This is an optimization exercise on Yosys and OpenROAD, whose aim is small area, a short achievable clock period and few clock cycles per item, not a production implementation.
RTL that was checked went through simulation tests only; none was proved equivalent to the original.
Not every run is shown, and edits may drop behaviour that the tests do not exercise.
No functional check of the RTL was part of runs 1 to 6.

## flow/design.v in outline (module list and top-level ports)
// module requant: 4402 lines
// module requant_top: 54 lines
module requant_top (
    input  wire        clk,
    input  wire        rst,
    input  wire [31:0] in_A_tdata,
    input  wire        in_A_tlast,
    input  wire        in_A_tvalid,
    output wire        in_A_tready,
    input  wire [31:0] in_bias_tdata,
    input  wire        in_bias_tlast,
    input  wire        in_bias_tvalid,
    output wire        in_bias_tready,
    input  wire [31:0] in_m_tdata,
    input  wire        in_m_tlast,
    input  wire        in_m_tvalid,
    output wire        in_m_tready,
    input  wire [7:0]  in_e_tdata,
    input  wire        in_e_tlast,
    input  wire        in_e_tvalid,
    output wire        in_e_tready,
    output wire [7:0]  out_D_tdata,
    output wire        out_D_tlast,
    output wire        out_D_tvalid,
    input  wire        out_D_tready
);
  // ...
==> flow/flow/run.sh <==
#!/bin/bash
set -euo pipefail
MARGIN=5.6
EXTRA="'BUFFER_PORTS_ARGS=-buffer_cell sky130_fd_sc_hd__buf_2'"
sed -e "s/SETUP_SLACK_MARGIN=[-0-9.]*/SETUP_SLACK_MARGIN=${MARGIN}/" \
    -e "s|\"\${@:-finish}\"|${EXTRA} \"\${@:-finish}\"|" standard.sh > standard_mod.sh
grep -q "SETUP_SLACK_MARGIN=${MARGIN}" standard_mod.sh
grep -q "BUFFER_PORTS_ARGS" standard_mod.sh
bash standard_mod.sh synth > flow_synth.log 2>&1
RES="$PWD/orfs/results/${FLOW_PLATFORM:-sky130hd}/requant_top/base"
cp "$RES/1_synth.odb" "$RES/1_synth_std.odb"
openroad -python -exit flow/fa_polarity.py "$RES/1_synth_std.odb" "$RES/1_synth.odb" > fa_polarity.log 2>&1
touch "$RES/1_synth.sdc"
bash standard_mod.sh > flow_make.log 2>&1
==> flow/flow/fa_polarity.py <==
# Inverter clean-up around full adders, run on the synthesized netlist
# (1_synth.odb) before floorplanning.
#
# Yosys's full-adder extraction leaves many inverters between full-adder
# cells.  A full adder is self-dual: FA(~a, ~b, ~c) = (~cout, ~sum).  So any
# full adder may be "flipped" (all three inputs and both outputs complemented)
# without changing the logic.  This script removes the plain inverters of the
# netlist, chooses a flip for each full adder that needs few inverters, and
# puts back one inverter per signal whose complement some pin needs.  Only
# combinational cells change; registers and ports are untouched.
import sys
import odb

src, dst = sys.argv[1], sys.argv[2]
db = odb.dbDatabase.create()
odb.read_db(db, src)
blk = db.getChip().getBlock()

INV = 'sky130_fd_sc_hd__inv_1'
inv_master = db.findMaster(INV)

def is_inv(inst):
    n = inst.getMaster().getName()
    return n.startswith('sky130_fd_sc_hd__inv_') or n.startswith('sky130_fd_sc_hd__clkinv_')

def is_fa(inst):
    return inst.getMaster().getName().startswith('sky130_fd_sc_hd__fa_')

def sig_iterms(inst):
    return [it for it in inst.getITerms() if it.getSigType() not in ('POWER', 'GROUND')]

def net_has_port(net):
    return net is not None and len(list(net.getBTerms())) > 0

def driver(net):
    for it in net.getITerms():
        if it.isOutputSignal():
            return it
    return None

# inverters we may remove: input and output nets are plain internal nets
removable = []
for inst in blk.getInsts():
    if not is_inv(inst):
        continue
    a = inst.findITerm('A').getNet()
    y = inst.findITerm('Y').getNet()
    if a is None or y is None or net_has_port(a) or net_has_port(y):
        continue
    if a.getSigType() == 'CLOCK' or y.getSigType() == 'CLOCK':
        continue
    removable.append(inst)
rem_set = set(r.getName() for r in removable)

def root(net):
    """(root net, polarity) after stripping removable inverters."""
    p = 0
    seen = 0
    while True:
        d = driver(net)
        if d is None or d.getInst().getName() not in rem_set:
            return net, p
        net = d.getInst().findITerm('A').getNet()
        p ^= 1
        seen += 1
        if seen > 1000:
            raise RuntimeError('inverter loop')

# every load pin that is not a removable inverter input: its (root, polarity)
loads = []          # [iterm, rootnet, pol, fa_inst_name or None]
for inst in blk.getInsts():
    if inst.getName() in rem_set:
        continue
    for it in sig_iterms(inst):
        if it.isOutputSignal() or it.getNet() is None:
            continue
        if not it.isInputSignal():
            continue
        r, p = root(it.getNet())
        loads.append([it, r, p, inst.getName() if is_fa(inst) else None])
# output ports driven through removable inverters cannot occur (excluded above)

fa_names = [i.getName() for i in blk.getInsts() if is_fa(i)]
flip = {n: 0 for n in fa_names}
# root net -> FA name that drives it (if any)
drv_fa = {}
for inst in blk.getInsts():
    if is_fa(inst):
        for it in sig_iterms(inst):
            if it.isOutputSignal() and it.getNet() is not None:
                drv_fa[it.getNet().getName()] = inst.getName()

by_root = {}
for ld in loads:
    by_root.setdefault(ld[1].getName(), []).append(ld)
fa_roots = {n: set() for n in fa_names}   # roots an FA touches (inputs and outputs)
for ld in loads:
    if ld[3] is not None:
        fa_roots[ld[3]].add(ld[1].getName())
for rn, fn in drv_fa.items():
    fa_roots[fn].add(rn)

def need(ld):
    rn = ld[1].getName()
    f = flip[drv_fa[rn]] if rn in drv_fa else 0
    g = flip[ld[3]] if ld[3] is not None else 0
    return ld[2] ^ f ^ g

def cost_root(rn):
    return 1 if any(need(ld) for ld in by_root.get(rn, [])) else 0

def total():
    return sum(cost_root(rn) for rn in by_root)

before_inv = len(removable)
c0 = total()
import random

def greedy():
    improved = True
    rounds = 0
    while improved and rounds < 50:
        improved = False
        rounds += 1
        for fn in fa_names:
            rs = fa_roots[fn]
            old = sum(cost_root(r) for r in rs)
            flip[fn] ^= 1
            new = sum(cost_root(r) for r in rs)
            if new < old:
                improved = True
            else:
                flip[fn] ^= 1
    return rounds

rounds = greedy()
best = total()
best_flip = dict(flip)
# perturb and re-descend (deterministic seed)
rng = random.Random(1)
for it in range(int(sys.argv[3]) if len(sys.argv) > 3 else 40):
    for fn in fa_names:
        flip[fn] = best_flip[fn]
    for fn in rng.sample(fa_names, max(1, len(fa_names) // 10)):
        flip[fn] ^= 1
    for fn in fa_names:
        rs = fa_roots[fn]
        old = sum(cost_root(r) for r in rs)
        flip[fn] ^= 1
        if sum(cost_root(r) for r in rs) > old:
            flip[fn] ^= 1
    greedy()
    t = total()
    if t < best:
        best = t
        best_flip = dict(flip)
for fn in fa_names:
    flip[fn] = best_flip[fn]
c1 = total()
print('fa_polarity: %d full adders, %d removable inverters, %d needed before, %d after (%d rounds, %d flipped)'
      % (len(fa_names), before_inv, c0, c1, rounds, sum(flip.values())))

# rebuild: disconnect loads, drop removable inverters, add one inverter per root needing it
inv_net = {}
cnt = [0]
def get_inv(rnet):
    rn = rnet.getName()
    if rn in inv_net:
        return inv_net[rn]
    cnt[0] += 1
    n = odb.dbNet_create(blk, 'fapol_n%d' % cnt[0])
    i = odb.dbInst_create(blk, inv_master, 'fapol_inv%d' % cnt[0])
    i.findITerm('A').connect(rnet)
    i.findITerm('Y').connect(n)
    inv_net[rn] = n
    return n

plan = [(ld[0], ld[1], need(ld)) for ld in loads]
for it, r, p in plan:
    it.disconnect()
old_nets = set()
for inst in removable:
    for it in sig_iterms(inst):
        if it.getNet() is not None:
            old_nets.add(it.getNet().getName())
        it.disconnect()
    odb.dbInst_destroy(inst)
for it, r, p in plan:
    it.connect(get_inv(r) if p else r)
# drop nets left without any connection
for nn in old_nets:
    n = blk.findNet(nn)
    if n is not None and len(list(n.getITerms())) == 0 and len(list(n.getBTerms())) == 0:
        odb.dbNet_destroy(n)
print('fa_polarity: %d inverters in place of %d' % (cnt[0], before_inv))
# a flipped adder's output nets carry the complement of what their names
# (from the RTL) say: give them fresh names
k = 0
for inst in blk.getInsts():
    if is_fa(inst) and flip.get(inst.getName()):
        for it in sig_iterms(inst):
            if it.isOutputSignal() and it.getNet() is not None:
                k += 1
                it.getNet().rename('fapol_x%d' % k)
odb.write_db(db, dst)
==> flow/standard.sh <==
#!/bin/bash
# synth_recipe.tcl (not shown) runs the flow's synth.tcl, then flattens the netlist and writes it again
# the make line also repeats each setting of config.mk as NAME=value (left out here)
make -C /OpenROAD-flow-scripts/flow DESIGN_CONFIG=/design/flow/config.mk WORK_HOME=/design/flow/orfs CLKGATE_MAP_FILE= SYNTH_SCRIPT=/design/flow/synth_recipe.tcl "${@:-finish}"
==> flow/config.mk <==
export PLATFORM = sky130hd
export DESIGN_NAME = requant_top
export DESIGN_NICKNAME = requant_top
export VERILOG_FILES = /design/flow/design.v
export SDC_FILE = /design/flow/constraint.sdc
export NUM_CORES = 4
export LEC_CHECK = 0
export CAP_MARGIN = 20
export CORE_MARGIN = 2
export CORE_UTILIZATION = 65
export SETUP_SLACK_MARGIN = 5
export SLEW_MARGIN = 20
==> flow/constraint.sdc <==
create_clock -name core_clock -period 9.0 [get_ports {clk}]
set_input_delay 1.8000 -clock core_clock [delete_from_list [all_inputs] [get_ports {clk}]]
set_output_delay 1.8000 -clock core_clock [all_outputs]
set_load 0.01 [all_outputs]
run_1/layers.png
Two of the layers only.
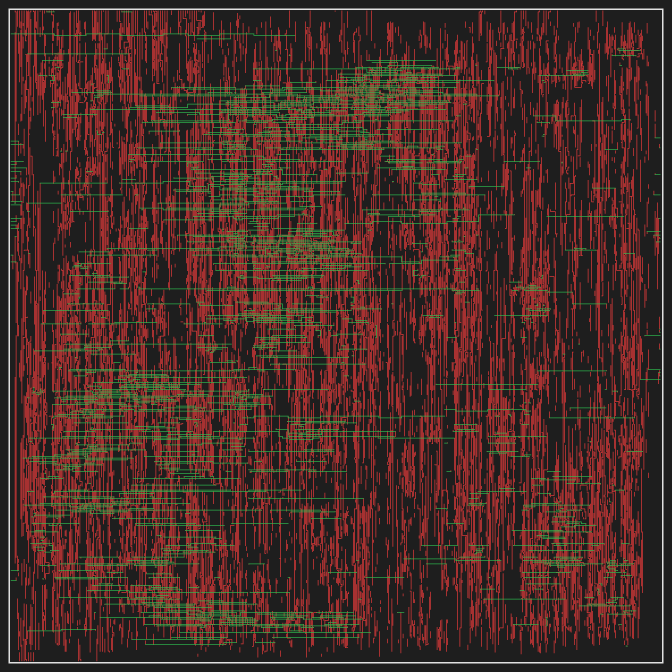
| layer | color | wire length |
|---|---|---|
| M3 | green | 13100 microns |
| M2 | red | 59.6 mm |
per-cell routed wire length: 26.02 microns
Routed WL: 125700 microns
vias post-DR: 31500

run_1/route_heat.png
26 x 26 tiles, from black (low) to pale yellow (high), scaled to the fullest tile. Values are wire area over tile area, all layers added.
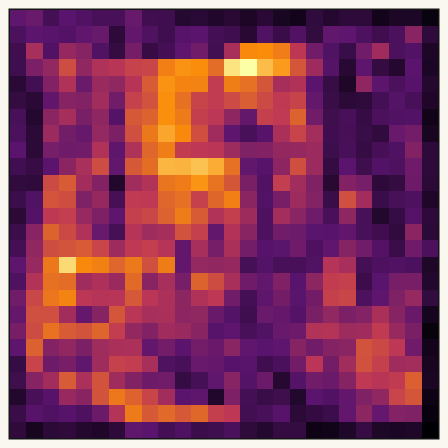
emptiest ninth of the die: upper right
nearly empty tiles: 0.30%
tiles over half the peak: 23%
fullest tile: 0.89

run_1/m3.png
Bar = 100 microns.
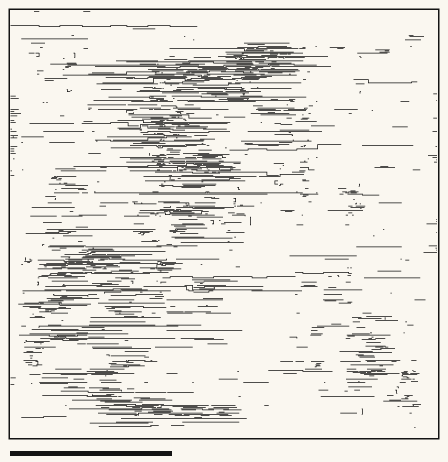
longest straight run: 85.8 microns
share of all routed wire: 10%
wire length on this layer: 13100 microns
nets with wire on the layer: 410
met3 Track Usage GR: 0.07746

==> summary.txt, run 1 <==
Max Freq = 298.2 MHz
Slew @ Worst Pin = 0.9935 ns
Layout Skew = 0.02352 ns
Synthesized area = 44040 sq um
CP Cell Sequence = buf_12, a22oi_1, xor2_1, fa_1, fa_1, fa_1, fa_1, inv_1
Vias per std cell = 6.521
GRT Residual Overflow = 0
Mapped Cells = 3919
Initial drt markers = 3256
Top layer in use = met5
CTS sink count = 662
Die Ht = 264.3 microns
Design area = 48450 sq um
Final period util = 0.3727
Area of the core = 67160 sq um
Die W = 264.3 microns
Crit path time final = 3.354 ns
Max Cap Viol = 0
Hold depth = 0
Number of global-route vias before repair = 33250
Drt drc = 0
Max Buffers Root-to-Sink = 3
Crit path DAT = 3.88 ns
Input/output buffers = 128
CTS tree = yes
HP Class = flip-flop to flip-flop
Critical Path RT = 9.52 ns
First-pass GRT wire length = 186700 microns
Placed instance area = 45040 sq um
Fraction of layout instances using a drive strength above 1 = 0.1256
Max FFs per register = 186
Crit path launch type = flip-flop
Synth Net Count = 4658
Num CTS Buffers = 72
Met3 wire length = 13060 microns
Crit end category = flip-flop
RePlAce Congestion = 0.9089
Final-report setup violation count = 0
Initial antenna violation count = 4
H-Tree Depth = 3
R2R setup slack = 5.65 ns
Kind of critical path = flip-flop to flip-flop
CP max stage delay = 0.63 ns
Syn avg cell area = 11.24 sq um
Slowest cell on crit path = dfxtp_4
Initial DRT Pass Iterations = 6
ANT cells = 0
Antenna-violating nets left = 0
Commonest non-fill, non-tap cell in the layout = a22oi_1
Critical path's most frequent cell = fa_1
Hold Violations, Final = 0
Status = timing/DRC/antenna clean
Worst-Skew Late Latency = 0.64 ns
Crit path max fanout = 17
Setup repair after global routing missed its margin = yes
Area growth syn-to-layout = 10.01%
Root buf cell = clkbuf_16
Final setup TNS = 0 ns
Post-DP HPWL = 80390 microns
Net count, final = 4636
Worst slew margin = 0.3377
FF-to-FF path depth = 8
Commonest non-fill, non-tap cells in the layout = 503 x a22oi_1, 448 x dfxtp_1, 436 x fa_1
Pin count of the biggest net entering global routing = 76
Max Slew Vio Count = 0
Metal-1 WL = 46010 microns
YS warnings = 1
Ports = 129
Full die area = 69850 sq um
Row Count = 95
Global router's overall resource usage = 0.3460
Initial core utilization = 0.6558
Hold_buf cts = 0
Clk pin slew, worst setup/hold paths = 0.06 ns
Met2 wire length = 59650 microns
[run 1: layout make-up]
type / count / area (sq um)
multi-input cells: 2637 / 26860
fillers: 4770 / 18710
flip-flops and latches: 662 / 15110
clock buffers: 97 / 1997
repair buffers: 229 / 1833
inverters: 295 / 1126
well taps: 873 / 1092
clock inverters: 37 / 439.2
[run 1: repair_timing]
action / CTS / global route
pin swaps: 3 / 14
endpoints found under the setup margin: 144 / 78
setup buffers: 6 / 30
cloned: 0 / 3
gates resized for setup: 57 / 46
[run 1: worst max-delay path: cells and delay by family, from the launching register on]
kind	cells	cell delay, ns
buf+inv	2	0.29
compound gates	1	0.11
flops	1	0.63
xor+xnor	1	0.19
fa+ha+maj	4	2.02
[run 1: stage by stage]
| stage | utilization | hold WS [ns] | setup WS [ns] | instances |
|---|---|---|---|---|
| floorplan | - | 0.3096 | 5.600 | 3919 |
| global placement | 0.6700 | 0.3154 | 5.016 | 4655 |
| detailed placement | 0.6706 | 0.3121 | 4.996 | 4657 |
| CTS | 0.7108 | 0.3245 | 5.603 | 4797 |
| global route | 0.7214 | 0.3313 | 5.544 | 4830 |
| finish | 0.7214 | 0.3235 | 5.646 | 4830 |
[run 1: metal layers]
metal,global-route usage,vias to the layer above
met5,0,-
met4,0.1600,2
met3,0.07746,486
met2,0.5766,1888
met1,0.4311,15630
li1,-,13490
## Run 2: what changed since run 1
--- a/flow/flow/run.sh
+++ b/flow/flow/run.sh
@@ -2,3 +2,3 @@
 set -euo pipefail
-MARGIN=5.6
+MARGIN=5.7
 EXTRA="'BUFFER_PORTS_ARGS=-buffer_cell sky130_fd_sc_hd__buf_2'"
==> summary.txt, run 2 <==
Crit path launch type = flip-flop
Synth Net Count = 4658 (unchanged)
Hold depth = 0 (unchanged)
Max Slew Vio Count = 0 (unchanged)
Ports = 129 (unchanged)
CTS sink count = 662 (unchanged)
Max FFs per register = 186 (unchanged)
R2R setup slack = 5.62 ns (-0.03 ns)
H-Tree Depth = 3 (unchanged)
Post-Place Worst Slack = 4.771 ns (-0.2244 ns)
Crit path time final = 3.383 ns (+0.02962 ns)
Final WS setup = 5.617 ns (-0.02962 ns)
Area growth syn-to-layout = 13.05%
Initial drt markers = 3584 (+10%)
Hold Violations, Final = 0 (unchanged)
Mapped Cells = 3919 (unchanged)
Drt drc = 0 (unchanged)
Layout Skew = 0.02796 ns (+0.004448 ns)
Worst-Skew Late Latency = 0.63 ns (about the same)
CTS tree = yes
HP Class = flip-flop to flip-flop
Fill cells = 4442 (-6.9%)
FF-to-FF path depth = 8 (unchanged)
Kind of critical path = flip-flop to flip-flop
Root buf cell = clkbuf_16
Slew @ Worst Pin = 1.034 ns (+0.04100 ns)
Initial antenna violation count = 2 (-2)
Max Buffers Root-to-Sink = 3 (unchanged)
Input/output buffers = 128 (unchanged)
Die Ht = 264.3 microns (unchanged)
Commonest non-fill, non-tap cell in the layout = a22oi_1
Multi-input logic area = 27010 sq um (+0.59%)
Full die area = 69850 sq um (unchanged)
Final-report setup violation count = 0 (unchanged)
Syn avg cell area = 11.24 sq um (unchanged)
Worst slew margin = 0.3104 (-0.02733)
First-pass GRT wire length = 196400 microns (+5.2%)
Status = timing/DRC/antenna clean
Crit end category = flip-flop
Pin count of the biggest net entering global routing = 76 (unchanged)
Max Freq = 295.6 MHz (-0.88%)
Net count, final = 4692 (+1.2%)
Commonest non-fill, non-tap cells in the layout = 494 x a22oi_1, 442 x dfxtp_1, 437 x fa_1
Initial DRT Pass Iterations = 7 (+1)
Crit path DAT = 3.90 ns (+0.02 ns)
Area of the core = 67160 sq um (unchanged)
Num CTS Buffers = 72 (unchanged)
Antenna-violating nets left = 0 (unchanged)
GRT Residual Overflow = 0 (unchanged)
Fraction of layout instances using a drive strength above 1 = 0.1461 (+0.02050)
Number of global-route vias before repair = 33680 (+1.3%)
Row Count = 95 (unchanged)
Critical Path RT = 9.51 ns (about the same)
FF/Latch Area = 15120 sq um (+0.12%)
Max Cap Viol = 0 (unchanged)
Vias per std cell = 6.604 (+1.3%)
YS warnings = 1 (unchanged)
Final setup TNS = 0 ns (unchanged)
Fin util = 0.7414 (+0.01993)
Synthesized area = 44040 sq um (unchanged)
Clk pin slew, worst setup/hold paths = 0.06 ns (about the same)
Initial core utilization = 0.6558 (unchanged)
Setup repair after global routing missed its margin = yes
Post-DP HPWL = 80930 microns (+0.68%)
Crit path max fanout = 33 (+16)
Die W = 264.3 microns (unchanged)
Final period util = 0.3759 (+0.003291)
RePlAce Congestion = 0.8900 (-2.1%)
-- run 2: cell count changes in the layout (fill, tap and decap cells not counted), sizes merged --
cell      delta
buf         +45
bufbuf       +3
bufinv       +1
clkbuf       +5
clkinv       -7
clkinvlp     +5
diode        +2
inv          +2
-- run 2: layout make-up --
type                       count  area share
multi-input combinational   2637      0.5426
sequential                   662      0.3037
timing repair buffer         285     0.05896
clock buffer                  94     0.03988
inverter                     295     0.02272
tap                          873     0.02194
clock inverter                38     0.01008
antenna                        2   0.0001005
-- run 2: stage by stage --
stage,instance area (sq um),hold WS [ns],std cells
floorplan,44050,0.3096,3919
global route,49790,0.3279,4885
global placement,45000,0.3130,4655
CTS,48480,0.3250,4825
finish,49790,0.3188,4886
detailed placement,45030,0.3161,4656
-- run 2: timing repair --
item,in CTS,in global routing
resized for setup,88,85
setup endpoints to repair,171,112
pin swaps,6,19
buffers inserted,34,57
cloned,3,2
hold buffers,0,0
-- run 2: worst max-delay path: stages (launching register included) --
cell	delay, ns
dfxtp_1	0.32
clkbuf_8	0.26
a22oi_1	0.36
xor2_1	0.27
fa_1	0.47
fa_1	0.48
fa_1	0.50
fa_1	0.54
inv_1	0.05
-- run 2: metal layers --
layer | vias to the layer above | track usage | wire length (microns)
li1 | 13590 | - | -
met1 | 15960 | 0.4531 | 48140
met5 | - | 0 | 13
met3 | 586 | 0.1010 | 15020
met4 | 2 | 0.1890 | 8595
met2 | 2133 | 0.5957 | 61070
run_2/m3.png
Bar = 100 microns.
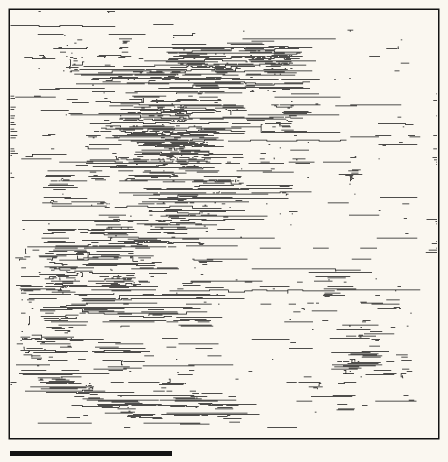
wire length on this layer: 15000 microns
longest straight run: 92.0 microns
nets with wire on the layer: 475
Routed WL: 132800 microns
vias post-DR: 32270
met3 Track Usage GR: 0.1010

run_2/layers.png
Two of the layers only.
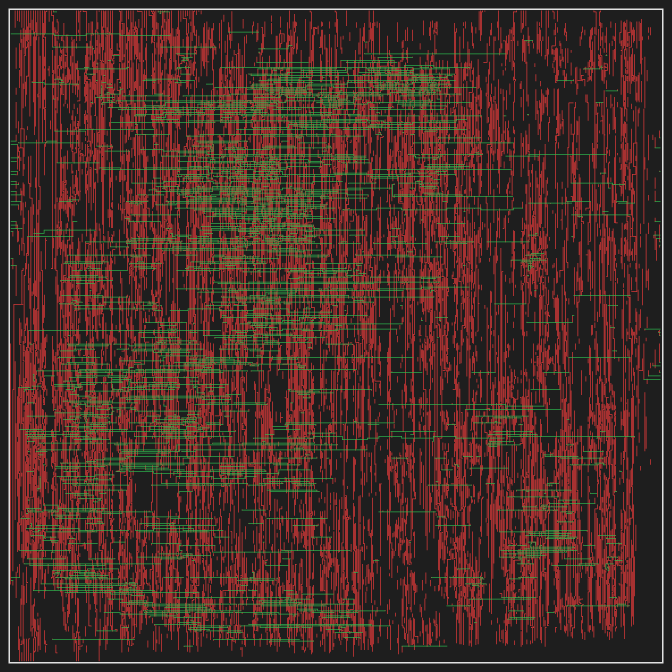
| layer | color | wire length |
|---|---|---|
| M2 | red | 61.1 mm |
| M3 | green | 15000 microns |
per-cell routed wire length: 27.19 microns
global router's overall resource usage: 0.3678

run_2/clock_wires.png
Bar = 100 microns.
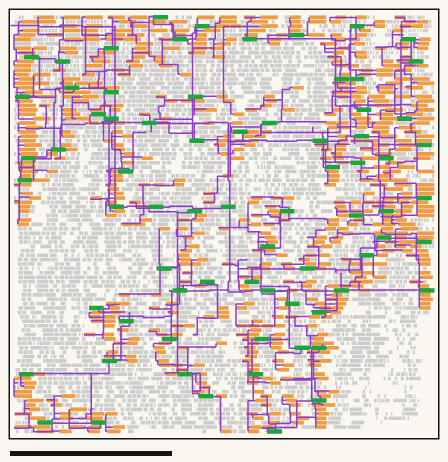
[flip-flops] orange | count: 662
[clock-net drivers] green | count: 72
[clock wires] purple | length: 7940 microns
routed clock nets: 73

## Run 3: what changed since run 2
--- a/flow/design.v
+++ b/flow/design.v
@@ -3687,3 +3687,3 @@
 wire [63:0] rc = {1'b1, ts1055, ts1053, ts1051, ts1049, ts1047, ts1045, ts1043, ts1041, ts1039, ts1037, ts1035, ts1033, ts1031, ts1029, ts1027, ts1025, ts1023, ts1021, ts1019, ts1017, ts1015, ts1013, ts1011, ts1009, ts1007, ts1005, ts1003, ts1001, ts999, ts997, ts995, ts993, ts991, ts989, ts987, ts985, ts983, ts981, ts979, ts977, ts975, ts973, ts971, ts969, ts967, ts965, q2[94], q2[30], q2[28], q2[26], q2[24], q2[22], q2[20], q2[18], q2[16], q2[14], q2[12], q2[10], q2[8], q2[6], q2[4], 1'b0, q2[1]};
-reg  [31:0] lo3, hs3, hc3;
+reg  [31:0] lo3, hs3;
 reg         c3;
@@ -3887,9 +3887,4 @@
 assign losum[32] = sk2_G4_31;
-always @(posedge clk) begin
-    {c3, lo3} <= losum;
-    hs3 <= rs[63:32]; hc3 <= rc[63:32];
-    sh3 <= sh2; nr3 <= nr2; l3 <= l2;
-end
-wire [32:0] sk3_p = {hs3, c3} ^ {hc3, c3};
-wire [32:0] sk3_g = {hs3, c3} & {hc3, c3};
+wire [31:0] sk3_p = rs[63:32] ^ rc[63:32];
+wire [31:0] sk3_g = rs[63:32] & rc[63:32];
 wire sk3_G0_1 = sk3_g[1] | (sk3_p[1] & sk3_g[0]);
@@ -4054,40 +4049,42 @@
 wire sk3_P4_31 = sk3_P3_31 & sk3_P3_15;
-wire sk3_G5_32 = sk3_g[32] | (sk3_p[32] & sk3_G4_31);
-wire sk3_P5_32 = sk3_p[32] & sk3_P4_31;
-wire [33:0] hisum;
-assign hisum[0] = sk3_p[0];
-assign hisum[1] = sk3_p[1] ^ sk3_g[0];
-assign hisum[2] = sk3_p[2] ^ sk3_G0_1;
-assign hisum[3] = sk3_p[3] ^ sk3_G1_2;
-assign hisum[4] = sk3_p[4] ^ sk3_G1_3;
-assign hisum[5] = sk3_p[5] ^ sk3_G2_4;
-assign hisum[6] = sk3_p[6] ^ sk3_G2_5;
-assign hisum[7] = sk3_p[7] ^ sk3_G2_6;
-assign hisum[8] = sk3_p[8] ^ sk3_G2_7;
-assign hisum[9] = sk3_p[9] ^ sk3_G3_8;
-assign hisum[10] = sk3_p[10] ^ sk3_G3_9;
-assign hisum[11] = sk3_p[11] ^ sk3_G3_10;
-assign hisum[12] = sk3_p[12] ^ sk3_G3_11;
-assign hisum[13] = sk3_p[13] ^ sk3_G3_12;
-assign hisum[14] = sk3_p[14] ^ sk3_G3_13;
-assign hisum[15] = sk3_p[15] ^ sk3_G3_14;
-assign hisum[16] = sk3_p[16] ^ sk3_G3_15;
-assign hisum[17] = sk3_p[17] ^ sk3_G4_16;
-assign hisum[18] = sk3_p[18] ^ sk3_G4_17;
-assign hisum[19] = sk3_p[19] ^ sk3_G4_18;
-assign hisum[20] = sk3_p[20] ^ sk3_G4_19;
-assign hisum[21] = sk3_p[21] ^ sk3_G4_20;
-assign hisum[22] = sk3_p[22] ^ sk3_G4_21;
-assign hisum[23] = sk3_p[23] ^ sk3_G4_22;
-assign hisum[24] = sk3_p[24] ^ sk3_G4_23;
-assign hisum[25] = sk3_p[25] ^ sk3_G4_24;
-assign hisum[26] = sk3_p[26] ^ sk3_G4_25;
-assign hisum[27] = sk3_p[27] ^ sk3_G4_26;
-assign hisum[28] = sk3_p[28] ^ sk3_G4_27;
-assign hisum[29] = sk3_p[29] ^ sk3_G4_28;
-assign hisum[30] = sk3_p[30] ^ sk3_G4_29;
-assign hisum[31] = sk3_p[31] ^ sk3_G4_30;
-assign hisum[32] = sk3_p[32] ^ sk3_G4_31;
-assign hisum[33] = sk3_G5_32;
-wire [31:0] hi4 = hisum[32:1];
+wire [32:0] hsum;
+assign hsum[0] = sk3_p[0];
+assign hsum[1] = sk3_p[1] ^ sk3_g[0];
+assign hsum[2] = sk3_p[2] ^ sk3_G0_1;
+assign hsum[3] = sk3_p[3] ^ sk3_G1_2;
+assign hsum[4] = sk3_p[4] ^ sk3_G1_3;
+assign hsum[5] = sk3_p[5] ^ sk3_G2_4;
+assign hsum[6] = sk3_p[6] ^ sk3_G2_5;
+assign hsum[7] = sk3_p[7] ^ sk3_G2_6;
+assign hsum[8] = sk3_p[8] ^ sk3_G2_7;
+assign hsum[9] = sk3_p[9] ^ sk3_G3_8;
+assign hsum[10] = sk3_p[10] ^ sk3_G3_9;
+assign hsum[11] = sk3_p[11] ^ sk3_G3_10;
+assign hsum[12] = sk3_p[12] ^ sk3_G3_11;
+assign hsum[13] = sk3_p[13] ^ sk3_G3_12;
+assign hsum[14] = sk3_p[14] ^ sk3_G3_13;
+assign hsum[15] = sk3_p[15] ^ sk3_G3_14;
+assign hsum[16] = sk3_p[16] ^ sk3_G3_15;
+assign hsum[17] = sk3_p[17] ^ sk3_G4_16;
+assign hsum[18] = sk3_p[18] ^ sk3_G4_17;
+assign hsum[19] = sk3_p[19] ^ sk3_G4_18;
+assign hsum[20] = sk3_p[20] ^ sk3_G4_19;
+assign hsum[21] = sk3_p[21] ^ sk3_G4_20;
+assign hsum[22] = sk3_p[22] ^ sk3_G4_21;
+assign hsum[23] = sk3_p[23] ^ sk3_G4_22;
+assign hsum[24] = sk3_p[24] ^ sk3_G4_23;
+assign hsum[25] = sk3_p[25] ^ sk3_G4_24;
+assign hsum[26] = sk3_p[26] ^ sk3_G4_25;
+assign hsum[27] = sk3_p[27] ^ sk3_G4_26;
+assign hsum[28] = sk3_p[28] ^ sk3_G4_27;
+assign hsum[29] = sk3_p[29] ^ sk3_G4_28;
+assign hsum[30] = sk3_p[30] ^ sk3_G4_29;
+assign hsum[31] = sk3_p[31] ^ sk3_G4_30;
+assign hsum[32] = sk3_G4_31;
+always @(posedge clk) begin
+    {c3, lo3} <= losum;
+    hs3 <= hsum[31:0];
+    sh3 <= sh2; nr3 <= nr2; l3 <= l2;
+end
+wire [31:0] hi4 = hs3 + {31'd0, c3};
 wire [63:0] mul = {hi4, lo3};
@@ -4209,3 +4206,44 @@
 assign t4[47] = sh3[4] ? t5[63] : t5[47];
-reg  [47:0] t4r;
+wire [39:0] t3;
+assign t3[0] = sh3[3] ? t4[8] : t4[0];
+assign t3[1] = sh3[3] ? t4[9] : t4[1];
+assign t3[2] = sh3[3] ? t4[10] : t4[2];
+assign t3[3] = sh3[3] ? t4[11] : t4[3];
+assign t3[4] = sh3[3] ? t4[12] : t4[4];
+assign t3[5] = sh3[3] ? t4[13] : t4[5];
+assign t3[6] = sh3[3] ? t4[14] : t4[6];
+assign t3[7] = sh3[3] ? t4[15] : t4[7];
+assign t3[8] = sh3[3] ? t4[16] : t4[8];
+assign t3[9] = sh3[3] ? t4[17] : t4[9];
+assign t3[10] = sh3[3] ? t4[18] : t4[10];
+assign t3[11] = sh3[3] ? t4[19] : t4[11];
+assign t3[12] = sh3[3] ? t4[20] : t4[12];
+assign t3[13] = sh3[3] ? t4[21] : t4[13];
+assign t3[14] = sh3[3] ? t4[22] : t4[14];
+assign t3[15] = sh3[3] ? t4[23] : t4[15];
+assign t3[16] = sh3[3] ? t4[24] : t4[16];
+assign t3[17] = sh3[3] ? t4[25] : t4[17];
+assign t3[18] = sh3[3] ? t4[26] : t4[18];
+assign t3[19] = sh3[3] ? t4[27] : t4[19];
+assign t3[20] = sh3[3] ? t4[28] : t4[20];
+assign t3[21] = sh3[3] ? t4[29] : t4[21];
+assign t3[22] = sh3[3] ? t4[30] : t4[22];
+assign t3[23] = sh3[3] ? t4[31] : t4[23];
+assign t3[24] = sh3[3] ? t4[32] : t4[24];
+assign t3[25] = sh3[3] ? t4[33] : t4[25];
+assign t3[26] = sh3[3] ? t4[34] : t4[26];
+assign t3[27] = sh3[3] ? t4[35] : t4[27];
+assign t3[28] = sh3[3] ? t4[36] : t4[28];
+assign t3[29] = sh3[3] ? t4[37] : t4[29];
+assign t3[30] = sh3[3] ? t4[38] : t4[30];
+assign t3[31] = sh3[3] ? t4[39] : t4[31];
+assign t3[32] = sh3[3] ? t4[40] : t4[32];
+assign t3[33] = sh3[3] ? t4[41] : t4[33];
+assign t3[34] = sh3[3] ? t4[42] : t4[34];
+assign t3[35] = sh3[3] ? t4[43] : t4[35];
+assign t3[36] = sh3[3] ? t4[44] : t4[36];
+assign t3[37] = sh3[3] ? t4[45] : t4[37];
+assign t3[38] = sh3[3] ? t4[46] : t4[38];
+assign t3[39] = sh3[3] ? t4[47] : t4[39];
+reg  [39:0] t4r;
 reg  [3:0]  sh4;
@@ -4214,83 +4252,42 @@
 always @(posedge clk) begin
-    t4r <= t4; sh4 <= sh3[3:0]; nr4 <= nr3; l4 <= l3;
+    t4r <= t3; sh4 <= sh3[3:0]; nr4 <= nr3; l4 <= l3;
     s64 <= sh3[6]; sg4 <= sgn;
 end
-wire [39:0] t3;
-assign t3[0] = sh4[3] ? t4r[8] : t4r[0];
-assign t3[1] = sh4[3] ? t4r[9] : t4r[1];
-assign t3[2] = sh4[3] ? t4r[10] : t4r[2];
-assign t3[3] = sh4[3] ? t4r[11] : t4r[3];
-assign t3[4] = sh4[3] ? t4r[12] : t4r[4];
-assign t3[5] = sh4[3] ? t4r[13] : t4r[5];
-assign t3[6] = sh4[3] ? t4r[14] : t4r[6];
-assign t3[7] = sh4[3] ? t4r[15] : t4r[7];
-assign t3[8] = sh4[3] ? t4r[16] : t4r[8];
-assign t3[9] = sh4[3] ? t4r[17] : t4r[9];
-assign t3[10] = sh4[3] ? t4r[18] : t4r[10];
-assign t3[11] = sh4[3] ? t4r[19] : t4r[11];
-assign t3[12] = sh4[3] ? t4r[20] : t4r[12];
-assign t3[13] = sh4[3] ? t4r[21] : t4r[13];
-assign t3[14] = sh4[3] ? t4r[22] : t4r[14];
-assign t3[15] = sh4[3] ? t4r[23] : t4r[15];
-assign t3[16] = sh4[3] ? t4r[24] : t4r[16];
-assign t3[17] = sh4[3] ? t4r[25] : t4r[17];
-assign t3[18] = sh4[3] ? t4r[26] : t4r[18];
-assign t3[19] = sh4[3] ? t4r[27] : t4r[19];
-assign t3[20] = sh4[3] ? t4r[28] : t4r[20];
-assign t3[21] = sh4[3] ? t4r[29] : t4r[21];
-assign t3[22] = sh4[3] ? t4r[30] : t4r[22];
-assign t3[23] = sh4[3] ? t4r[31] : t4r[23];
-assign t3[24] = sh4[3] ? t4r[32] : t4r[24];
-assign t3[25] = sh4[3] ? t4r[33] : t4r[25];
-assign t3[26] = sh4[3] ? t4r[34] : t4r[26];
-assign t3[27] = sh4[3] ? t4r[35] : t4r[27];
-assign t3[28] = sh4[3] ? t4r[36] : t4r[28];
-assign t3[29] = sh4[3] ? t4r[37] : t4r[29];
-assign t3[30] = sh4[3] ? t4r[38] : t4r[30];
-assign t3[31] = sh4[3] ? t4r[39] : t4r[31];
-assign t3[32] = sh4[3] ? t4r[40] : t4r[32];
-assign t3[33] = sh4[3] ? t4r[41] : t4r[33];
-assign t3[34] = sh4[3] ? t4r[42] : t4r[34];
-assign t3[35] = sh4[3] ? t4r[43] : t4r[35];
-assign t3[36] = sh4[3] ? t4r[44] : t4r[36];
-assign t3[37] = sh4[3] ? t4r[45] : t4r[37];
-assign t3[38] = sh4[3] ? t4r[46] : t4r[38];
-assign t3[39] = sh4[3] ? t4r[47] : t4r[39];
 wire [35:0] t2;
-assign t2[0] = sh4[2] ? t3[4] : t3[0];
-assign t2[1] = sh4[2] ? t3[5] : t3[1];
-assign t2[2] = sh4[2] ? t3[6] : t3[2];
-assign t2[3] = sh4[2] ? t3[7] : t3[3];
-assign t2[4] = sh4[2] ? t3[8] : t3[4];
-assign t2[5] = sh4[2] ? t3[9] : t3[5];
-assign t2[6] = sh4[2] ? t3[10] : t3[6];
-assign t2[7] = sh4[2] ? t3[11] : t3[7];
-assign t2[8] = sh4[2] ? t3[12] : t3[8];
-assign t2[9] = sh4[2] ? t3[13] : t3[9];
-assign t2[10] = sh4[2] ? t3[14] : t3[10];
-assign t2[11] = sh4[2] ? t3[15] : t3[11];
-assign t2[12] = sh4[2] ? t3[16] : t3[12];
-assign t2[13] = sh4[2] ? t3[17] : t3[13];
-assign t2[14] = sh4[2] ? t3[18] : t3[14];
-assign t2[15] = sh4[2] ? t3[19] : t3[15];
-assign t2[16] = sh4[2] ? t3[20] : t3[16];
-assign t2[17] = sh4[2] ? t3[21] : t3[17];
-assign t2[18] = sh4[2] ? t3[22] : t3[18];
-assign t2[19] = sh4[2] ? t3[23] : t3[19];
-assign t2[20] = sh4[2] ? t3[24] : t3[20];
-assign t2[21] = sh4[2] ? t3[25] : t3[21];
-assign t2[22] = sh4[2] ? t3[26] : t3[22];
-assign t2[23] = sh4[2] ? t3[27] : t3[23];
-assign t2[24] = sh4[2] ? t3[28] : t3[24];
-assign t2[25] = sh4[2] ? t3[29] : t3[25];
-assign t2[26] = sh4[2] ? t3[30] : t3[26];
-assign t2[27] = sh4[2] ? t3[31] : t3[27];
-assign t2[28] = sh4[2] ? t3[32] : t3[28];
-assign t2[29] = sh4[2] ? t3[33] : t3[29];
-assign t2[30] = sh4[2] ? t3[34] : t3[30];
-assign t2[31] = sh4[2] ? t3[35] : t3[31];
-assign t2[32] = sh4[2] ? t3[36] : t3[32];
-assign t2[33] = sh4[2] ? t3[37] : t3[33];
-assign t2[34] = sh4[2] ? t3[38] : t3[34];
-assign t2[35] = sh4[2] ? t3[39] : t3[35];
+assign t2[0] = sh4[2] ? t4r[4] : t4r[0];
+assign t2[1] = sh4[2] ? t4r[5] : t4r[1];
+assign t2[2] = sh4[2] ? t4r[6] : t4r[2];
+assign t2[3] = sh4[2] ? t4r[7] : t4r[3];
+assign t2[4] = sh4[2] ? t4r[8] : t4r[4];
+assign t2[5] = sh4[2] ? t4r[9] : t4r[5];
+assign t2[6] = sh4[2] ? t4r[10] : t4r[6];
+assign t2[7] = sh4[2] ? t4r[11] : t4r[7];
+assign t2[8] = sh4[2] ? t4r[12] : t4r[8];
+assign t2[9] = sh4[2] ? t4r[13] : t4r[9];
+assign t2[10] = sh4[2] ? t4r[14] : t4r[10];
+assign t2[11] = sh4[2] ? t4r[15] : t4r[11];
+assign t2[12] = sh4[2] ? t4r[16] : t4r[12];
+assign t2[13] = sh4[2] ? t4r[17] : t4r[13];
+assign t2[14] = sh4[2] ? t4r[18] : t4r[14];
+assign t2[15] = sh4[2] ? t4r[19] : t4r[15];
+assign t2[16] = sh4[2] ? t4r[20] : t4r[16];
+assign t2[17] = sh4[2] ? t4r[21] : t4r[17];
+assign t2[18] = sh4[2] ? t4r[22] : t4r[18];
+assign t2[19] = sh4[2] ? t4r[23] : t4r[19];
+assign t2[20] = sh4[2] ? t4r[24] : t4r[20];
+assign t2[21] = sh4[2] ? t4r[25] : t4r[21];
+assign t2[22] = sh4[2] ? t4r[26] : t4r[22];
+assign t2[23] = sh4[2] ? t4r[27] : t4r[23];
+assign t2[24] = sh4[2] ? t4r[28] : t4r[24];
+assign t2[25] = sh4[2] ? t4r[29] : t4r[25];
+assign t2[26] = sh4[2] ? t4r[30] : t4r[26];
+assign t2[27] = sh4[2] ? t4r[31] : t4r[27];
+assign t2[28] = sh4[2] ? t4r[32] : t4r[28];
+assign t2[29] = sh4[2] ? t4r[33] : t4r[29];
+assign t2[30] = sh4[2] ? t4r[34] : t4r[30];
+assign t2[31] = sh4[2] ? t4r[35] : t4r[31];
+assign t2[32] = sh4[2] ? t4r[36] : t4r[32];
+assign t2[33] = sh4[2] ? t4r[37] : t4r[33];
+assign t2[34] = sh4[2] ? t4r[38] : t4r[34];
+assign t2[35] = sh4[2] ? t4r[39] : t4r[35];
 wire [33:0] t1;
--- a/flow/flow/run.sh
+++ b/flow/flow/run.sh
@@ -2,3 +2,3 @@
 set -euo pipefail
-MARGIN=5.7
+MARGIN=5.6
 EXTRA="'BUFFER_PORTS_ARGS=-buffer_cell sky130_fd_sc_hd__buf_2'"
run_3/placed.png
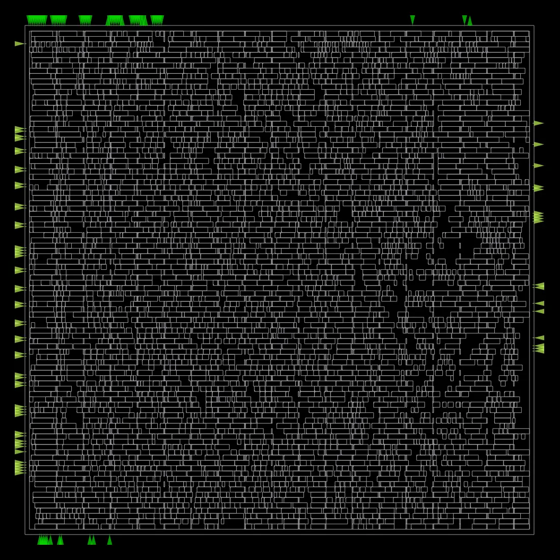
area of the core: 65630 sq um
sequential share of cell area: 0.3020
fin util: 0.7234
num tapcells: 864
non-filler instance count after layout: 4810

run_3/clock_wires.png
Bar = 100 microns.
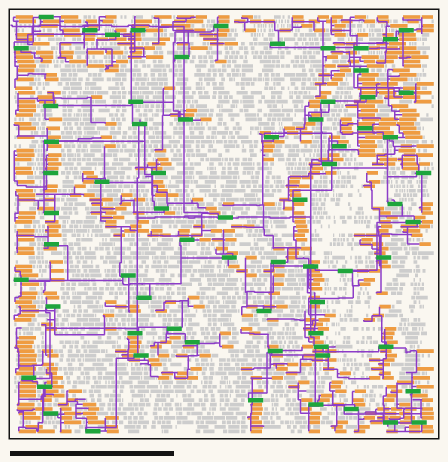
[flip-flops] orange | count: 622
[clock wires] purple | length: 7510 microns
[clock-net drivers] green | count: 69
flops lie: all over the die

==> summary.txt, run 3 <==
Vias post-DR = 31280 (-3.1%)
Routed WL = 124300 microns (-6.5%)
Commonest non-fill, non-tap cells in the layout = 500 x a22oi_1, 431 x fa_1, 396 x dfxtp_1
Hold Violations, Final = 0 (unchanged)
Max FFs per register = 186 (unchanged)
Number of global-route vias before repair = 32900 (-2.3%)
Pin count of the biggest net entering global routing = 76 (unchanged)
Vias per std cell = 6.502 (-1.5%)
First-pass GRT wire length = 183800 microns (-6.4%)
Die Ht = 261.3 microns (-1.1%)
Ports = 129 (unchanged)
Hold WS = 0.3182 ns (-0.0006050 ns)
H-Tree Depth = 3 (unchanged)
Max Cap Viol = 0 (unchanged)
Post-DP HPWL = 80490 microns (-0.54%)
Kind of critical path = flip-flop to flip-flop
Clk pin slew, worst setup/hold paths = 0.06 ns (about the same)
Root buf cell = clkbuf_16
Final-report setup violation count = 0 (unchanged)
Syn avg cell area = 11.00 sq um (-2.1%)
Initial DRT Pass Iterations = 8 (+1)
Synthesized area = 43030 sq um (-2.3%)
Worst slew margin = 0.3158 (+0.005424)
Final setup TNS = 0 ns (unchanged)
Global router's overall resource usage = 0.3529 (-0.01484)
Crit path time final = 3.539 ns (+0.1557 ns)
Full die area = 68280 sq um (-2.3%)
Initial core utilization = 0.6557 (about the same)
Antenna-violating nets left = 0 (unchanged)
CTS tree = yes
Max Buffers Root-to-Sink = 3 (unchanged)
Crit path launch type = flip-flop
Crit path DAT = 4.05 ns (+0.15 ns)
Net count, final = 4629 (-1.3%)
Crit path max fanout = 2 (-94%)
Status = timing/DRC/antenna clean
Initial drt markers = 3514 (-2.0%)
RePlAce Congestion = 0.8952 (+0.58%)
Drt drc = 0 (unchanged)
Slew @ Worst Pin = 1.024 ns (-0.01062 ns)
Worst path bufs/invs = 4 (+2)
Setup repair after global routing missed its margin = yes
HP Class = flip-flop to flip-flop
Final period util = 0.3932 (+0.01730)
Crit end category = flip-flop
CTS sink count = 622 (-6.0%)
Hold depth = 0 (unchanged)
Area growth syn-to-layout = 10.32%
Per-cell routed wire length = 25.83 microns (-5.0%)
FF-to-FF path depth = 15 (+7)
Initial antenna violation count = 6 (+4)
Critical Path RT = 9.51 ns (about the same)
Cell family with most CP delay = adder cells
Layout Skew = 0.04180 ns (+0.01383 ns)
GRT Residual Overflow = 0 (unchanged)
Commonest non-fill, non-tap cell in the layout = a22oi_1
Input/output buffers = 128 (unchanged)
CP Cell Sequence = fa_1, fa_1, ha_2, fa_2, inv_2, nand2b_4, a21oi_4, buf_4, o21a_1, o21a_1, nor2_2, inv_1, fa_2, inv_2, xnor2_4
Max Slew Vio Count = 0 (unchanged)
Row Count = 94 (-1.1%)
Fraction of layout instances using a drive strength above 1 = 0.1271 (-0.01904)
Worst-Skew Late Latency = 0.62 ns (about the same)
CP Depth = 15 (+7)
Die W = 261.3 microns (-1.1%)
R2R setup slack = 5.46 ns (-0.16 ns)
Max Freq = 282.6 MHz (-4.4%)
Synth Net Count = 4654 (-0.086%)
Slowest cell on crit path = fa_1
CP max stage delay = 0.51 ns (-0.03 ns)
Mapped Cells = 3913 (-0.15%)
YS warnings = 1 (unchanged)
Num CTS Buffers = 69 (-4.2%)
run_3/layers.png
Two of the layers only.
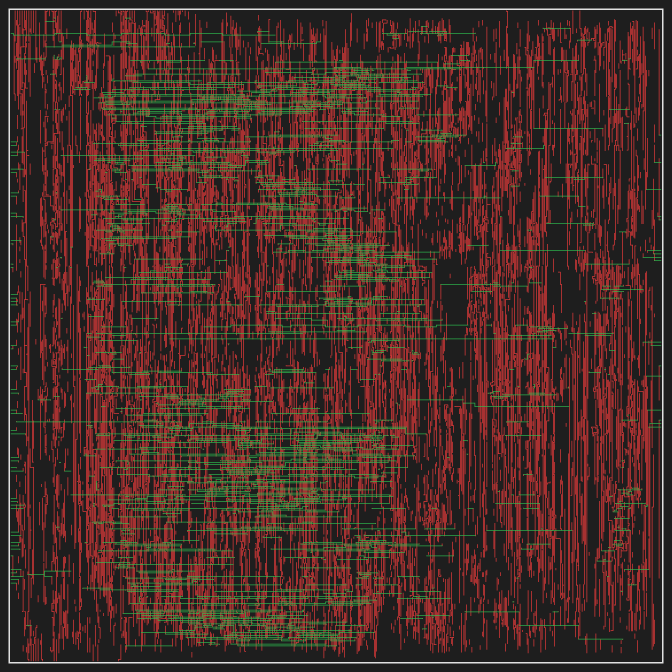
| layer | color | wire length |
|---|---|---|
| M3 | green | 13600 microns |
| M2 | red | 58.5 mm |

-- run 3: cell types whose count changed in the layout (fill, tap and decap cells not counted), moves of 10 or more --
cell,previous run,this run
buf_12,38,11
buf_16,16,4
dfxtp_1,442,396
inv_1,291,270
mux4_2,57,28
nor2_1,110,136
nor2b_1,26,13
xnor2_1,343,387
xnor2_2,16,6
-- run 3: metrics by stage --
| step | cells | instance area (sq um) | setup WS, ns | util |
|---|---|---|---|---|
| finish | 4810 | 47470 | 5.461 | 0.7234 |
| global route | 4810 | 47470 | 5.377 | 0.7234 |
| CTS | 4782 | 46800 | 5.565 | 0.7131 |
| detailed placement | 4643 | 44050 | 4.846 | 0.6712 |
| global placement | 4642 | 44020 | 4.882 | 0.6708 |
| floorplan | 3913 | 43040 | 5.624 | - |
-- run 3: routing by layer --
layer,global-route usage,up-vias,share of wire,routed length (microns)
li1,-,13450,-,-
met2,0.5816,1930,0.47,58460
met1,0.4283,15400,0.36,44640
met4,0.1878,4,0.060,7494
met3,0.08991,495,0.11,13640
met5,0,-,0.00021,26
-- run 3: final cells by class --
cell class / count / area (sq um)
repair buffers: 223 / 1680
diodes: 3 / 7.507
well taps: 864 / 1081
multi-input cells: 2695 / 26910
inverters: 277 / 1055
flip-flops and latches: 622 / 14340
fillers: 4569 / 18150
clock inverters: 35 / 422.9
clock buffers: 91 / 1983
-- run 3: worst register-to-register path, stage by stage (launching register included) --
cell and delay (ns):
dfxtp_2 0.32, fa_1 0.51, fa_1 0.51, ha_2 0.20, fa_2 0.35, inv_2 0.06, nand2b_4 0.13, a21oi_4 0.06
buf_4 0.15, o21a_1 0.19, o21a_1 0.22, nor2_2 0.11, inv_1 0.07, fa_2 0.35, inv_2 0.10, xnor2_4 0.14
-- run 3: repair_timing --
action	in CTS	in global routing
endpoints found under the setup margin	139	71
hold buffers	0	0
buffers inserted	13	22
pin swaps	12	21
cloned	0	3
resized for setup	76	64
run_3/m3.png
Bar = 100 microns.
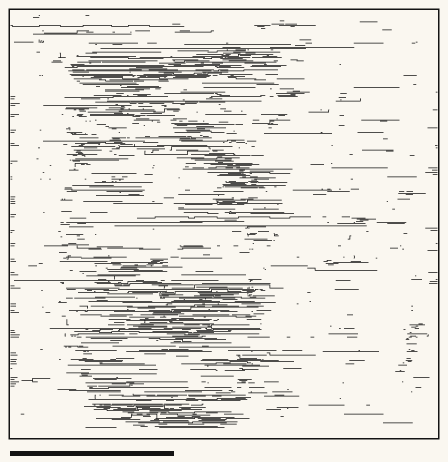

## Run 4: what changed since run 3
--- a/flow/design.v
+++ b/flow/design.v
@@ -32,3 +32,3 @@
 );
-localparam integer CAP = 7;    
+localparam integer CAP = 6;    
 reg va, vb, vm, ve;             
@@ -37,3 +37,3 @@
 reg [CAP-1:0] th;              
-reg p1, p2, p3, p4, p5;
+reg p1, p2, p3, p4;
 reg l1, l2, l3, l4;
@@ -62,3 +62,3 @@
         fire <= 1'b0; th <= 0;
-        p1 <= 1'b0; p2 <= 1'b0; p3 <= 1'b0; p4 <= 1'b0; p5 <= 1'b0;
+        p1 <= 1'b0; p2 <= 1'b0; p3 <= 1'b0; p4 <= 1'b0;
     end else begin
@@ -69,3 +69,3 @@
         th <= th_n;
-        p1 <= fire; p2 <= p1; p3 <= p2; p4 <= p3; p5 <= p4;
+        p1 <= fire; p2 <= p1; p3 <= p2; p4 <= p3;
     end
@@ -4247,3 +4247,40 @@
 assign t3[39] = sh3[3] ? t4[47] : t4[39];
-reg  [39:0] t4r;
+wire [35:0] t2;
+assign t2[0] = sh3[2] ? t3[4] : t3[0];
+assign t2[1] = sh3[2] ? t3[5] : t3[1];
+assign t2[2] = sh3[2] ? t3[6] : t3[2];
+assign t2[3] = sh3[2] ? t3[7] : t3[3];
+assign t2[4] = sh3[2] ? t3[8] : t3[4];
+assign t2[5] = sh3[2] ? t3[9] : t3[5];
+assign t2[6] = sh3[2] ? t3[10] : t3[6];
+assign t2[7] = sh3[2] ? t3[11] : t3[7];
+assign t2[8] = sh3[2] ? t3[12] : t3[8];
+assign t2[9] = sh3[2] ? t3[13] : t3[9];
+assign t2[10] = sh3[2] ? t3[14] : t3[10];
+assign t2[11] = sh3[2] ? t3[15] : t3[11];
+assign t2[12] = sh3[2] ? t3[16] : t3[12];
+assign t2[13] = sh3[2] ? t3[17] : t3[13];
+assign t2[14] = sh3[2] ? t3[18] : t3[14];
+assign t2[15] = sh3[2] ? t3[19] : t3[15];
+assign t2[16] = sh3[2] ? t3[20] : t3[16];
+assign t2[17] = sh3[2] ? t3[21] : t3[17];
+assign t2[18] = sh3[2] ? t3[22] : t3[18];
+assign t2[19] = sh3[2] ? t3[23] : t3[19];
+assign t2[20] = sh3[2] ? t3[24] : t3[20];
+assign t2[21] = sh3[2] ? t3[25] : t3[21];
+assign t2[22] = sh3[2] ? t3[26] : t3[22];
+assign t2[23] = sh3[2] ? t3[27] : t3[23];
+assign t2[24] = sh3[2] ? t3[28] : t3[24];
+assign t2[25] = sh3[2] ? t3[29] : t3[25];
+assign t2[26] = sh3[2] ? t3[30] : t3[26];
+assign t2[27] = sh3[2] ? t3[31] : t3[27];
+assign t2[28] = sh3[2] ? t3[32] : t3[28];
+assign t2[29] = sh3[2] ? t3[33] : t3[29];
+assign t2[30] = sh3[2] ? t3[34] : t3[30];
+assign t2[31] = sh3[2] ? t3[35] : t3[31];
+assign t2[32] = sh3[2] ? t3[36] : t3[32];
+assign t2[33] = sh3[2] ? t3[37] : t3[33];
+assign t2[34] = sh3[2] ? t3[38] : t3[34];
+assign t2[35] = sh3[2] ? t3[39] : t3[35];
+reg  [35:0] t4r;
 reg  [3:0]  sh4;
@@ -4252,77 +4289,40 @@
 always @(posedge clk) begin
-    t4r <= t3; sh4 <= sh3[3:0]; nr4 <= nr3; l4 <= l3;
+    t4r <= t2; sh4 <= sh3[3:0]; nr4 <= nr3; l4 <= l3;
     s64 <= sh3[6]; sg4 <= sgn;
 end
-wire [35:0] t2;
-assign t2[0] = sh4[2] ? t4r[4] : t4r[0];
-assign t2[1] = sh4[2] ? t4r[5] : t4r[1];
-assign t2[2] = sh4[2] ? t4r[6] : t4r[2];
-assign t2[3] = sh4[2] ? t4r[7] : t4r[3];
-assign t2[4] = sh4[2] ? t4r[8] : t4r[4];
-assign t2[5] = sh4[2] ? t4r[9] : t4r[5];
-assign t2[6] = sh4[2] ? t4r[10] : t4r[6];
-assign t2[7] = sh4[2] ? t4r[11] : t4r[7];
-assign t2[8] = sh4[2] ? t4r[12] : t4r[8];
-assign t2[9] = sh4[2] ? t4r[13] : t4r[9];
-assign t2[10] = sh4[2] ? t4r[14] : t4r[10];
-assign t2[11] = sh4[2] ? t4r[15] : t4r[11];
-assign t2[12] = sh4[2] ? t4r[16] : t4r[12];
-assign t2[13] = sh4[2] ? t4r[17] : t4r[13];
-assign t2[14] = sh4[2] ? t4r[18] : t4r[14];
-assign t2[15] = sh4[2] ? t4r[19] : t4r[15];
-assign t2[16] = sh4[2] ? t4r[20] : t4r[16];
-assign t2[17] = sh4[2] ? t4r[21] : t4r[17];
-assign t2[18] = sh4[2] ? t4r[22] : t4r[18];
-assign t2[19] = sh4[2] ? t4r[23] : t4r[19];
-assign t2[20] = sh4[2] ? t4r[24] : t4r[20];
-assign t2[21] = sh4[2] ? t4r[25] : t4r[21];
-assign t2[22] = sh4[2] ? t4r[26] : t4r[22];
-assign t2[23] = sh4[2] ? t4r[27] : t4r[23];
-assign t2[24] = sh4[2] ? t4r[28] : t4r[24];
-assign t2[25] = sh4[2] ? t4r[29] : t4r[25];
-assign t2[26] = sh4[2] ? t4r[30] : t4r[26];
-assign t2[27] = sh4[2] ? t4r[31] : t4r[27];
-assign t2[28] = sh4[2] ? t4r[32] : t4r[28];
-assign t2[29] = sh4[2] ? t4r[33] : t4r[29];
-assign t2[30] = sh4[2] ? t4r[34] : t4r[30];
-assign t2[31] = sh4[2] ? t4r[35] : t4r[31];
-assign t2[32] = sh4[2] ? t4r[36] : t4r[32];
-assign t2[33] = sh4[2] ? t4r[37] : t4r[33];
-assign t2[34] = sh4[2] ? t4r[38] : t4r[34];
-assign t2[35] = sh4[2] ? t4r[39] : t4r[35];
 wire [33:0] t1;
-assign t1[0] = sh4[1] ? t2[2] : t2[0];
-assign t1[1] = sh4[1] ? t2[3] : t2[1];
-assign t1[2] = sh4[1] ? t2[4] : t2[2];
-assign t1[3] = sh4[1] ? t2[5] : t2[3];
-assign t1[4] = sh4[1] ? t2[6] : t2[4];
-assign t1[5] = sh4[1] ? t2[7] : t2[5];
-assign t1[6] = sh4[1] ? t2[8] : t2[6];
-assign t1[7] = sh4[1] ? t2[9] : t2[7];
-assign t1[8] = sh4[1] ? t2[10] : t2[8];
-assign t1[9] = sh4[1] ? t2[11] : t2[9];
-assign t1[10] = sh4[1] ? t2[12] : t2[10];
-assign t1[11] = sh4[1] ? t2[13] : t2[11];
-assign t1[12] = sh4[1] ? t2[14] : t2[12];
-assign t1[13] = sh4[1] ? t2[15] : t2[13];
-assign t1[14] = sh4[1] ? t2[16] : t2[14];
-assign t1[15] = sh4[1] ? t2[17] : t2[15];
-assign t1[16] = sh4[1] ? t2[18] : t2[16];
-assign t1[17] = sh4[1] ? t2[19] : t2[17];
-assign t1[18] = sh4[1] ? t2[20] : t2[18];
-assign t1[19] = sh4[1] ? t2[21] : t2[19];
-assign t1[20] = sh4[1] ? t2[22] : t2[20];
-assign t1[21] = sh4[1] ? t2[23] : t2[21];
-assign t1[22] = sh4[1] ? t2[24] : t2[22];
-assign t1[23] = sh4[1] ? t2[25] : t2[23];
-assign t1[24] = sh4[1] ? t2[26] : t2[24];
-assign t1[25] = sh4[1] ? t2[27] : t2[25];
-assign t1[26] = sh4[1] ? t2[28] : t2[26];
-assign t1[27] = sh4[1] ? t2[29] : t2[27];
-assign t1[28] = sh4[1] ? t2[30] : t2[28];
-assign t1[29] = sh4[1] ? t2[31] : t2[29];
-assign t1[30] = sh4[1] ? t2[32] : t2[30];
-assign t1[31] = sh4[1] ? t2[33] : t2[31];
-assign t1[32] = sh4[1] ? t2[34] : t2[32];
-assign t1[33] = sh4[1] ? t2[35] : t2[33];
+assign t1[0] = sh4[1] ? t4r[2] : t4r[0];
+assign t1[1] = sh4[1] ? t4r[3] : t4r[1];
+assign t1[2] = sh4[1] ? t4r[4] : t4r[2];
+assign t1[3] = sh4[1] ? t4r[5] : t4r[3];
+assign t1[4] = sh4[1] ? t4r[6] : t4r[4];
+assign t1[5] = sh4[1] ? t4r[7] : t4r[5];
+assign t1[6] = sh4[1] ? t4r[8] : t4r[6];
+assign t1[7] = sh4[1] ? t4r[9] : t4r[7];
+assign t1[8] = sh4[1] ? t4r[10] : t4r[8];
+assign t1[9] = sh4[1] ? t4r[11] : t4r[9];
+assign t1[10] = sh4[1] ? t4r[12] : t4r[10];
+assign t1[11] = sh4[1] ? t4r[13] : t4r[11];
+assign t1[12] = sh4[1] ? t4r[14] : t4r[12];
+assign t1[13] = sh4[1] ? t4r[15] : t4r[13];
+assign t1[14] = sh4[1] ? t4r[16] : t4r[14];
+assign t1[15] = sh4[1] ? t4r[17] : t4r[15];
+assign t1[16] = sh4[1] ? t4r[18] : t4r[16];
+assign t1[17] = sh4[1] ? t4r[19] : t4r[17];
+assign t1[18] = sh4[1] ? t4r[20] : t4r[18];
+assign t1[19] = sh4[1] ? t4r[21] : t4r[19];
+assign t1[20] = sh4[1] ? t4r[22] : t4r[20];
+assign t1[21] = sh4[1] ? t4r[23] : t4r[21];
+assign t1[22] = sh4[1] ? t4r[24] : t4r[22];
+assign t1[23] = sh4[1] ? t4r[25] : t4r[23];
+assign t1[24] = sh4[1] ? t4r[26] : t4r[24];
+assign t1[25] = sh4[1] ? t4r[27] : t4r[25];
+assign t1[26] = sh4[1] ? t4r[28] : t4r[26];
+assign t1[27] = sh4[1] ? t4r[29] : t4r[27];
+assign t1[28] = sh4[1] ? t4r[30] : t4r[28];
+assign t1[29] = sh4[1] ? t4r[31] : t4r[29];
+assign t1[30] = sh4[1] ? t4r[32] : t4r[30];
+assign t1[31] = sh4[1] ? t4r[33] : t4r[31];
+assign t1[32] = sh4[1] ? t4r[34] : t4r[32];
+assign t1[33] = sh4[1] ? t4r[35] : t4r[33];
 wire [32:0] t0;
@@ -4370,10 +4370,8 @@
 wire [7:0]  q = s64 ? {8{sg4 & nr4}} : inr ? r8 : (neg_res ? 8'h80 : 8'h7f);
-reg  [8:0] r5;
-always @(posedge clk) r5 <= {l4, q};
-wire       wv = p5;
-wire [8:0] wd = r5;
+wire       wv = p4;
+wire [8:0] wd = {l4, q};
 reg  [8:0] od;
-reg  [8:0] mem [0:5];
+reg  [8:0] mem [0:4];
 reg  [2:0] rp, wp;
-reg  [5:0] nt;                  
+reg  [4:0] nt;                  
 wire take = ~ov | pop;
@@ -4386,6 +4384,6 @@
         if (take) ov <= have;
-        if (rd) rp <= (rp == 5) ? 0 : rp + 1'b1;
-        if (wv) wp <= (wp == 5) ? 0 : wp + 1'b1;
-        if (wv & ~rd) nt <= {nt[4:0], 1'b1};
-        else if (~wv & rd) nt <= {1'b0, nt[5:1]};
+        if (rd) rp <= (rp == 4) ? 0 : rp + 1'b1;
+        if (wv) wp <= (wp == 4) ? 0 : wp + 1'b1;
+        if (wv & ~rd) nt <= {nt[3:0], 1'b1};
+        else if (~wv & rd) nt <= {1'b0, nt[4:1]};
     end
run_4/m3.png
Bar = 100 microns.
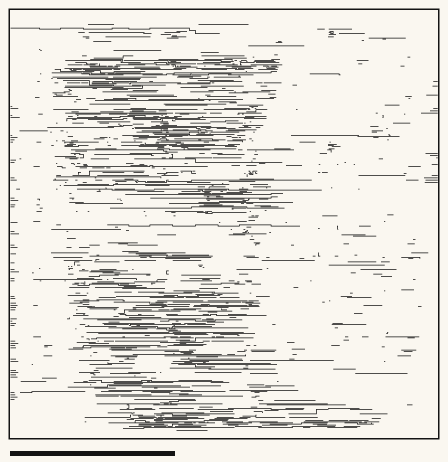
longest straight run: 88.5 microns
share of all routed wire: 11%
wire length on this layer: 13800 microns
nets with wire on the layer: 411
Routed WL: 123800 microns
met3 Track Usage GR: 0.08723

run_4/route_heat.png
26 x 26 tiles, from black (low) to pale yellow (high), scaled to the fullest tile. Values are wire area over tile area, all layers added.
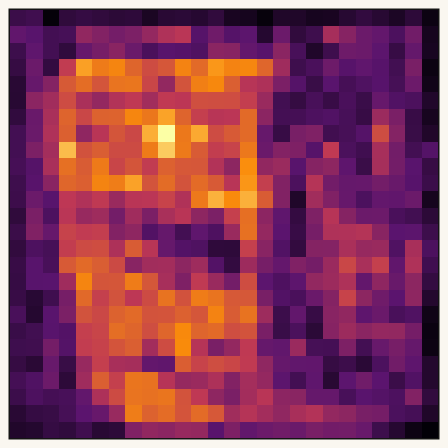
fullest tile: 0.87
nearly empty tiles: 0.40%
tiles over half the peak: 27%
mean over tiles: 0.32
emptiest ninth of the die: upper right

==> summary.txt, run 4 <==
Full die area = 67690 sq um (-0.86%)
Ports = 129 (unchanged)
Commonest non-fill, non-tap cell in the layout = a22oi_1
Area growth syn-to-layout = 10.52%
Slew @ Worst Pin = 0.9860 ns (-0.03787 ns)
Design area = 47140 sq um (-0.70%)
Critical Path RT = 9.58 ns (+0.07 ns)
Max Slew Vio Count = 0 (unchanged)
Root buf cell = clkbuf_16
Die Ht = 260.2 microns (-0.43%)
Initial drt markers = 3685 (+4.9%)
Num CTS Buffers = 61 (-12%)
RePlAce Congestion = 0.9090 (+1.5%)
Initial antenna violation count = 0 (-6)
Input/output buffers = 128 (unchanged)
Status = timing/DRC/antenna clean
Max Buffers Root-to-Sink = 3 (unchanged)
H-Tree Depth = 2 (-1)
Hold_buf cts = 0 (unchanged)
Die W = 260.2 microns (-0.43%)
Fraction of layout instances using a drive strength above 1 = 0.1385 (+0.01142)
Crit path max fanout = 5 (+3)
Mapped Cells = 3918 (+0.13%)
Hold Violations, Final = 0 (unchanged)
Final setup TNS = 0 ns (unchanged)
Area of the core = 64700 sq um (-1.4%)
Worst slew margin = 0.3404 (+0.02457)
Layout Skew = 0.02039 ns (-0.02141 ns)
Vias per std cell = 6.572 (+1.1%)
Crit path DAT = 4.19 ns (+0.14 ns)
CTS tree = yes
Kind of critical path = flip-flop to flip-flop
Number of global-route vias before repair = 33490 (+1.8%)
FF-to-FF path depth = 13 (-2)
Max Freq = 276.7 MHz (-2.1%)
GRT Residual Overflow = 0 (unchanged)
Drt drc = 0 (unchanged)
Hold depth = 0 (unchanged)
Max FFs per register = 186 (unchanged)
Synth Net Count = 4663 (+0.19%)
R2R setup slack = 5.39 ns (-0.08 ns)
Fill cells = 4541 (-0.61%)
Placed instance area = 43610 sq um (-1.0%)
Row Count = 93 (-1.1%)
Post-DP HPWL = 80100 microns (-0.49%)
Crit path time final = 3.614 ns (+0.07515 ns)
Initial DRT Pass Iterations = 6 (-2)
HP Class = flip-flop to flip-flop
ANT cells = 0 (-3)
Worst-Skew Late Latency = 0.66 ns (+0.04 ns)
Net count, final = 4642 (+0.28%)
YS warnings = 1 (unchanged)
Pin count of the biggest net entering global routing = 69 (-9.2%)
CTS sink count = 596 (-4.2%)
Syn avg cell area = 10.89 sq um (-1.0%)
Crit end category = flip-flop
Antenna-violating nets left = 0 (unchanged)
Setup repair after global routing missed its margin = yes
Post-Place Cells = 4635 (-0.17%)
Initial core utilization = 0.6593 (+0.003613)
Non-filler instance count after layout = 4805 (-0.10%)
run_4/layers.png
Two of the layers only.
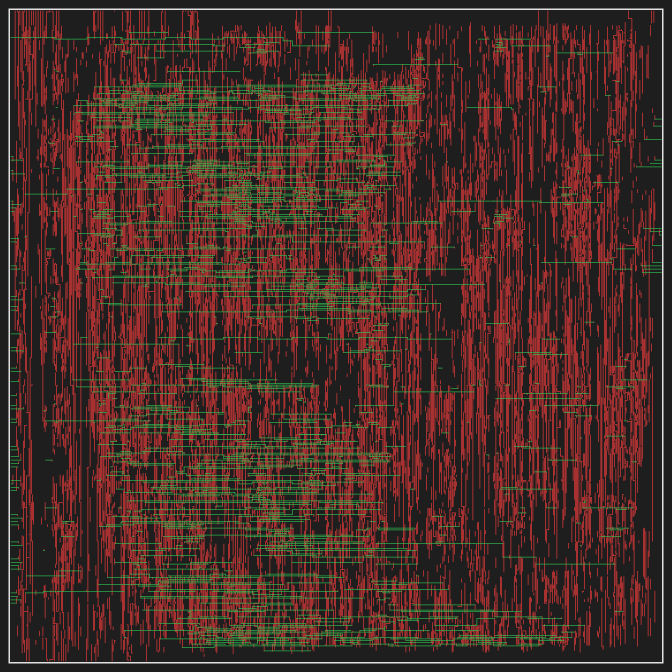
| layer | color | wire length |
|---|---|---|
| M3 | green | 13800 microns |
| M2 | red | 58.4 mm |
global router's overall resource usage: 0.3555
per-cell routed wire length: 25.77 microns
vias post-DR: 31580

[run 4: timing repair]
action,CTS,global route
resized for setup,98,84
pin swaps,23,32
setup buffers,22,32
setup endpoints to repair,201,110
[run 4: per-layer routing]
metal | vias up | share of wire | track usage
li1 | 13490 | - | -
met2 | 2013 | 0.47 | 0.5891
met3 | 485 | 0.11 | 0.08723
met4 | 0 | 0.059 | 0.1786
met5 | - | 0 | 0
met1 | 15590 | 0.36 | 0.4342
[run 4: metrics by stage]
stage,setup slack (ns),util,hold slack [ns]
4_1_cts,5.488,0.7159,0.3262
3_5_place_dp,4.843,0.6740,0.3127
6_report,5.386,0.7286,0.3250
5_1_grt,5.263,0.7286,0.3295
2_1_floorplan,5.617,-,0.3096
3_3_place_gp,4.919,0.6740,0.3105
[run 4: layout make-up]
| class | count | area [sq um] | share of cell area |
|---|---|---|---|
| clock buffer | 83 | 1700 | 0.03607 |
| clock inverter | 33 | 483.0 | 0.01024 |
| inverter | 280 | 1066 | 0.02261 |
| multi-input combinational | 2718 | 27330 | 0.5798 |
| sequential | 596 | 13700 | 0.2907 |
| tap | 855 | 1070 | 0.02269 |
| timing repair buffer | 240 | 1788 | 0.03793 |
[run 4: worst max-delay path, stage by stage (launching register included)]
cell      delay [ns]
dfxtp_2         0.32
fa_1            0.51
fa_1            0.62
ha_4            0.25
and2_4          0.15
and3_4          0.16
a221oi_4        0.28
buf_6           0.19
a21oi_4         0.07
o211ai_1        0.27
a21boi_2        0.11
o21a_4          0.23
o31ai_4         0.22
xor2_1          0.16
run_4/placed.png
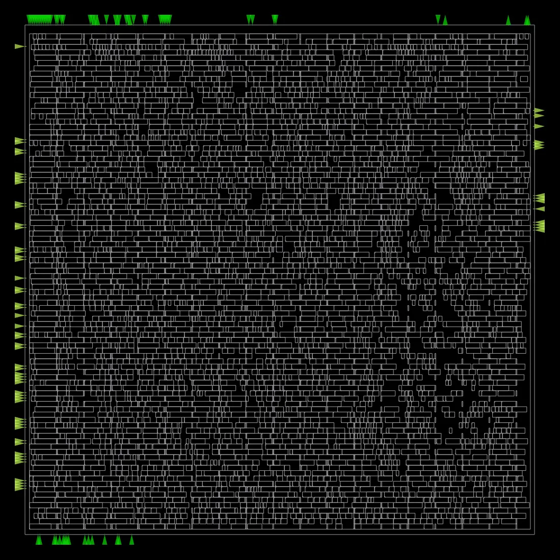

## Run 5: what changed since run 4
--- a/flow/design.v
+++ b/flow/design.v
@@ -3687,3 +3687,4 @@
 wire [63:0] rc = {1'b1, ts1055, ts1053, ts1051, ts1049, ts1047, ts1045, ts1043, ts1041, ts1039, ts1037, ts1035, ts1033, ts1031, ts1029, ts1027, ts1025, ts1023, ts1021, ts1019, ts1017, ts1015, ts1013, ts1011, ts1009, ts1007, ts1005, ts1003, ts1001, ts999, ts997, ts995, ts993, ts991, ts989, ts987, ts985, ts983, ts981, ts979, ts977, ts975, ts973, ts971, ts969, ts967, ts965, q2[94], q2[30], q2[28], q2[26], q2[24], q2[22], q2[20], q2[18], q2[16], q2[14], q2[12], q2[10], q2[8], q2[6], q2[4], 1'b0, q2[1]};
-reg  [31:0] lo3, hs3;
+reg  [35:0] lo3;
+reg  [27:0] hs3;
 reg         c3;
@@ -3691,4 +3692,4 @@
 reg         nr3;
-wire [31:0] sk2_p = rs[31:0] ^ rc[31:0];
-wire [31:0] sk2_g = rs[31:0] & rc[31:0];
+wire [35:0] sk2_p = rs[35:0] ^ rc[35:0];
+wire [35:0] sk2_g = rs[35:0] & rc[35:0];
 wire sk2_G0_1 = sk2_g[1] | (sk2_p[1] & sk2_g[0]);
@@ -3725,2 +3726,6 @@
 wire sk2_P0_31 = sk2_p[31] & sk2_p[30];
+wire sk2_G0_33 = sk2_g[33] | (sk2_p[33] & sk2_g[32]);
+wire sk2_P0_33 = sk2_p[33] & sk2_p[32];
+wire sk2_G0_35 = sk2_g[35] | (sk2_p[35] & sk2_g[34]);
+wire sk2_P0_35 = sk2_p[35] & sk2_p[34];
 wire sk2_G1_2 = sk2_g[2] | (sk2_p[2] & sk2_G0_1);
@@ -3757,2 +3762,6 @@
 wire sk2_P1_31 = sk2_P0_31 & sk2_P0_29;
+wire sk2_G1_34 = sk2_g[34] | (sk2_p[34] & sk2_G0_33);
+wire sk2_P1_34 = sk2_p[34] & sk2_P0_33;
+wire sk2_G1_35 = sk2_G0_35 | (sk2_P0_35 & sk2_G0_33);
+wire sk2_P1_35 = sk2_P0_35 & sk2_P0_33;
 wire sk2_G2_4 = sk2_g[4] | (sk2_p[4] & sk2_G1_3);
@@ -3853,3 +3862,11 @@
 wire sk2_P4_31 = sk2_P3_31 & sk2_P3_15;
-wire [32:0] losum;
+wire sk2_G5_32 = sk2_g[32] | (sk2_p[32] & sk2_G4_31);
+wire sk2_P5_32 = sk2_p[32] & sk2_P4_31;
+wire sk2_G5_33 = sk2_G0_33 | (sk2_P0_33 & sk2_G4_31);
+wire sk2_P5_33 = sk2_P0_33 & sk2_P4_31;
+wire sk2_G5_34 = sk2_G1_34 | (sk2_P1_34 & sk2_G4_31);
+wire sk2_P5_34 = sk2_P1_34 & sk2_P4_31;
+wire sk2_G5_35 = sk2_G1_35 | (sk2_P1_35 & sk2_G4_31);
+wire sk2_P5_35 = sk2_P1_35 & sk2_P4_31;
+wire [36:0] losum;
 assign losum[0] = sk2_p[0];
@@ -3886,5 +3903,9 @@
 assign losum[31] = sk2_p[31] ^ sk2_G4_30;
-assign losum[32] = sk2_G4_31;
-wire [31:0] sk3_p = rs[63:32] ^ rc[63:32];
-wire [31:0] sk3_g = rs[63:32] & rc[63:32];
+assign losum[32] = sk2_p[32] ^ sk2_G4_31;
+assign losum[33] = sk2_p[33] ^ sk2_G5_32;
+assign losum[34] = sk2_p[34] ^ sk2_G5_33;
+assign losum[35] = sk2_p[35] ^ sk2_G5_34;
+assign losum[36] = sk2_G5_35;
+wire [27:0] sk3_p = rs[63:36] ^ rc[63:36];
+wire [27:0] sk3_g = rs[63:36] & rc[63:36];
 wire sk3_G0_1 = sk3_g[1] | (sk3_p[1] & sk3_g[0]);
@@ -3917,6 +3938,2 @@
 wire sk3_P0_27 = sk3_p[27] & sk3_p[26];
-wire sk3_G0_29 = sk3_g[29] | (sk3_p[29] & sk3_g[28]);
-wire sk3_P0_29 = sk3_p[29] & sk3_p[28];
-wire sk3_G0_31 = sk3_g[31] | (sk3_p[31] & sk3_g[30]);
-wire sk3_P0_31 = sk3_p[31] & sk3_p[30];
 wire sk3_G1_2 = sk3_g[2] | (sk3_p[2] & sk3_G0_1);
@@ -3949,6 +3966,2 @@
 wire sk3_P1_27 = sk3_P0_27 & sk3_P0_25;
-wire sk3_G1_30 = sk3_g[30] | (sk3_p[30] & sk3_G0_29);
-wire sk3_P1_30 = sk3_p[30] & sk3_P0_29;
-wire sk3_G1_31 = sk3_G0_31 | (sk3_P0_31 & sk3_G0_29);
-wire sk3_P1_31 = sk3_P0_31 & sk3_P0_29;
 wire sk3_G2_4 = sk3_g[4] | (sk3_p[4] & sk3_G1_3);
@@ -3977,10 +3990,2 @@
 wire sk3_P2_23 = sk3_P1_23 & sk3_P1_19;
-wire sk3_G2_28 = sk3_g[28] | (sk3_p[28] & sk3_G1_27);
-wire sk3_P2_28 = sk3_p[28] & sk3_P1_27;
-wire sk3_G2_29 = sk3_G0_29 | (sk3_P0_29 & sk3_G1_27);
-wire sk3_P2_29 = sk3_P0_29 & sk3_P1_27;
-wire sk3_G2_30 = sk3_G1_30 | (sk3_P1_30 & sk3_G1_27);
-wire sk3_P2_30 = sk3_P1_30 & sk3_P1_27;
-wire sk3_G2_31 = sk3_G1_31 | (sk3_P1_31 & sk3_G1_27);
-wire sk3_P2_31 = sk3_P1_31 & sk3_P1_27;
 wire sk3_G3_8 = sk3_g[8] | (sk3_p[8] & sk3_G2_7);
@@ -4009,10 +4014,2 @@
 wire sk3_P3_27 = sk3_P1_27 & sk3_P2_23;
-wire sk3_G3_28 = sk3_G2_28 | (sk3_P2_28 & sk3_G2_23);
-wire sk3_P3_28 = sk3_P2_28 & sk3_P2_23;
-wire sk3_G3_29 = sk3_G2_29 | (sk3_P2_29 & sk3_G2_23);
-wire sk3_P3_29 = sk3_P2_29 & sk3_P2_23;
-wire sk3_G3_30 = sk3_G2_30 | (sk3_P2_30 & sk3_G2_23);
-wire sk3_P3_30 = sk3_P2_30 & sk3_P2_23;
-wire sk3_G3_31 = sk3_G2_31 | (sk3_P2_31 & sk3_G2_23);
-wire sk3_P3_31 = sk3_P2_31 & sk3_P2_23;
 wire sk3_G4_16 = sk3_g[16] | (sk3_p[16] & sk3_G3_15);
@@ -4041,11 +4038,3 @@
 wire sk3_P4_27 = sk3_P3_27 & sk3_P3_15;
-wire sk3_G4_28 = sk3_G3_28 | (sk3_P3_28 & sk3_G3_15);
-wire sk3_P4_28 = sk3_P3_28 & sk3_P3_15;
-wire sk3_G4_29 = sk3_G3_29 | (sk3_P3_29 & sk3_G3_15);
-wire sk3_P4_29 = sk3_P3_29 & sk3_P3_15;
-wire sk3_G4_30 = sk3_G3_30 | (sk3_P3_30 & sk3_G3_15);
-wire sk3_P4_30 = sk3_P3_30 & sk3_P3_15;
-wire sk3_G4_31 = sk3_G3_31 | (sk3_P3_31 & sk3_G3_15);
-wire sk3_P4_31 = sk3_P3_31 & sk3_P3_15;
-wire [32:0] hsum;
+wire [28:0] hsum;
 assign hsum[0] = sk3_p[0];
@@ -4078,13 +4067,9 @@
 assign hsum[27] = sk3_p[27] ^ sk3_G4_26;
-assign hsum[28] = sk3_p[28] ^ sk3_G4_27;
-assign hsum[29] = sk3_p[29] ^ sk3_G4_28;
-assign hsum[30] = sk3_p[30] ^ sk3_G4_29;
-assign hsum[31] = sk3_p[31] ^ sk3_G4_30;
-assign hsum[32] = sk3_G4_31;
+assign hsum[28] = sk3_G4_27;
 always @(posedge clk) begin
     {c3, lo3} <= losum;
-    hs3 <= hsum[31:0];
+    hs3 <= hsum[27:0];
     sh3 <= sh2; nr3 <= nr2; l3 <= l2;
 end
-wire [31:0] hi4 = hs3 + {31'd0, c3};
+wire [27:0] hi4 = hs3 + {27'd0, c3};
 wire [63:0] mul = {hi4, lo3};
run_5/placed.png
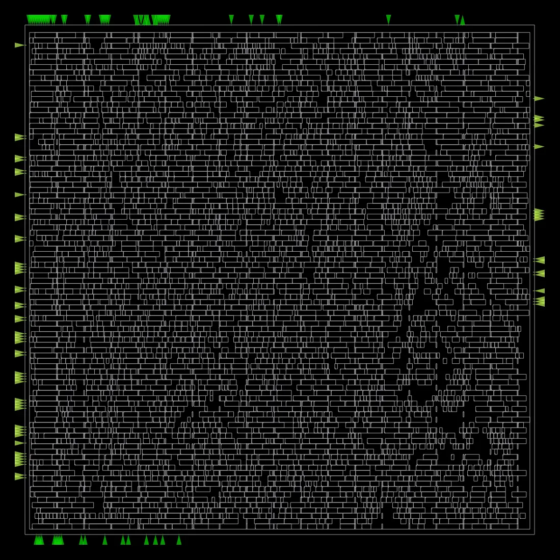
num tapcells: 855
Row Count: 93
sequential share of cell area: 0.2922

run_5/route_heat.png
26 x 26 tiles, from black (low) to pale yellow (high), scaled to the fullest tile. Values are wire area over tile area, all layers added.
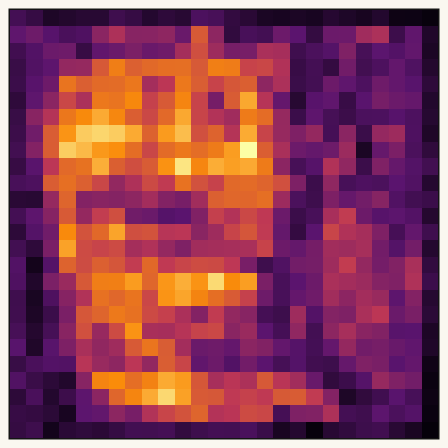
densest ninth of the die: center
nearly empty tiles: 0.30%
fullest tile: 0.85
per-cell routed wire length: 26.15 microns
global router's overall resource usage: 0.3582
Routed WL: 124900 microns
vias post-DR: 31190

==> summary.txt, run 5 <==
Critical Path RT = 9.51 ns (-0.07 ns)
YS warnings = 1 (unchanged)
Met2 wire length = 57550 microns (-1.5%)
Pin count of the biggest net entering global routing = 72 (+4.3%)
Worst-Skew Late Latency = 0.63 ns (-0.03 ns)
Kind of critical path = flip-flop to flip-flop
Initial core utilization = 0.6582 (-0.001113)
Crit path max fanout = 3 (-2)
Commonest non-fill, non-tap cell in the layout = a22oi_1
H-Tree Depth = 3 (+1)
RePlAce Congestion = 0.9323 (+2.6%)
Mapped Cells = 3876 (-1.1%)
Crit end category = flip-flop
Placed instance area = 43430 sq um (-0.40%)
Root buf cell = clkbuf_16
Syn avg cell area = 10.95 sq um (+0.55%)
Worst slew margin = 0.2089 (-0.1315)
Worst path bufs/invs = 2 (+1)
Slowest cell on crit path = fa_1
Num CTS Buffers = 67 (+9.8%)
Status = timing/DRC/antenna clean
Clk pin slew, worst setup/hold paths = 0.06 ns
CP Depth = 13 (unchanged)
Met3 wire length = 14150 microns (+2.6%)
Crit path DAT = 4.24 ns (+0.05 ns)
Initial antenna violation count = 3 (+3)
CTS sink count = 596 (unchanged)
CP Cell Sequence = fa_1, fa_1, ha_4, a21o_1, a221o_1, a221oi_2, a21oi_2, o221a_2, buf_4, buf_6, a21o_1, a211oi_2, nor2_1
Max Buffers Root-to-Sink = 3 (unchanged)
FF-to-FF path depth = 13 (unchanged)
Fin util = 0.7273 (-0.001367)
Metal-1 WL = 45450 microns (+2.5%)
CP max stage delay = 0.55 ns (-0.07 ns)
Hold Violations, Final = 0 (unchanged)
Input/output buffers = 128 (unchanged)
Layout Skew = 0.02134 ns (+0.0009541 ns)
Hold WS = 0.3253 ns (+0.0002960 ns)
Top layer in use = met5
Fill cells = 4492 (-1.1%)
Die Ht = 259.5 microns (-0.26%)
Full die area = 67340 sq um (-0.52%)
Max Freq = 268.5 MHz (-3.0%)
Area of the core = 64460 sq um (-0.36%)
Area growth syn-to-layout = 10.49% (about the same)
Fraction of layout instances using a drive strength above 1 = 0.1340 (-0.004518)
Slew @ Worst Pin = 1.187 ns (+0.2007 ns)
Max FFs per register = 186 (unchanged)
Cell family with most CP delay = compound AO/OA/AOI/OAI gates
Antenna-violating nets left = 0 (unchanged)
Drt drc = 0 (unchanged)
Final WS setup = 5.275 ns (-0.1105 ns)
Net count, final = 4610 (-0.69%)
Max Slew Vio Count = 0 (unchanged)
Post-Place Worst Slack = 4.839 ns (-0.003230 ns)
Setup repair after global routing missed its margin = yes
R2R setup slack = 5.28 ns (-0.11 ns)
HP Class = flip-flop to flip-flop
run_5/layers.png
Two of the layers only.
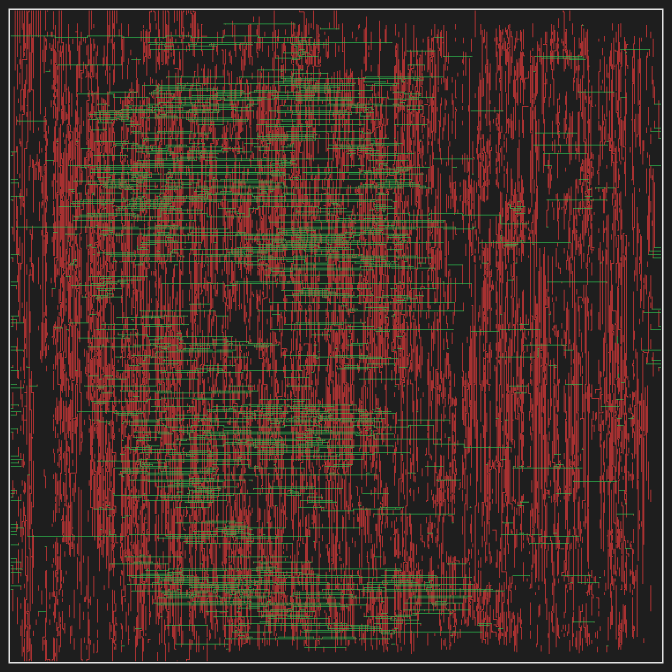
| layer | color | wire length |
|---|---|---|
| M2 | red | 57.5 mm |
| M3 | green | 14100 microns |

[run 5: cell count changes in the layout (fill, tap and decap cells not counted), moves of 8 or more]
| cell | change |
|---|---|
| clkbuf_16 | +9 |
| inv_1 | -8 |
| nor2_1 | -11 |
| o21ai_0 | +10 |
[run 5: cell type report]
class / instances / area [sq um] / share of cell area
clock inverter: 30 / 296.5 / 0.006325
multi-input combinational: 2684 / 26890 / 0.5736
tap: 855 / 1070 / 0.02282
sequential: 596 / 13700 / 0.2922
antenna: 1 / 2.502 / 0.00005337
timing repair buffer: 244 / 1954 / 0.04169
clock buffer: 94 / 1943 / 0.04145
inverter: 271 / 1028 / 0.02194
[run 5: per-layer routing]
layer / GRT usage / vias to the layer above
met2: 0.5790 / 1926
li1: - / 13330
met4: 0.1882 / 2
met1: 0.4431 / 15410
met5: 0 / -
met3: 0.09344 / 525
[run 5: worst reg2reg max path, stage by stage, from the launching register on]
cell      delay, ns
dfxtp_1        0.32
fa_1           0.55
fa_1           0.46
ha_4           0.27
a21o_1         0.20
a221o_1        0.39
a221oi_2       0.37
a21oi_2        0.13
o221a_2        0.28
buf_4          0.13
buf_6          0.10
a21o_1         0.18
a211oi_2       0.18
nor2_1         0.07
[run 5: per-stage QoR]
stage	instances
final	4775
after global routing	4774
after CTS	4732
after detailed placement	4594
after global placement	4593
after floorplan	3876
[run 5: timing repair]
| action | CTS | global route |
|---|---|---|
| hold buffers | 0 | 0 |
| endpoints found under the setup margin | 158 | 110 |
| pin swaps | 26 | 14 |
| gates resized for setup | 76 | 57 |
| buffers inserted | 14 | 42 |
## Run 6: what changed since run 5
--- a/flow/design.v
+++ b/flow/design.v
@@ -3687,4 +3687,4 @@
 wire [63:0] rc = {1'b1, ts1055, ts1053, ts1051, ts1049, ts1047, ts1045, ts1043, ts1041, ts1039, ts1037, ts1035, ts1033, ts1031, ts1029, ts1027, ts1025, ts1023, ts1021, ts1019, ts1017, ts1015, ts1013, ts1011, ts1009, ts1007, ts1005, ts1003, ts1001, ts999, ts997, ts995, ts993, ts991, ts989, ts987, ts985, ts983, ts981, ts979, ts977, ts975, ts973, ts971, ts969, ts967, ts965, q2[94], q2[30], q2[28], q2[26], q2[24], q2[22], q2[20], q2[18], q2[16], q2[14], q2[12], q2[10], q2[8], q2[6], q2[4], 1'b0, q2[1]};
-reg  [35:0] lo3;
-reg  [27:0] hs3;
+reg  [39:0] lo3;
+reg  [23:0] hs3;
 reg         c3;
@@ -3692,4 +3692,4 @@
 reg         nr3;
-wire [35:0] sk2_p = rs[35:0] ^ rc[35:0];
-wire [35:0] sk2_g = rs[35:0] & rc[35:0];
+wire [39:0] sk2_p = rs[39:0] ^ rc[39:0];
+wire [39:0] sk2_g = rs[39:0] & rc[39:0];
 wire sk2_G0_1 = sk2_g[1] | (sk2_p[1] & sk2_g[0]);
@@ -3730,2 +3730,6 @@
 wire sk2_P0_35 = sk2_p[35] & sk2_p[34];
+wire sk2_G0_37 = sk2_g[37] | (sk2_p[37] & sk2_g[36]);
+wire sk2_P0_37 = sk2_p[37] & sk2_p[36];
+wire sk2_G0_39 = sk2_g[39] | (sk2_p[39] & sk2_g[38]);
+wire sk2_P0_39 = sk2_p[39] & sk2_p[38];
 wire sk2_G1_2 = sk2_g[2] | (sk2_p[2] & sk2_G0_1);
@@ -3766,2 +3770,6 @@
 wire sk2_P1_35 = sk2_P0_35 & sk2_P0_33;
+wire sk2_G1_38 = sk2_g[38] | (sk2_p[38] & sk2_G0_37);
+wire sk2_P1_38 = sk2_p[38] & sk2_P0_37;
+wire sk2_G1_39 = sk2_G0_39 | (sk2_P0_39 & sk2_G0_37);
+wire sk2_P1_39 = sk2_P0_39 & sk2_P0_37;
 wire sk2_G2_4 = sk2_g[4] | (sk2_p[4] & sk2_G1_3);
@@ -3798,2 +3806,10 @@
 wire sk2_P2_31 = sk2_P1_31 & sk2_P1_27;
+wire sk2_G2_36 = sk2_g[36] | (sk2_p[36] & sk2_G1_35);
+wire sk2_P2_36 = sk2_p[36] & sk2_P1_35;
+wire sk2_G2_37 = sk2_G0_37 | (sk2_P0_37 & sk2_G1_35);
+wire sk2_P2_37 = sk2_P0_37 & sk2_P1_35;
+wire sk2_G2_38 = sk2_G1_38 | (sk2_P1_38 & sk2_G1_35);
+wire sk2_P2_38 = sk2_P1_38 & sk2_P1_35;
+wire sk2_G2_39 = sk2_G1_39 | (sk2_P1_39 & sk2_G1_35);
+wire sk2_P2_39 = sk2_P1_39 & sk2_P1_35;
 wire sk2_G3_8 = sk2_g[8] | (sk2_p[8] & sk2_G2_7);
@@ -3870,3 +3886,11 @@
 wire sk2_P5_35 = sk2_P1_35 & sk2_P4_31;
-wire [36:0] losum;
+wire sk2_G5_36 = sk2_G2_36 | (sk2_P2_36 & sk2_G4_31);
+wire sk2_P5_36 = sk2_P2_36 & sk2_P4_31;
+wire sk2_G5_37 = sk2_G2_37 | (sk2_P2_37 & sk2_G4_31);
+wire sk2_P5_37 = sk2_P2_37 & sk2_P4_31;
+wire sk2_G5_38 = sk2_G2_38 | (sk2_P2_38 & sk2_G4_31);
+wire sk2_P5_38 = sk2_P2_38 & sk2_P4_31;
+wire sk2_G5_39 = sk2_G2_39 | (sk2_P2_39 & sk2_G4_31);
+wire sk2_P5_39 = sk2_P2_39 & sk2_P4_31;
+wire [40:0] losum;
 assign losum[0] = sk2_p[0];
@@ -3907,5 +3931,9 @@
 assign losum[35] = sk2_p[35] ^ sk2_G5_34;
-assign losum[36] = sk2_G5_35;
-wire [27:0] sk3_p = rs[63:36] ^ rc[63:36];
-wire [27:0] sk3_g = rs[63:36] & rc[63:36];
+assign losum[36] = sk2_p[36] ^ sk2_G5_35;
+assign losum[37] = sk2_p[37] ^ sk2_G5_36;
+assign losum[38] = sk2_p[38] ^ sk2_G5_37;
+assign losum[39] = sk2_p[39] ^ sk2_G5_38;
+assign losum[40] = sk2_G5_39;
+wire [23:0] sk3_p = rs[63:40] ^ rc[63:40];
+wire [23:0] sk3_g = rs[63:40] & rc[63:40];
 wire sk3_G0_1 = sk3_g[1] | (sk3_p[1] & sk3_g[0]);
@@ -3934,6 +3962,2 @@
 wire sk3_P0_23 = sk3_p[23] & sk3_p[22];
-wire sk3_G0_25 = sk3_g[25] | (sk3_p[25] & sk3_g[24]);
-wire sk3_P0_25 = sk3_p[25] & sk3_p[24];
-wire sk3_G0_27 = sk3_g[27] | (sk3_p[27] & sk3_g[26]);
-wire sk3_P0_27 = sk3_p[27] & sk3_p[26];
 wire sk3_G1_2 = sk3_g[2] | (sk3_p[2] & sk3_G0_1);
@@ -3962,6 +3986,2 @@
 wire sk3_P1_23 = sk3_P0_23 & sk3_P0_21;
-wire sk3_G1_26 = sk3_g[26] | (sk3_p[26] & sk3_G0_25);
-wire sk3_P1_26 = sk3_p[26] & sk3_P0_25;
-wire sk3_G1_27 = sk3_G0_27 | (sk3_P0_27 & sk3_G0_25);
-wire sk3_P1_27 = sk3_P0_27 & sk3_P0_25;
 wire sk3_G2_4 = sk3_g[4] | (sk3_p[4] & sk3_G1_3);
@@ -4006,10 +4026,2 @@
 wire sk3_P3_15 = sk3_P2_15 & sk3_P2_7;
-wire sk3_G3_24 = sk3_g[24] | (sk3_p[24] & sk3_G2_23);
-wire sk3_P3_24 = sk3_p[24] & sk3_P2_23;
-wire sk3_G3_25 = sk3_G0_25 | (sk3_P0_25 & sk3_G2_23);
-wire sk3_P3_25 = sk3_P0_25 & sk3_P2_23;
-wire sk3_G3_26 = sk3_G1_26 | (sk3_P1_26 & sk3_G2_23);
-wire sk3_P3_26 = sk3_P1_26 & sk3_P2_23;
-wire sk3_G3_27 = sk3_G1_27 | (sk3_P1_27 & sk3_G2_23);
-wire sk3_P3_27 = sk3_P1_27 & sk3_P2_23;
 wire sk3_G4_16 = sk3_g[16] | (sk3_p[16] & sk3_G3_15);
@@ -4030,11 +4042,3 @@
 wire sk3_P4_23 = sk3_P2_23 & sk3_P3_15;
-wire sk3_G4_24 = sk3_G3_24 | (sk3_P3_24 & sk3_G3_15);
-wire sk3_P4_24 = sk3_P3_24 & sk3_P3_15;
-wire sk3_G4_25 = sk3_G3_25 | (sk3_P3_25 & sk3_G3_15);
-wire sk3_P4_25 = sk3_P3_25 & sk3_P3_15;
-wire sk3_G4_26 = sk3_G3_26 | (sk3_P3_26 & sk3_G3_15);
-wire sk3_P4_26 = sk3_P3_26 & sk3_P3_15;
-wire sk3_G4_27 = sk3_G3_27 | (sk3_P3_27 & sk3_G3_15);
-wire sk3_P4_27 = sk3_P3_27 & sk3_P3_15;
-wire [28:0] hsum;
+wire [24:0] hsum;
 assign hsum[0] = sk3_p[0];
@@ -4063,13 +4067,9 @@
 assign hsum[23] = sk3_p[23] ^ sk3_G4_22;
-assign hsum[24] = sk3_p[24] ^ sk3_G4_23;
-assign hsum[25] = sk3_p[25] ^ sk3_G4_24;
-assign hsum[26] = sk3_p[26] ^ sk3_G4_25;
-assign hsum[27] = sk3_p[27] ^ sk3_G4_26;
-assign hsum[28] = sk3_G4_27;
+assign hsum[24] = sk3_G4_23;
 always @(posedge clk) begin
     {c3, lo3} <= losum;
-    hs3 <= hsum[27:0];
+    hs3 <= hsum[23:0];
     sh3 <= sh2; nr3 <= nr2; l3 <= l2;
 end
-wire [27:0] hi4 = hs3 + {27'd0, c3};
+wire [23:0] hi4 = hs3 + {23'd0, c3};
 wire [63:0] mul = {hi4, lo3};
==> summary.txt, run 6 <==
Row Count = 93 (unchanged)
Pin count of the biggest net entering global routing = 71 (-1.4%)
CP Cell Sequence = fa_1, fa_1, ha_2, fa_2, inv_2, nor2b_2, o21ai_2, o21ai_2, a31o_4, nor4bb_1, o21a_1, o31a_1, o41a_1, buf_4, a21o_1, a21oi_2, xnor2_1
Critical Path RT = 9.53 ns (+0.02 ns)
Worst path bufs/invs = 2 (unchanged)
Slowest cell on crit path = fa_1
Post-DP HPWL = 76940 microns
Input/output buffers = 128 (unchanged)
First-pass GRT wire length = 182700 microns
Slew @ Worst Pin = 1.041 ns (-0.1453 ns)
ANT cells = 0 (-1)
Crit path max fanout = 3 (unchanged)
Drt drc = 0 (unchanged)
Max Slew Vio Count = 0 (unchanged)
Max FFs per register = 186 (unchanged)
CTS sink count = 596 (unchanged)
GRT Residual Overflow = 0
Max Cap Viol = 0
Initial antenna violation count = 1 (-2)
YS warnings = 1 (unchanged)
Initial DRT Pass Iterations = 9
Max Freq = 242.9 MHz (-9.5%)
FF-to-FF path depth = 17 (+4)
Syn avg cell area = 10.94 sq um (about the same)
Crit end category = flip-flop
Cell family with most CP delay = compound AO/OA/AOI/OAI gates
Hold_buf cts = 0 (unchanged)
Vias per std cell = 6.436
RePlAce Congestion = 0.9701 (+4.1%)
Worst slew margin = 0.3058 (+0.09690)
Commonest non-fill, non-tap cells in the layout = 503 x a22oi_1, 432 x fa_1, 377 x dfxtp_1
Antenna-violating nets left = 0 (unchanged)
Setup repair after global routing missed its margin = yes
Area of the core = 64120 sq um (-0.54%)
Worst-Skew Late Latency = 0.62 ns (about the same)
Layout Skew = 0.02061 ns (-0.0007286 ns)
Hold WS = 0.3234 ns (-0.001896 ns)
Final setup TNS = 0 ns
Die Ht = 258.2 microns (-0.52%)
Root buf cell = clkbuf_16
Num CTS Buffers = 67 (unchanged)
Initial drt markers = 3889
Die W = 258.2 microns
Final-report setup violation count = 0
Crit path time final = 4.117 ns
Initial core utilization = 0.6549 (-0.003344)
Hold Violations, Final = 0 (unchanged)
Max Buffers Root-to-Sink = 3 (unchanged)
Net count, final = 4573 (-0.80%)
Commonest non-fill, non-tap cell in the layout = a22oi_1
Synthesized area = 41990 sq um
Ports = 129
Area growth syn-to-layout = 10.90%
Crit path DAT = 4.65 ns (+0.41 ns)
Synth Net Count = 4584
CTS tree = yes
H-Tree Depth = 3 (unchanged)
Number of global-route vias before repair = 32640
R2R setup slack = 4.88 ns (-0.39 ns)
Status = timing/DRC/antenna clean
Full die area = 66640 sq um (-1.0%)
Clk pin slew, worst setup/hold paths = 0.06 ns (about the same)
Final period util = 0.4575
CP max stage delay = 0.54 ns (about the same)
HP Class = flip-flop to flip-flop
Mapped Cells = 3838 (-0.98%)
Hold depth = 0
Kind of critical path = flip-flop to flip-flop
Fraction of layout instances using a drive strength above 1 = 0.1395 (+0.005542)
Crit path launch type = flip-flop
CP Depth = 17 (+4)
[run 6: layer usage]
metal,share of wire,track usage,vias to the layer above
li1,-,-,13110
met1,0.36,0.4348,14900
met2,0.46,0.5831,1956
met3,0.12,0.1010,495
met4,0.059,0.1827,0
met5,0,0.004274,-
[run 6: metrics by stage]
| step | utilization | area, sq um | cells | worst slack [ns] |
|---|---|---|---|---|
| 3_3_place_gp | 0.6710 | 43020 | 4556 | 4.811 |
| 6_report | 0.7263 | 46560 | 4733 | 4.883 |
| 3_5_place_dp | 0.6710 | 43020 | 4556 | 4.717 |
| 2_1_floorplan | - | 42050 | 3838 | 5.045 |
| 5_1_grt | 0.7263 | 46560 | 4733 | 4.751 |
| 4_1_cts | 0.7120 | 45650 | 4697 | 4.902 |
[run 6: final cells by class]
type | count | area, sq um | share of cell area
clock buffers | 80 | 1777 | 0.03816
clock inverters | 40 | 501.7 | 0.01077
well taps | 855 | 1070 | 0.02297
repair inverters | 1 | 7.507 | 0.0001612
inverters | 272 | 1030 | 0.02211
repair buffers | 242 | 1923 | 0.04130
flip-flops and latches | 596 | 13710 | 0.2944
multi-input cells | 2647 | 26550 | 0.5701
[run 6: timing repair]
action | CTS | global route
buffers inserted | 20 | 33
setup endpoints to repair | 184 | 123
gates cloned | 1 | 3
gates resized for setup | 68 | 87
pin swaps | 35 | 34
run_6/placed.png
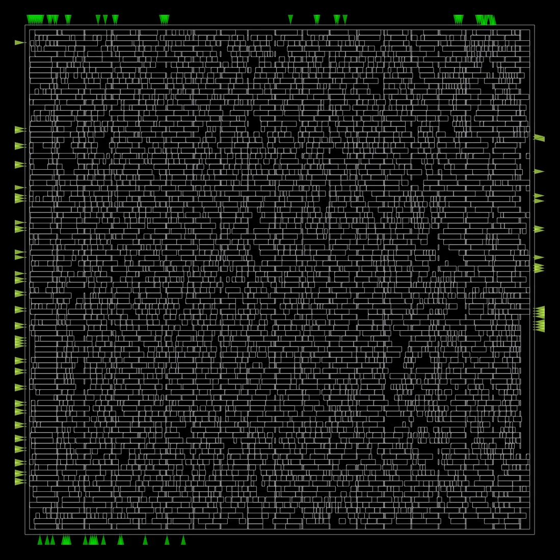
FFs & Latches: 596
Fill cells: 4464
sequential share of cell area: 0.2944
fin util: 0.7263
non-filler instance count after layout: 4733

run_6/route_heat.png
26 x 26 tiles, from black (low) to pale yellow (high), scaled to the fullest tile. Values are wire area over tile area, all layers added.
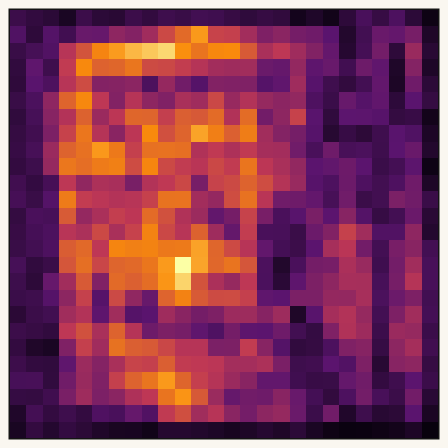
mean over tiles: 0.32
fullest tile: 0.91
tiles over half the peak: 23%
vias post-DR: 30460
global router's overall resource usage: 0.3574
Routed WL: 122200 microns
per-cell routed wire length: 25.81 microns

run_6/layers.png
Two of the layers only.
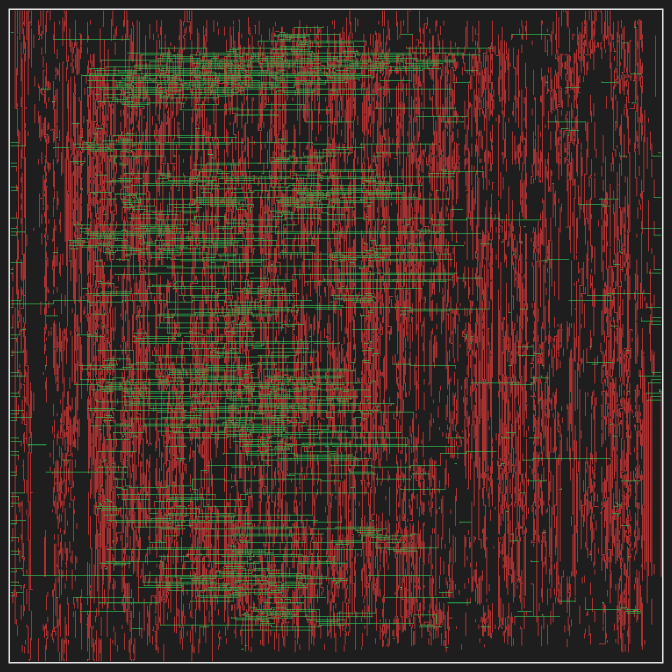
| layer | color | wire length |
|---|---|---|
| M2 | red | 56.7 mm |
| M3 | green | 14200 microns |

## Run 7: large edit since run 6, in outline
flow/design.v: 4438 -> 4456 lines; modules unchanged: 1
  requant: edited, 4382 -> 4400 lines
run_7/clock_wires.png
Bar = 100 microns.
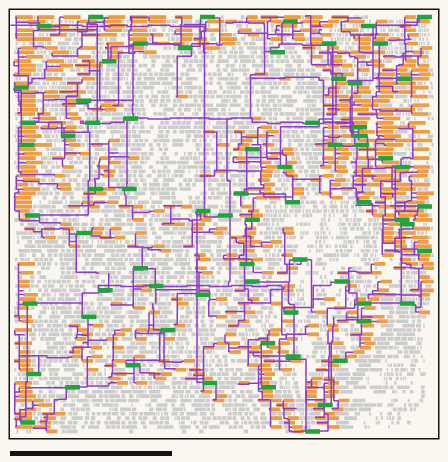
[clock-net drivers] green | count: 71
[flip-flops] orange | count: 660
[clock wires] purple | length: 8240 microns
routed clock nets: 72
flops lie: all over the die
Layout Skew: 0.03194 ns
Worst-Skew Late Latency: 0.65 ns

run_7/route_heat.png
26 x 26 tiles, from black (low) to pale yellow (high), scaled to the fullest tile. Values are wire area over tile area, all layers added.
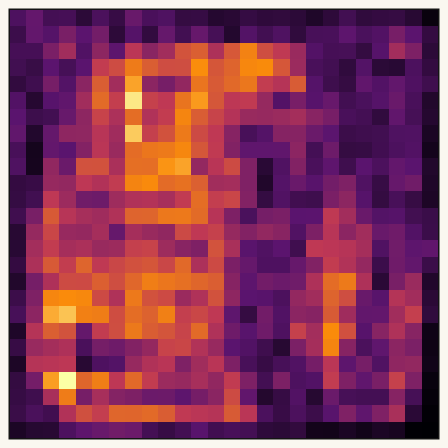
fullest tile: 0.86
emptiest ninth of the die: upper right
nearly empty tiles: 0.60%
global router's overall resource usage: 0.3537
per-cell routed wire length: 25.83 microns
vias post-DR: 31450
Routed WL: 124900 microns

==> summary.txt, run 7 <==
Status = timing/DRC/antenna clean
Input/output buffers = 128 (unchanged)
Synth Net Count = 4673 (+1.9%)
RePlAce Congestion = 0.9240 (-4.8%)
Top layer in use = met4
Max Freq = 296.5 MHz (+22%)
Crit path launch type = flip-flop
Area growth syn-to-layout = 9.498%
Hold depth = 0 (unchanged)
Mapped Cells = 3934 (+2.5%)
Crit path max fanout = 17 (+14)
Clk pin slew, worst setup/hold paths = 0.06 ns (about the same)
Pin count of the biggest net entering global routing = 49 (-31%)
Ports = 129 (unchanged)
Met2 wire length = 58750 microns (+3.6%)
Hold WS = 0.3273 ns (+0.003935 ns)
Met3 wire length = 13000 microns (-8.2%)
Cell family with most CP delay = adder cells
Critical path's most frequent cell = fa_1
CP Cell Sequence = buf_12, a22oi_1, xor2_1, fa_1, fa_1, fa_1, fa_1, inv_1
Critical Path RT = 9.53 ns (about the same)
Antenna-violating nets left = 0 (unchanged)
Root buf cell = clkbuf_16
Crit path time final = 3.372 ns (-0.7451 ns)
Net count, final = 4641 (+1.5%)
Slew @ Worst Pin = 1.208 ns (+0.1664 ns)
Max Buffers Root-to-Sink = 3 (unchanged)
Final WS setup = 5.628 ns (+0.7451 ns)
Area of the core = 67040 sq um (+4.6%)
Final setup TNS = 0 ns (unchanged)
Metal-1 WL = 46290 microns (+5.1%)
HP Class = flip-flop to flip-flop
Worst path bufs/invs = 2 (unchanged)
Commonest non-fill, non-tap cells in the layout = 501 x a22oi_1, 446 x dfxtp_1, 436 x fa_1
YS warnings = 1 (unchanged)
Initial core utilization = 0.6561 (+0.001280)
Initial drt markers = 3572 (-8.2%)
Post-Place Cells = 4675 (+2.6%)
Syn avg cell area = 11.18 sq um (+2.2%)
Placed instance area = 44980 sq um (+4.6%)
CP Depth = 8 (-9)
GRT Residual Overflow = 0 (unchanged)
Worst slew margin = 0.1949 (-0.1109)
Hold Violations, Final = 0 (unchanged)
Commonest non-fill, non-tap cell in the layout = a22oi_1
Slowest cell on crit path = dfxtp_4
Post-DP HPWL = 82380 microns (+7.1%)
Die W = 264.1 microns (+2.3%)
First-pass GRT wire length = 190000 microns (+4.0%)
Initial antenna violation count = 0 (-1)
Post-Place Worst Slack = 4.916 ns (+0.1989 ns)
Vias per std cell = 6.506 (+1.1%)
Full die area = 69770 sq um (+4.7%)
Crit path DAT = 3.91 ns (-0.74 ns)
CTS tree = yes
Max Cap Viol = 0 (unchanged)
FF-to-FF path depth = 8 (-9)
Drt drc = 0 (unchanged)
H-Tree Depth = 3 (unchanged)
Hold_buf cts = 0 (unchanged)
Num CTS Buffers = 71 (+6.0%)
CTS sink count = 660 (+11%)
Fraction of layout instances using a drive strength above 1 = 0.1265 (-0.01299)
CP max stage delay = 0.63 ns (+0.09 ns)
Max Slew Vio Count = 0 (unchanged)
Crit end category = flip-flop
Final period util = 0.3747 (-0.08278)
Final-report setup violation count = 0 (unchanged)
Setup repair after global routing missed its margin = yes
Number of global-route vias before repair = 33360 (+2.2%)
Initial DRT Pass Iterations = 8 (-1)
Max FFs per register = 186 (unchanged)
Design area = 48160 sq um (+3.4%)
Kind of critical path = flip-flop to flip-flop
Die Ht = 264.1 microns (+2.3%)
R2R setup slack = 5.63 ns (+0.75 ns)
Synthesized area = 43990 sq um (+4.8%)
Testbench counts for the RTL of run 7, summed over its fixed seeds: cycles 8,056, items 8,000.
run_7/placed.png
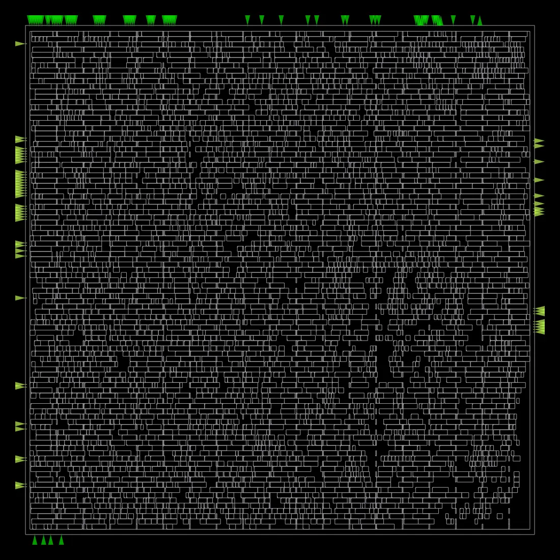
Row Count: 95
non-filler instance count after layout: 4834

run 7: changes by cell type in the layout (fill, tap and decap cells not counted), moves of 14 or more:
cell	previous run	this run
dfxtp_1	377	446
mux4_2	25	62
nand2_1	106	131
xnor2_1	373	354
inv_1	266	284
mux2i_1	68	50
nor2b_1	29	13
a21o_1	31	45
nor3_1	20	34
run 7: layout make-up:
class / count / area, sq um
clock inverter: 38 / 544.3
multi-input combinational: 2662 / 26860
timing repair buffer: 218 / 1563
timing repair inverter: 1 / 5.005
clock buffer: 93 / 1939
inverter: 288 / 1097
fill: 4781 / 18870
antenna: 1 / 2.502
tap: 873 / 1092
sequential: 660 / 15060
run 7: what timing repair did:
action	4_1_cts	5_1_grt
gates cloned	1	0
resized for setup	51	53
pin swaps	3	6
setup endpoints to repair	143	107
setup buffers	12	14
run 7: stage by stage:
stage | utilization
after floorplan | -
after global placement | 0.6710
after detailed placement | 0.6710
after CTS | 0.7119
after global routing | 0.7184
final | 0.7185
run 7: per-layer routing:
metal / vias up / track usage
li1: 13510 / -
met1: 15540 / 0.4492
met2: 1942 / 0.5765
met3: 466 / 0.07877
met4: 0 / 0.1717
met5: - / 0

==> notes/layouts.md <==
Pictures saved along the way, in no particular order.

Met3 routing.
Bar = 100 microns.
image #1
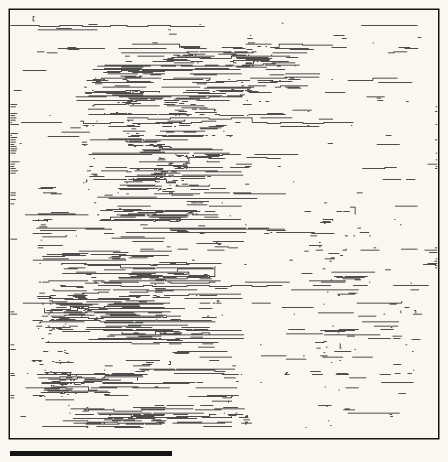
image #2
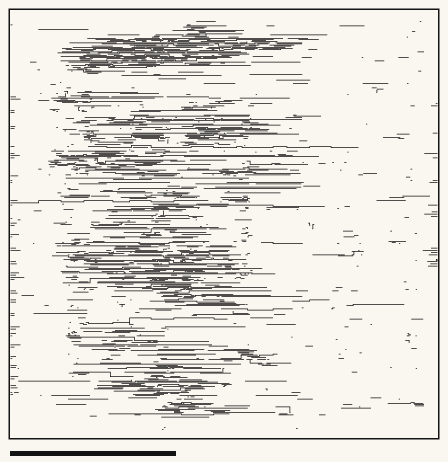
image #3
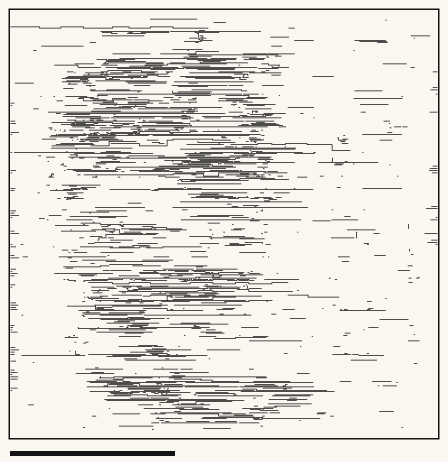
- image #1 = run 7
- image #2 = run 6
- image #3 = run 5

Key to image #2:
share of all routed wire: 12%
nets with wire on the layer: 371
wire length on this layer: 14200 microns
main direction: horizontal

[re-timing with driven ports]
Ports are ideal in the flow. The routed layouts listed here were re-timed in OpenROAD. Step 1 (the two cells are an assumption about what drives the block):
set clk [get_ports {clk}]
set_driving_cell -lib_cell sky130_fd_sc_hd__clkbuf_16 $clk
set_driving_cell -lib_cell sky130_fd_sc_hd__buf_2 [delete_from_list [all_inputs] $clk]
Step 2, shift: input delay + t, output delay - t, t = (earliest + latest rising clock arrival at the registers) / 2. This alone moves slack from input paths to output paths. Slacks: ideal / step 1 / step 2; pairs: ideal / step 1.
| run | t (ns) | setup slack, ns | hold WS [ns] | worst setup path at the end | cell pins on the clock port's net |
|---|---|---|---|---|---|
| run 1 | 0.694 | 5.646 / 5.646 / 5.434 | 0.323 / 0.323 / 0.323 | input to register | 1 |
| run 2 | 0.688 | 5.617 / 5.617 / 5.364 | 0.319 / 0.319 / 0.319 | input to register | 1 |
| run 3 | 0.667 | 5.461 / 5.461 / 5.102 | 0.318 / 0.318 / 0.318 | input to register | 1 |
| run 4 | 0.716 | 5.386 / 5.386 / 5.271 | 0.325 / 0.325 / 0.325 | input to register | 1 |
| run 5 | 0.690 | 5.275 / 5.275 / 5.275 | 0.325 / 0.325 / 0.325 | register to register | 1 |
| run 6 | 0.671 | 4.883 / 4.883 / 4.883 | 0.323 / 0.323 / 0.323 | register to register | 1 |
| run 7 | 0.704 | 5.628 / 5.628 / 5.415 | 0.327 / 0.327 / 0.327 | input to register | 1 |
After both steps setup and hold are still met in every run listed. For run 3, which loses most, drivers alone change the setup slack by 0.000 ns; drivers and shift together by -0.359 ns.
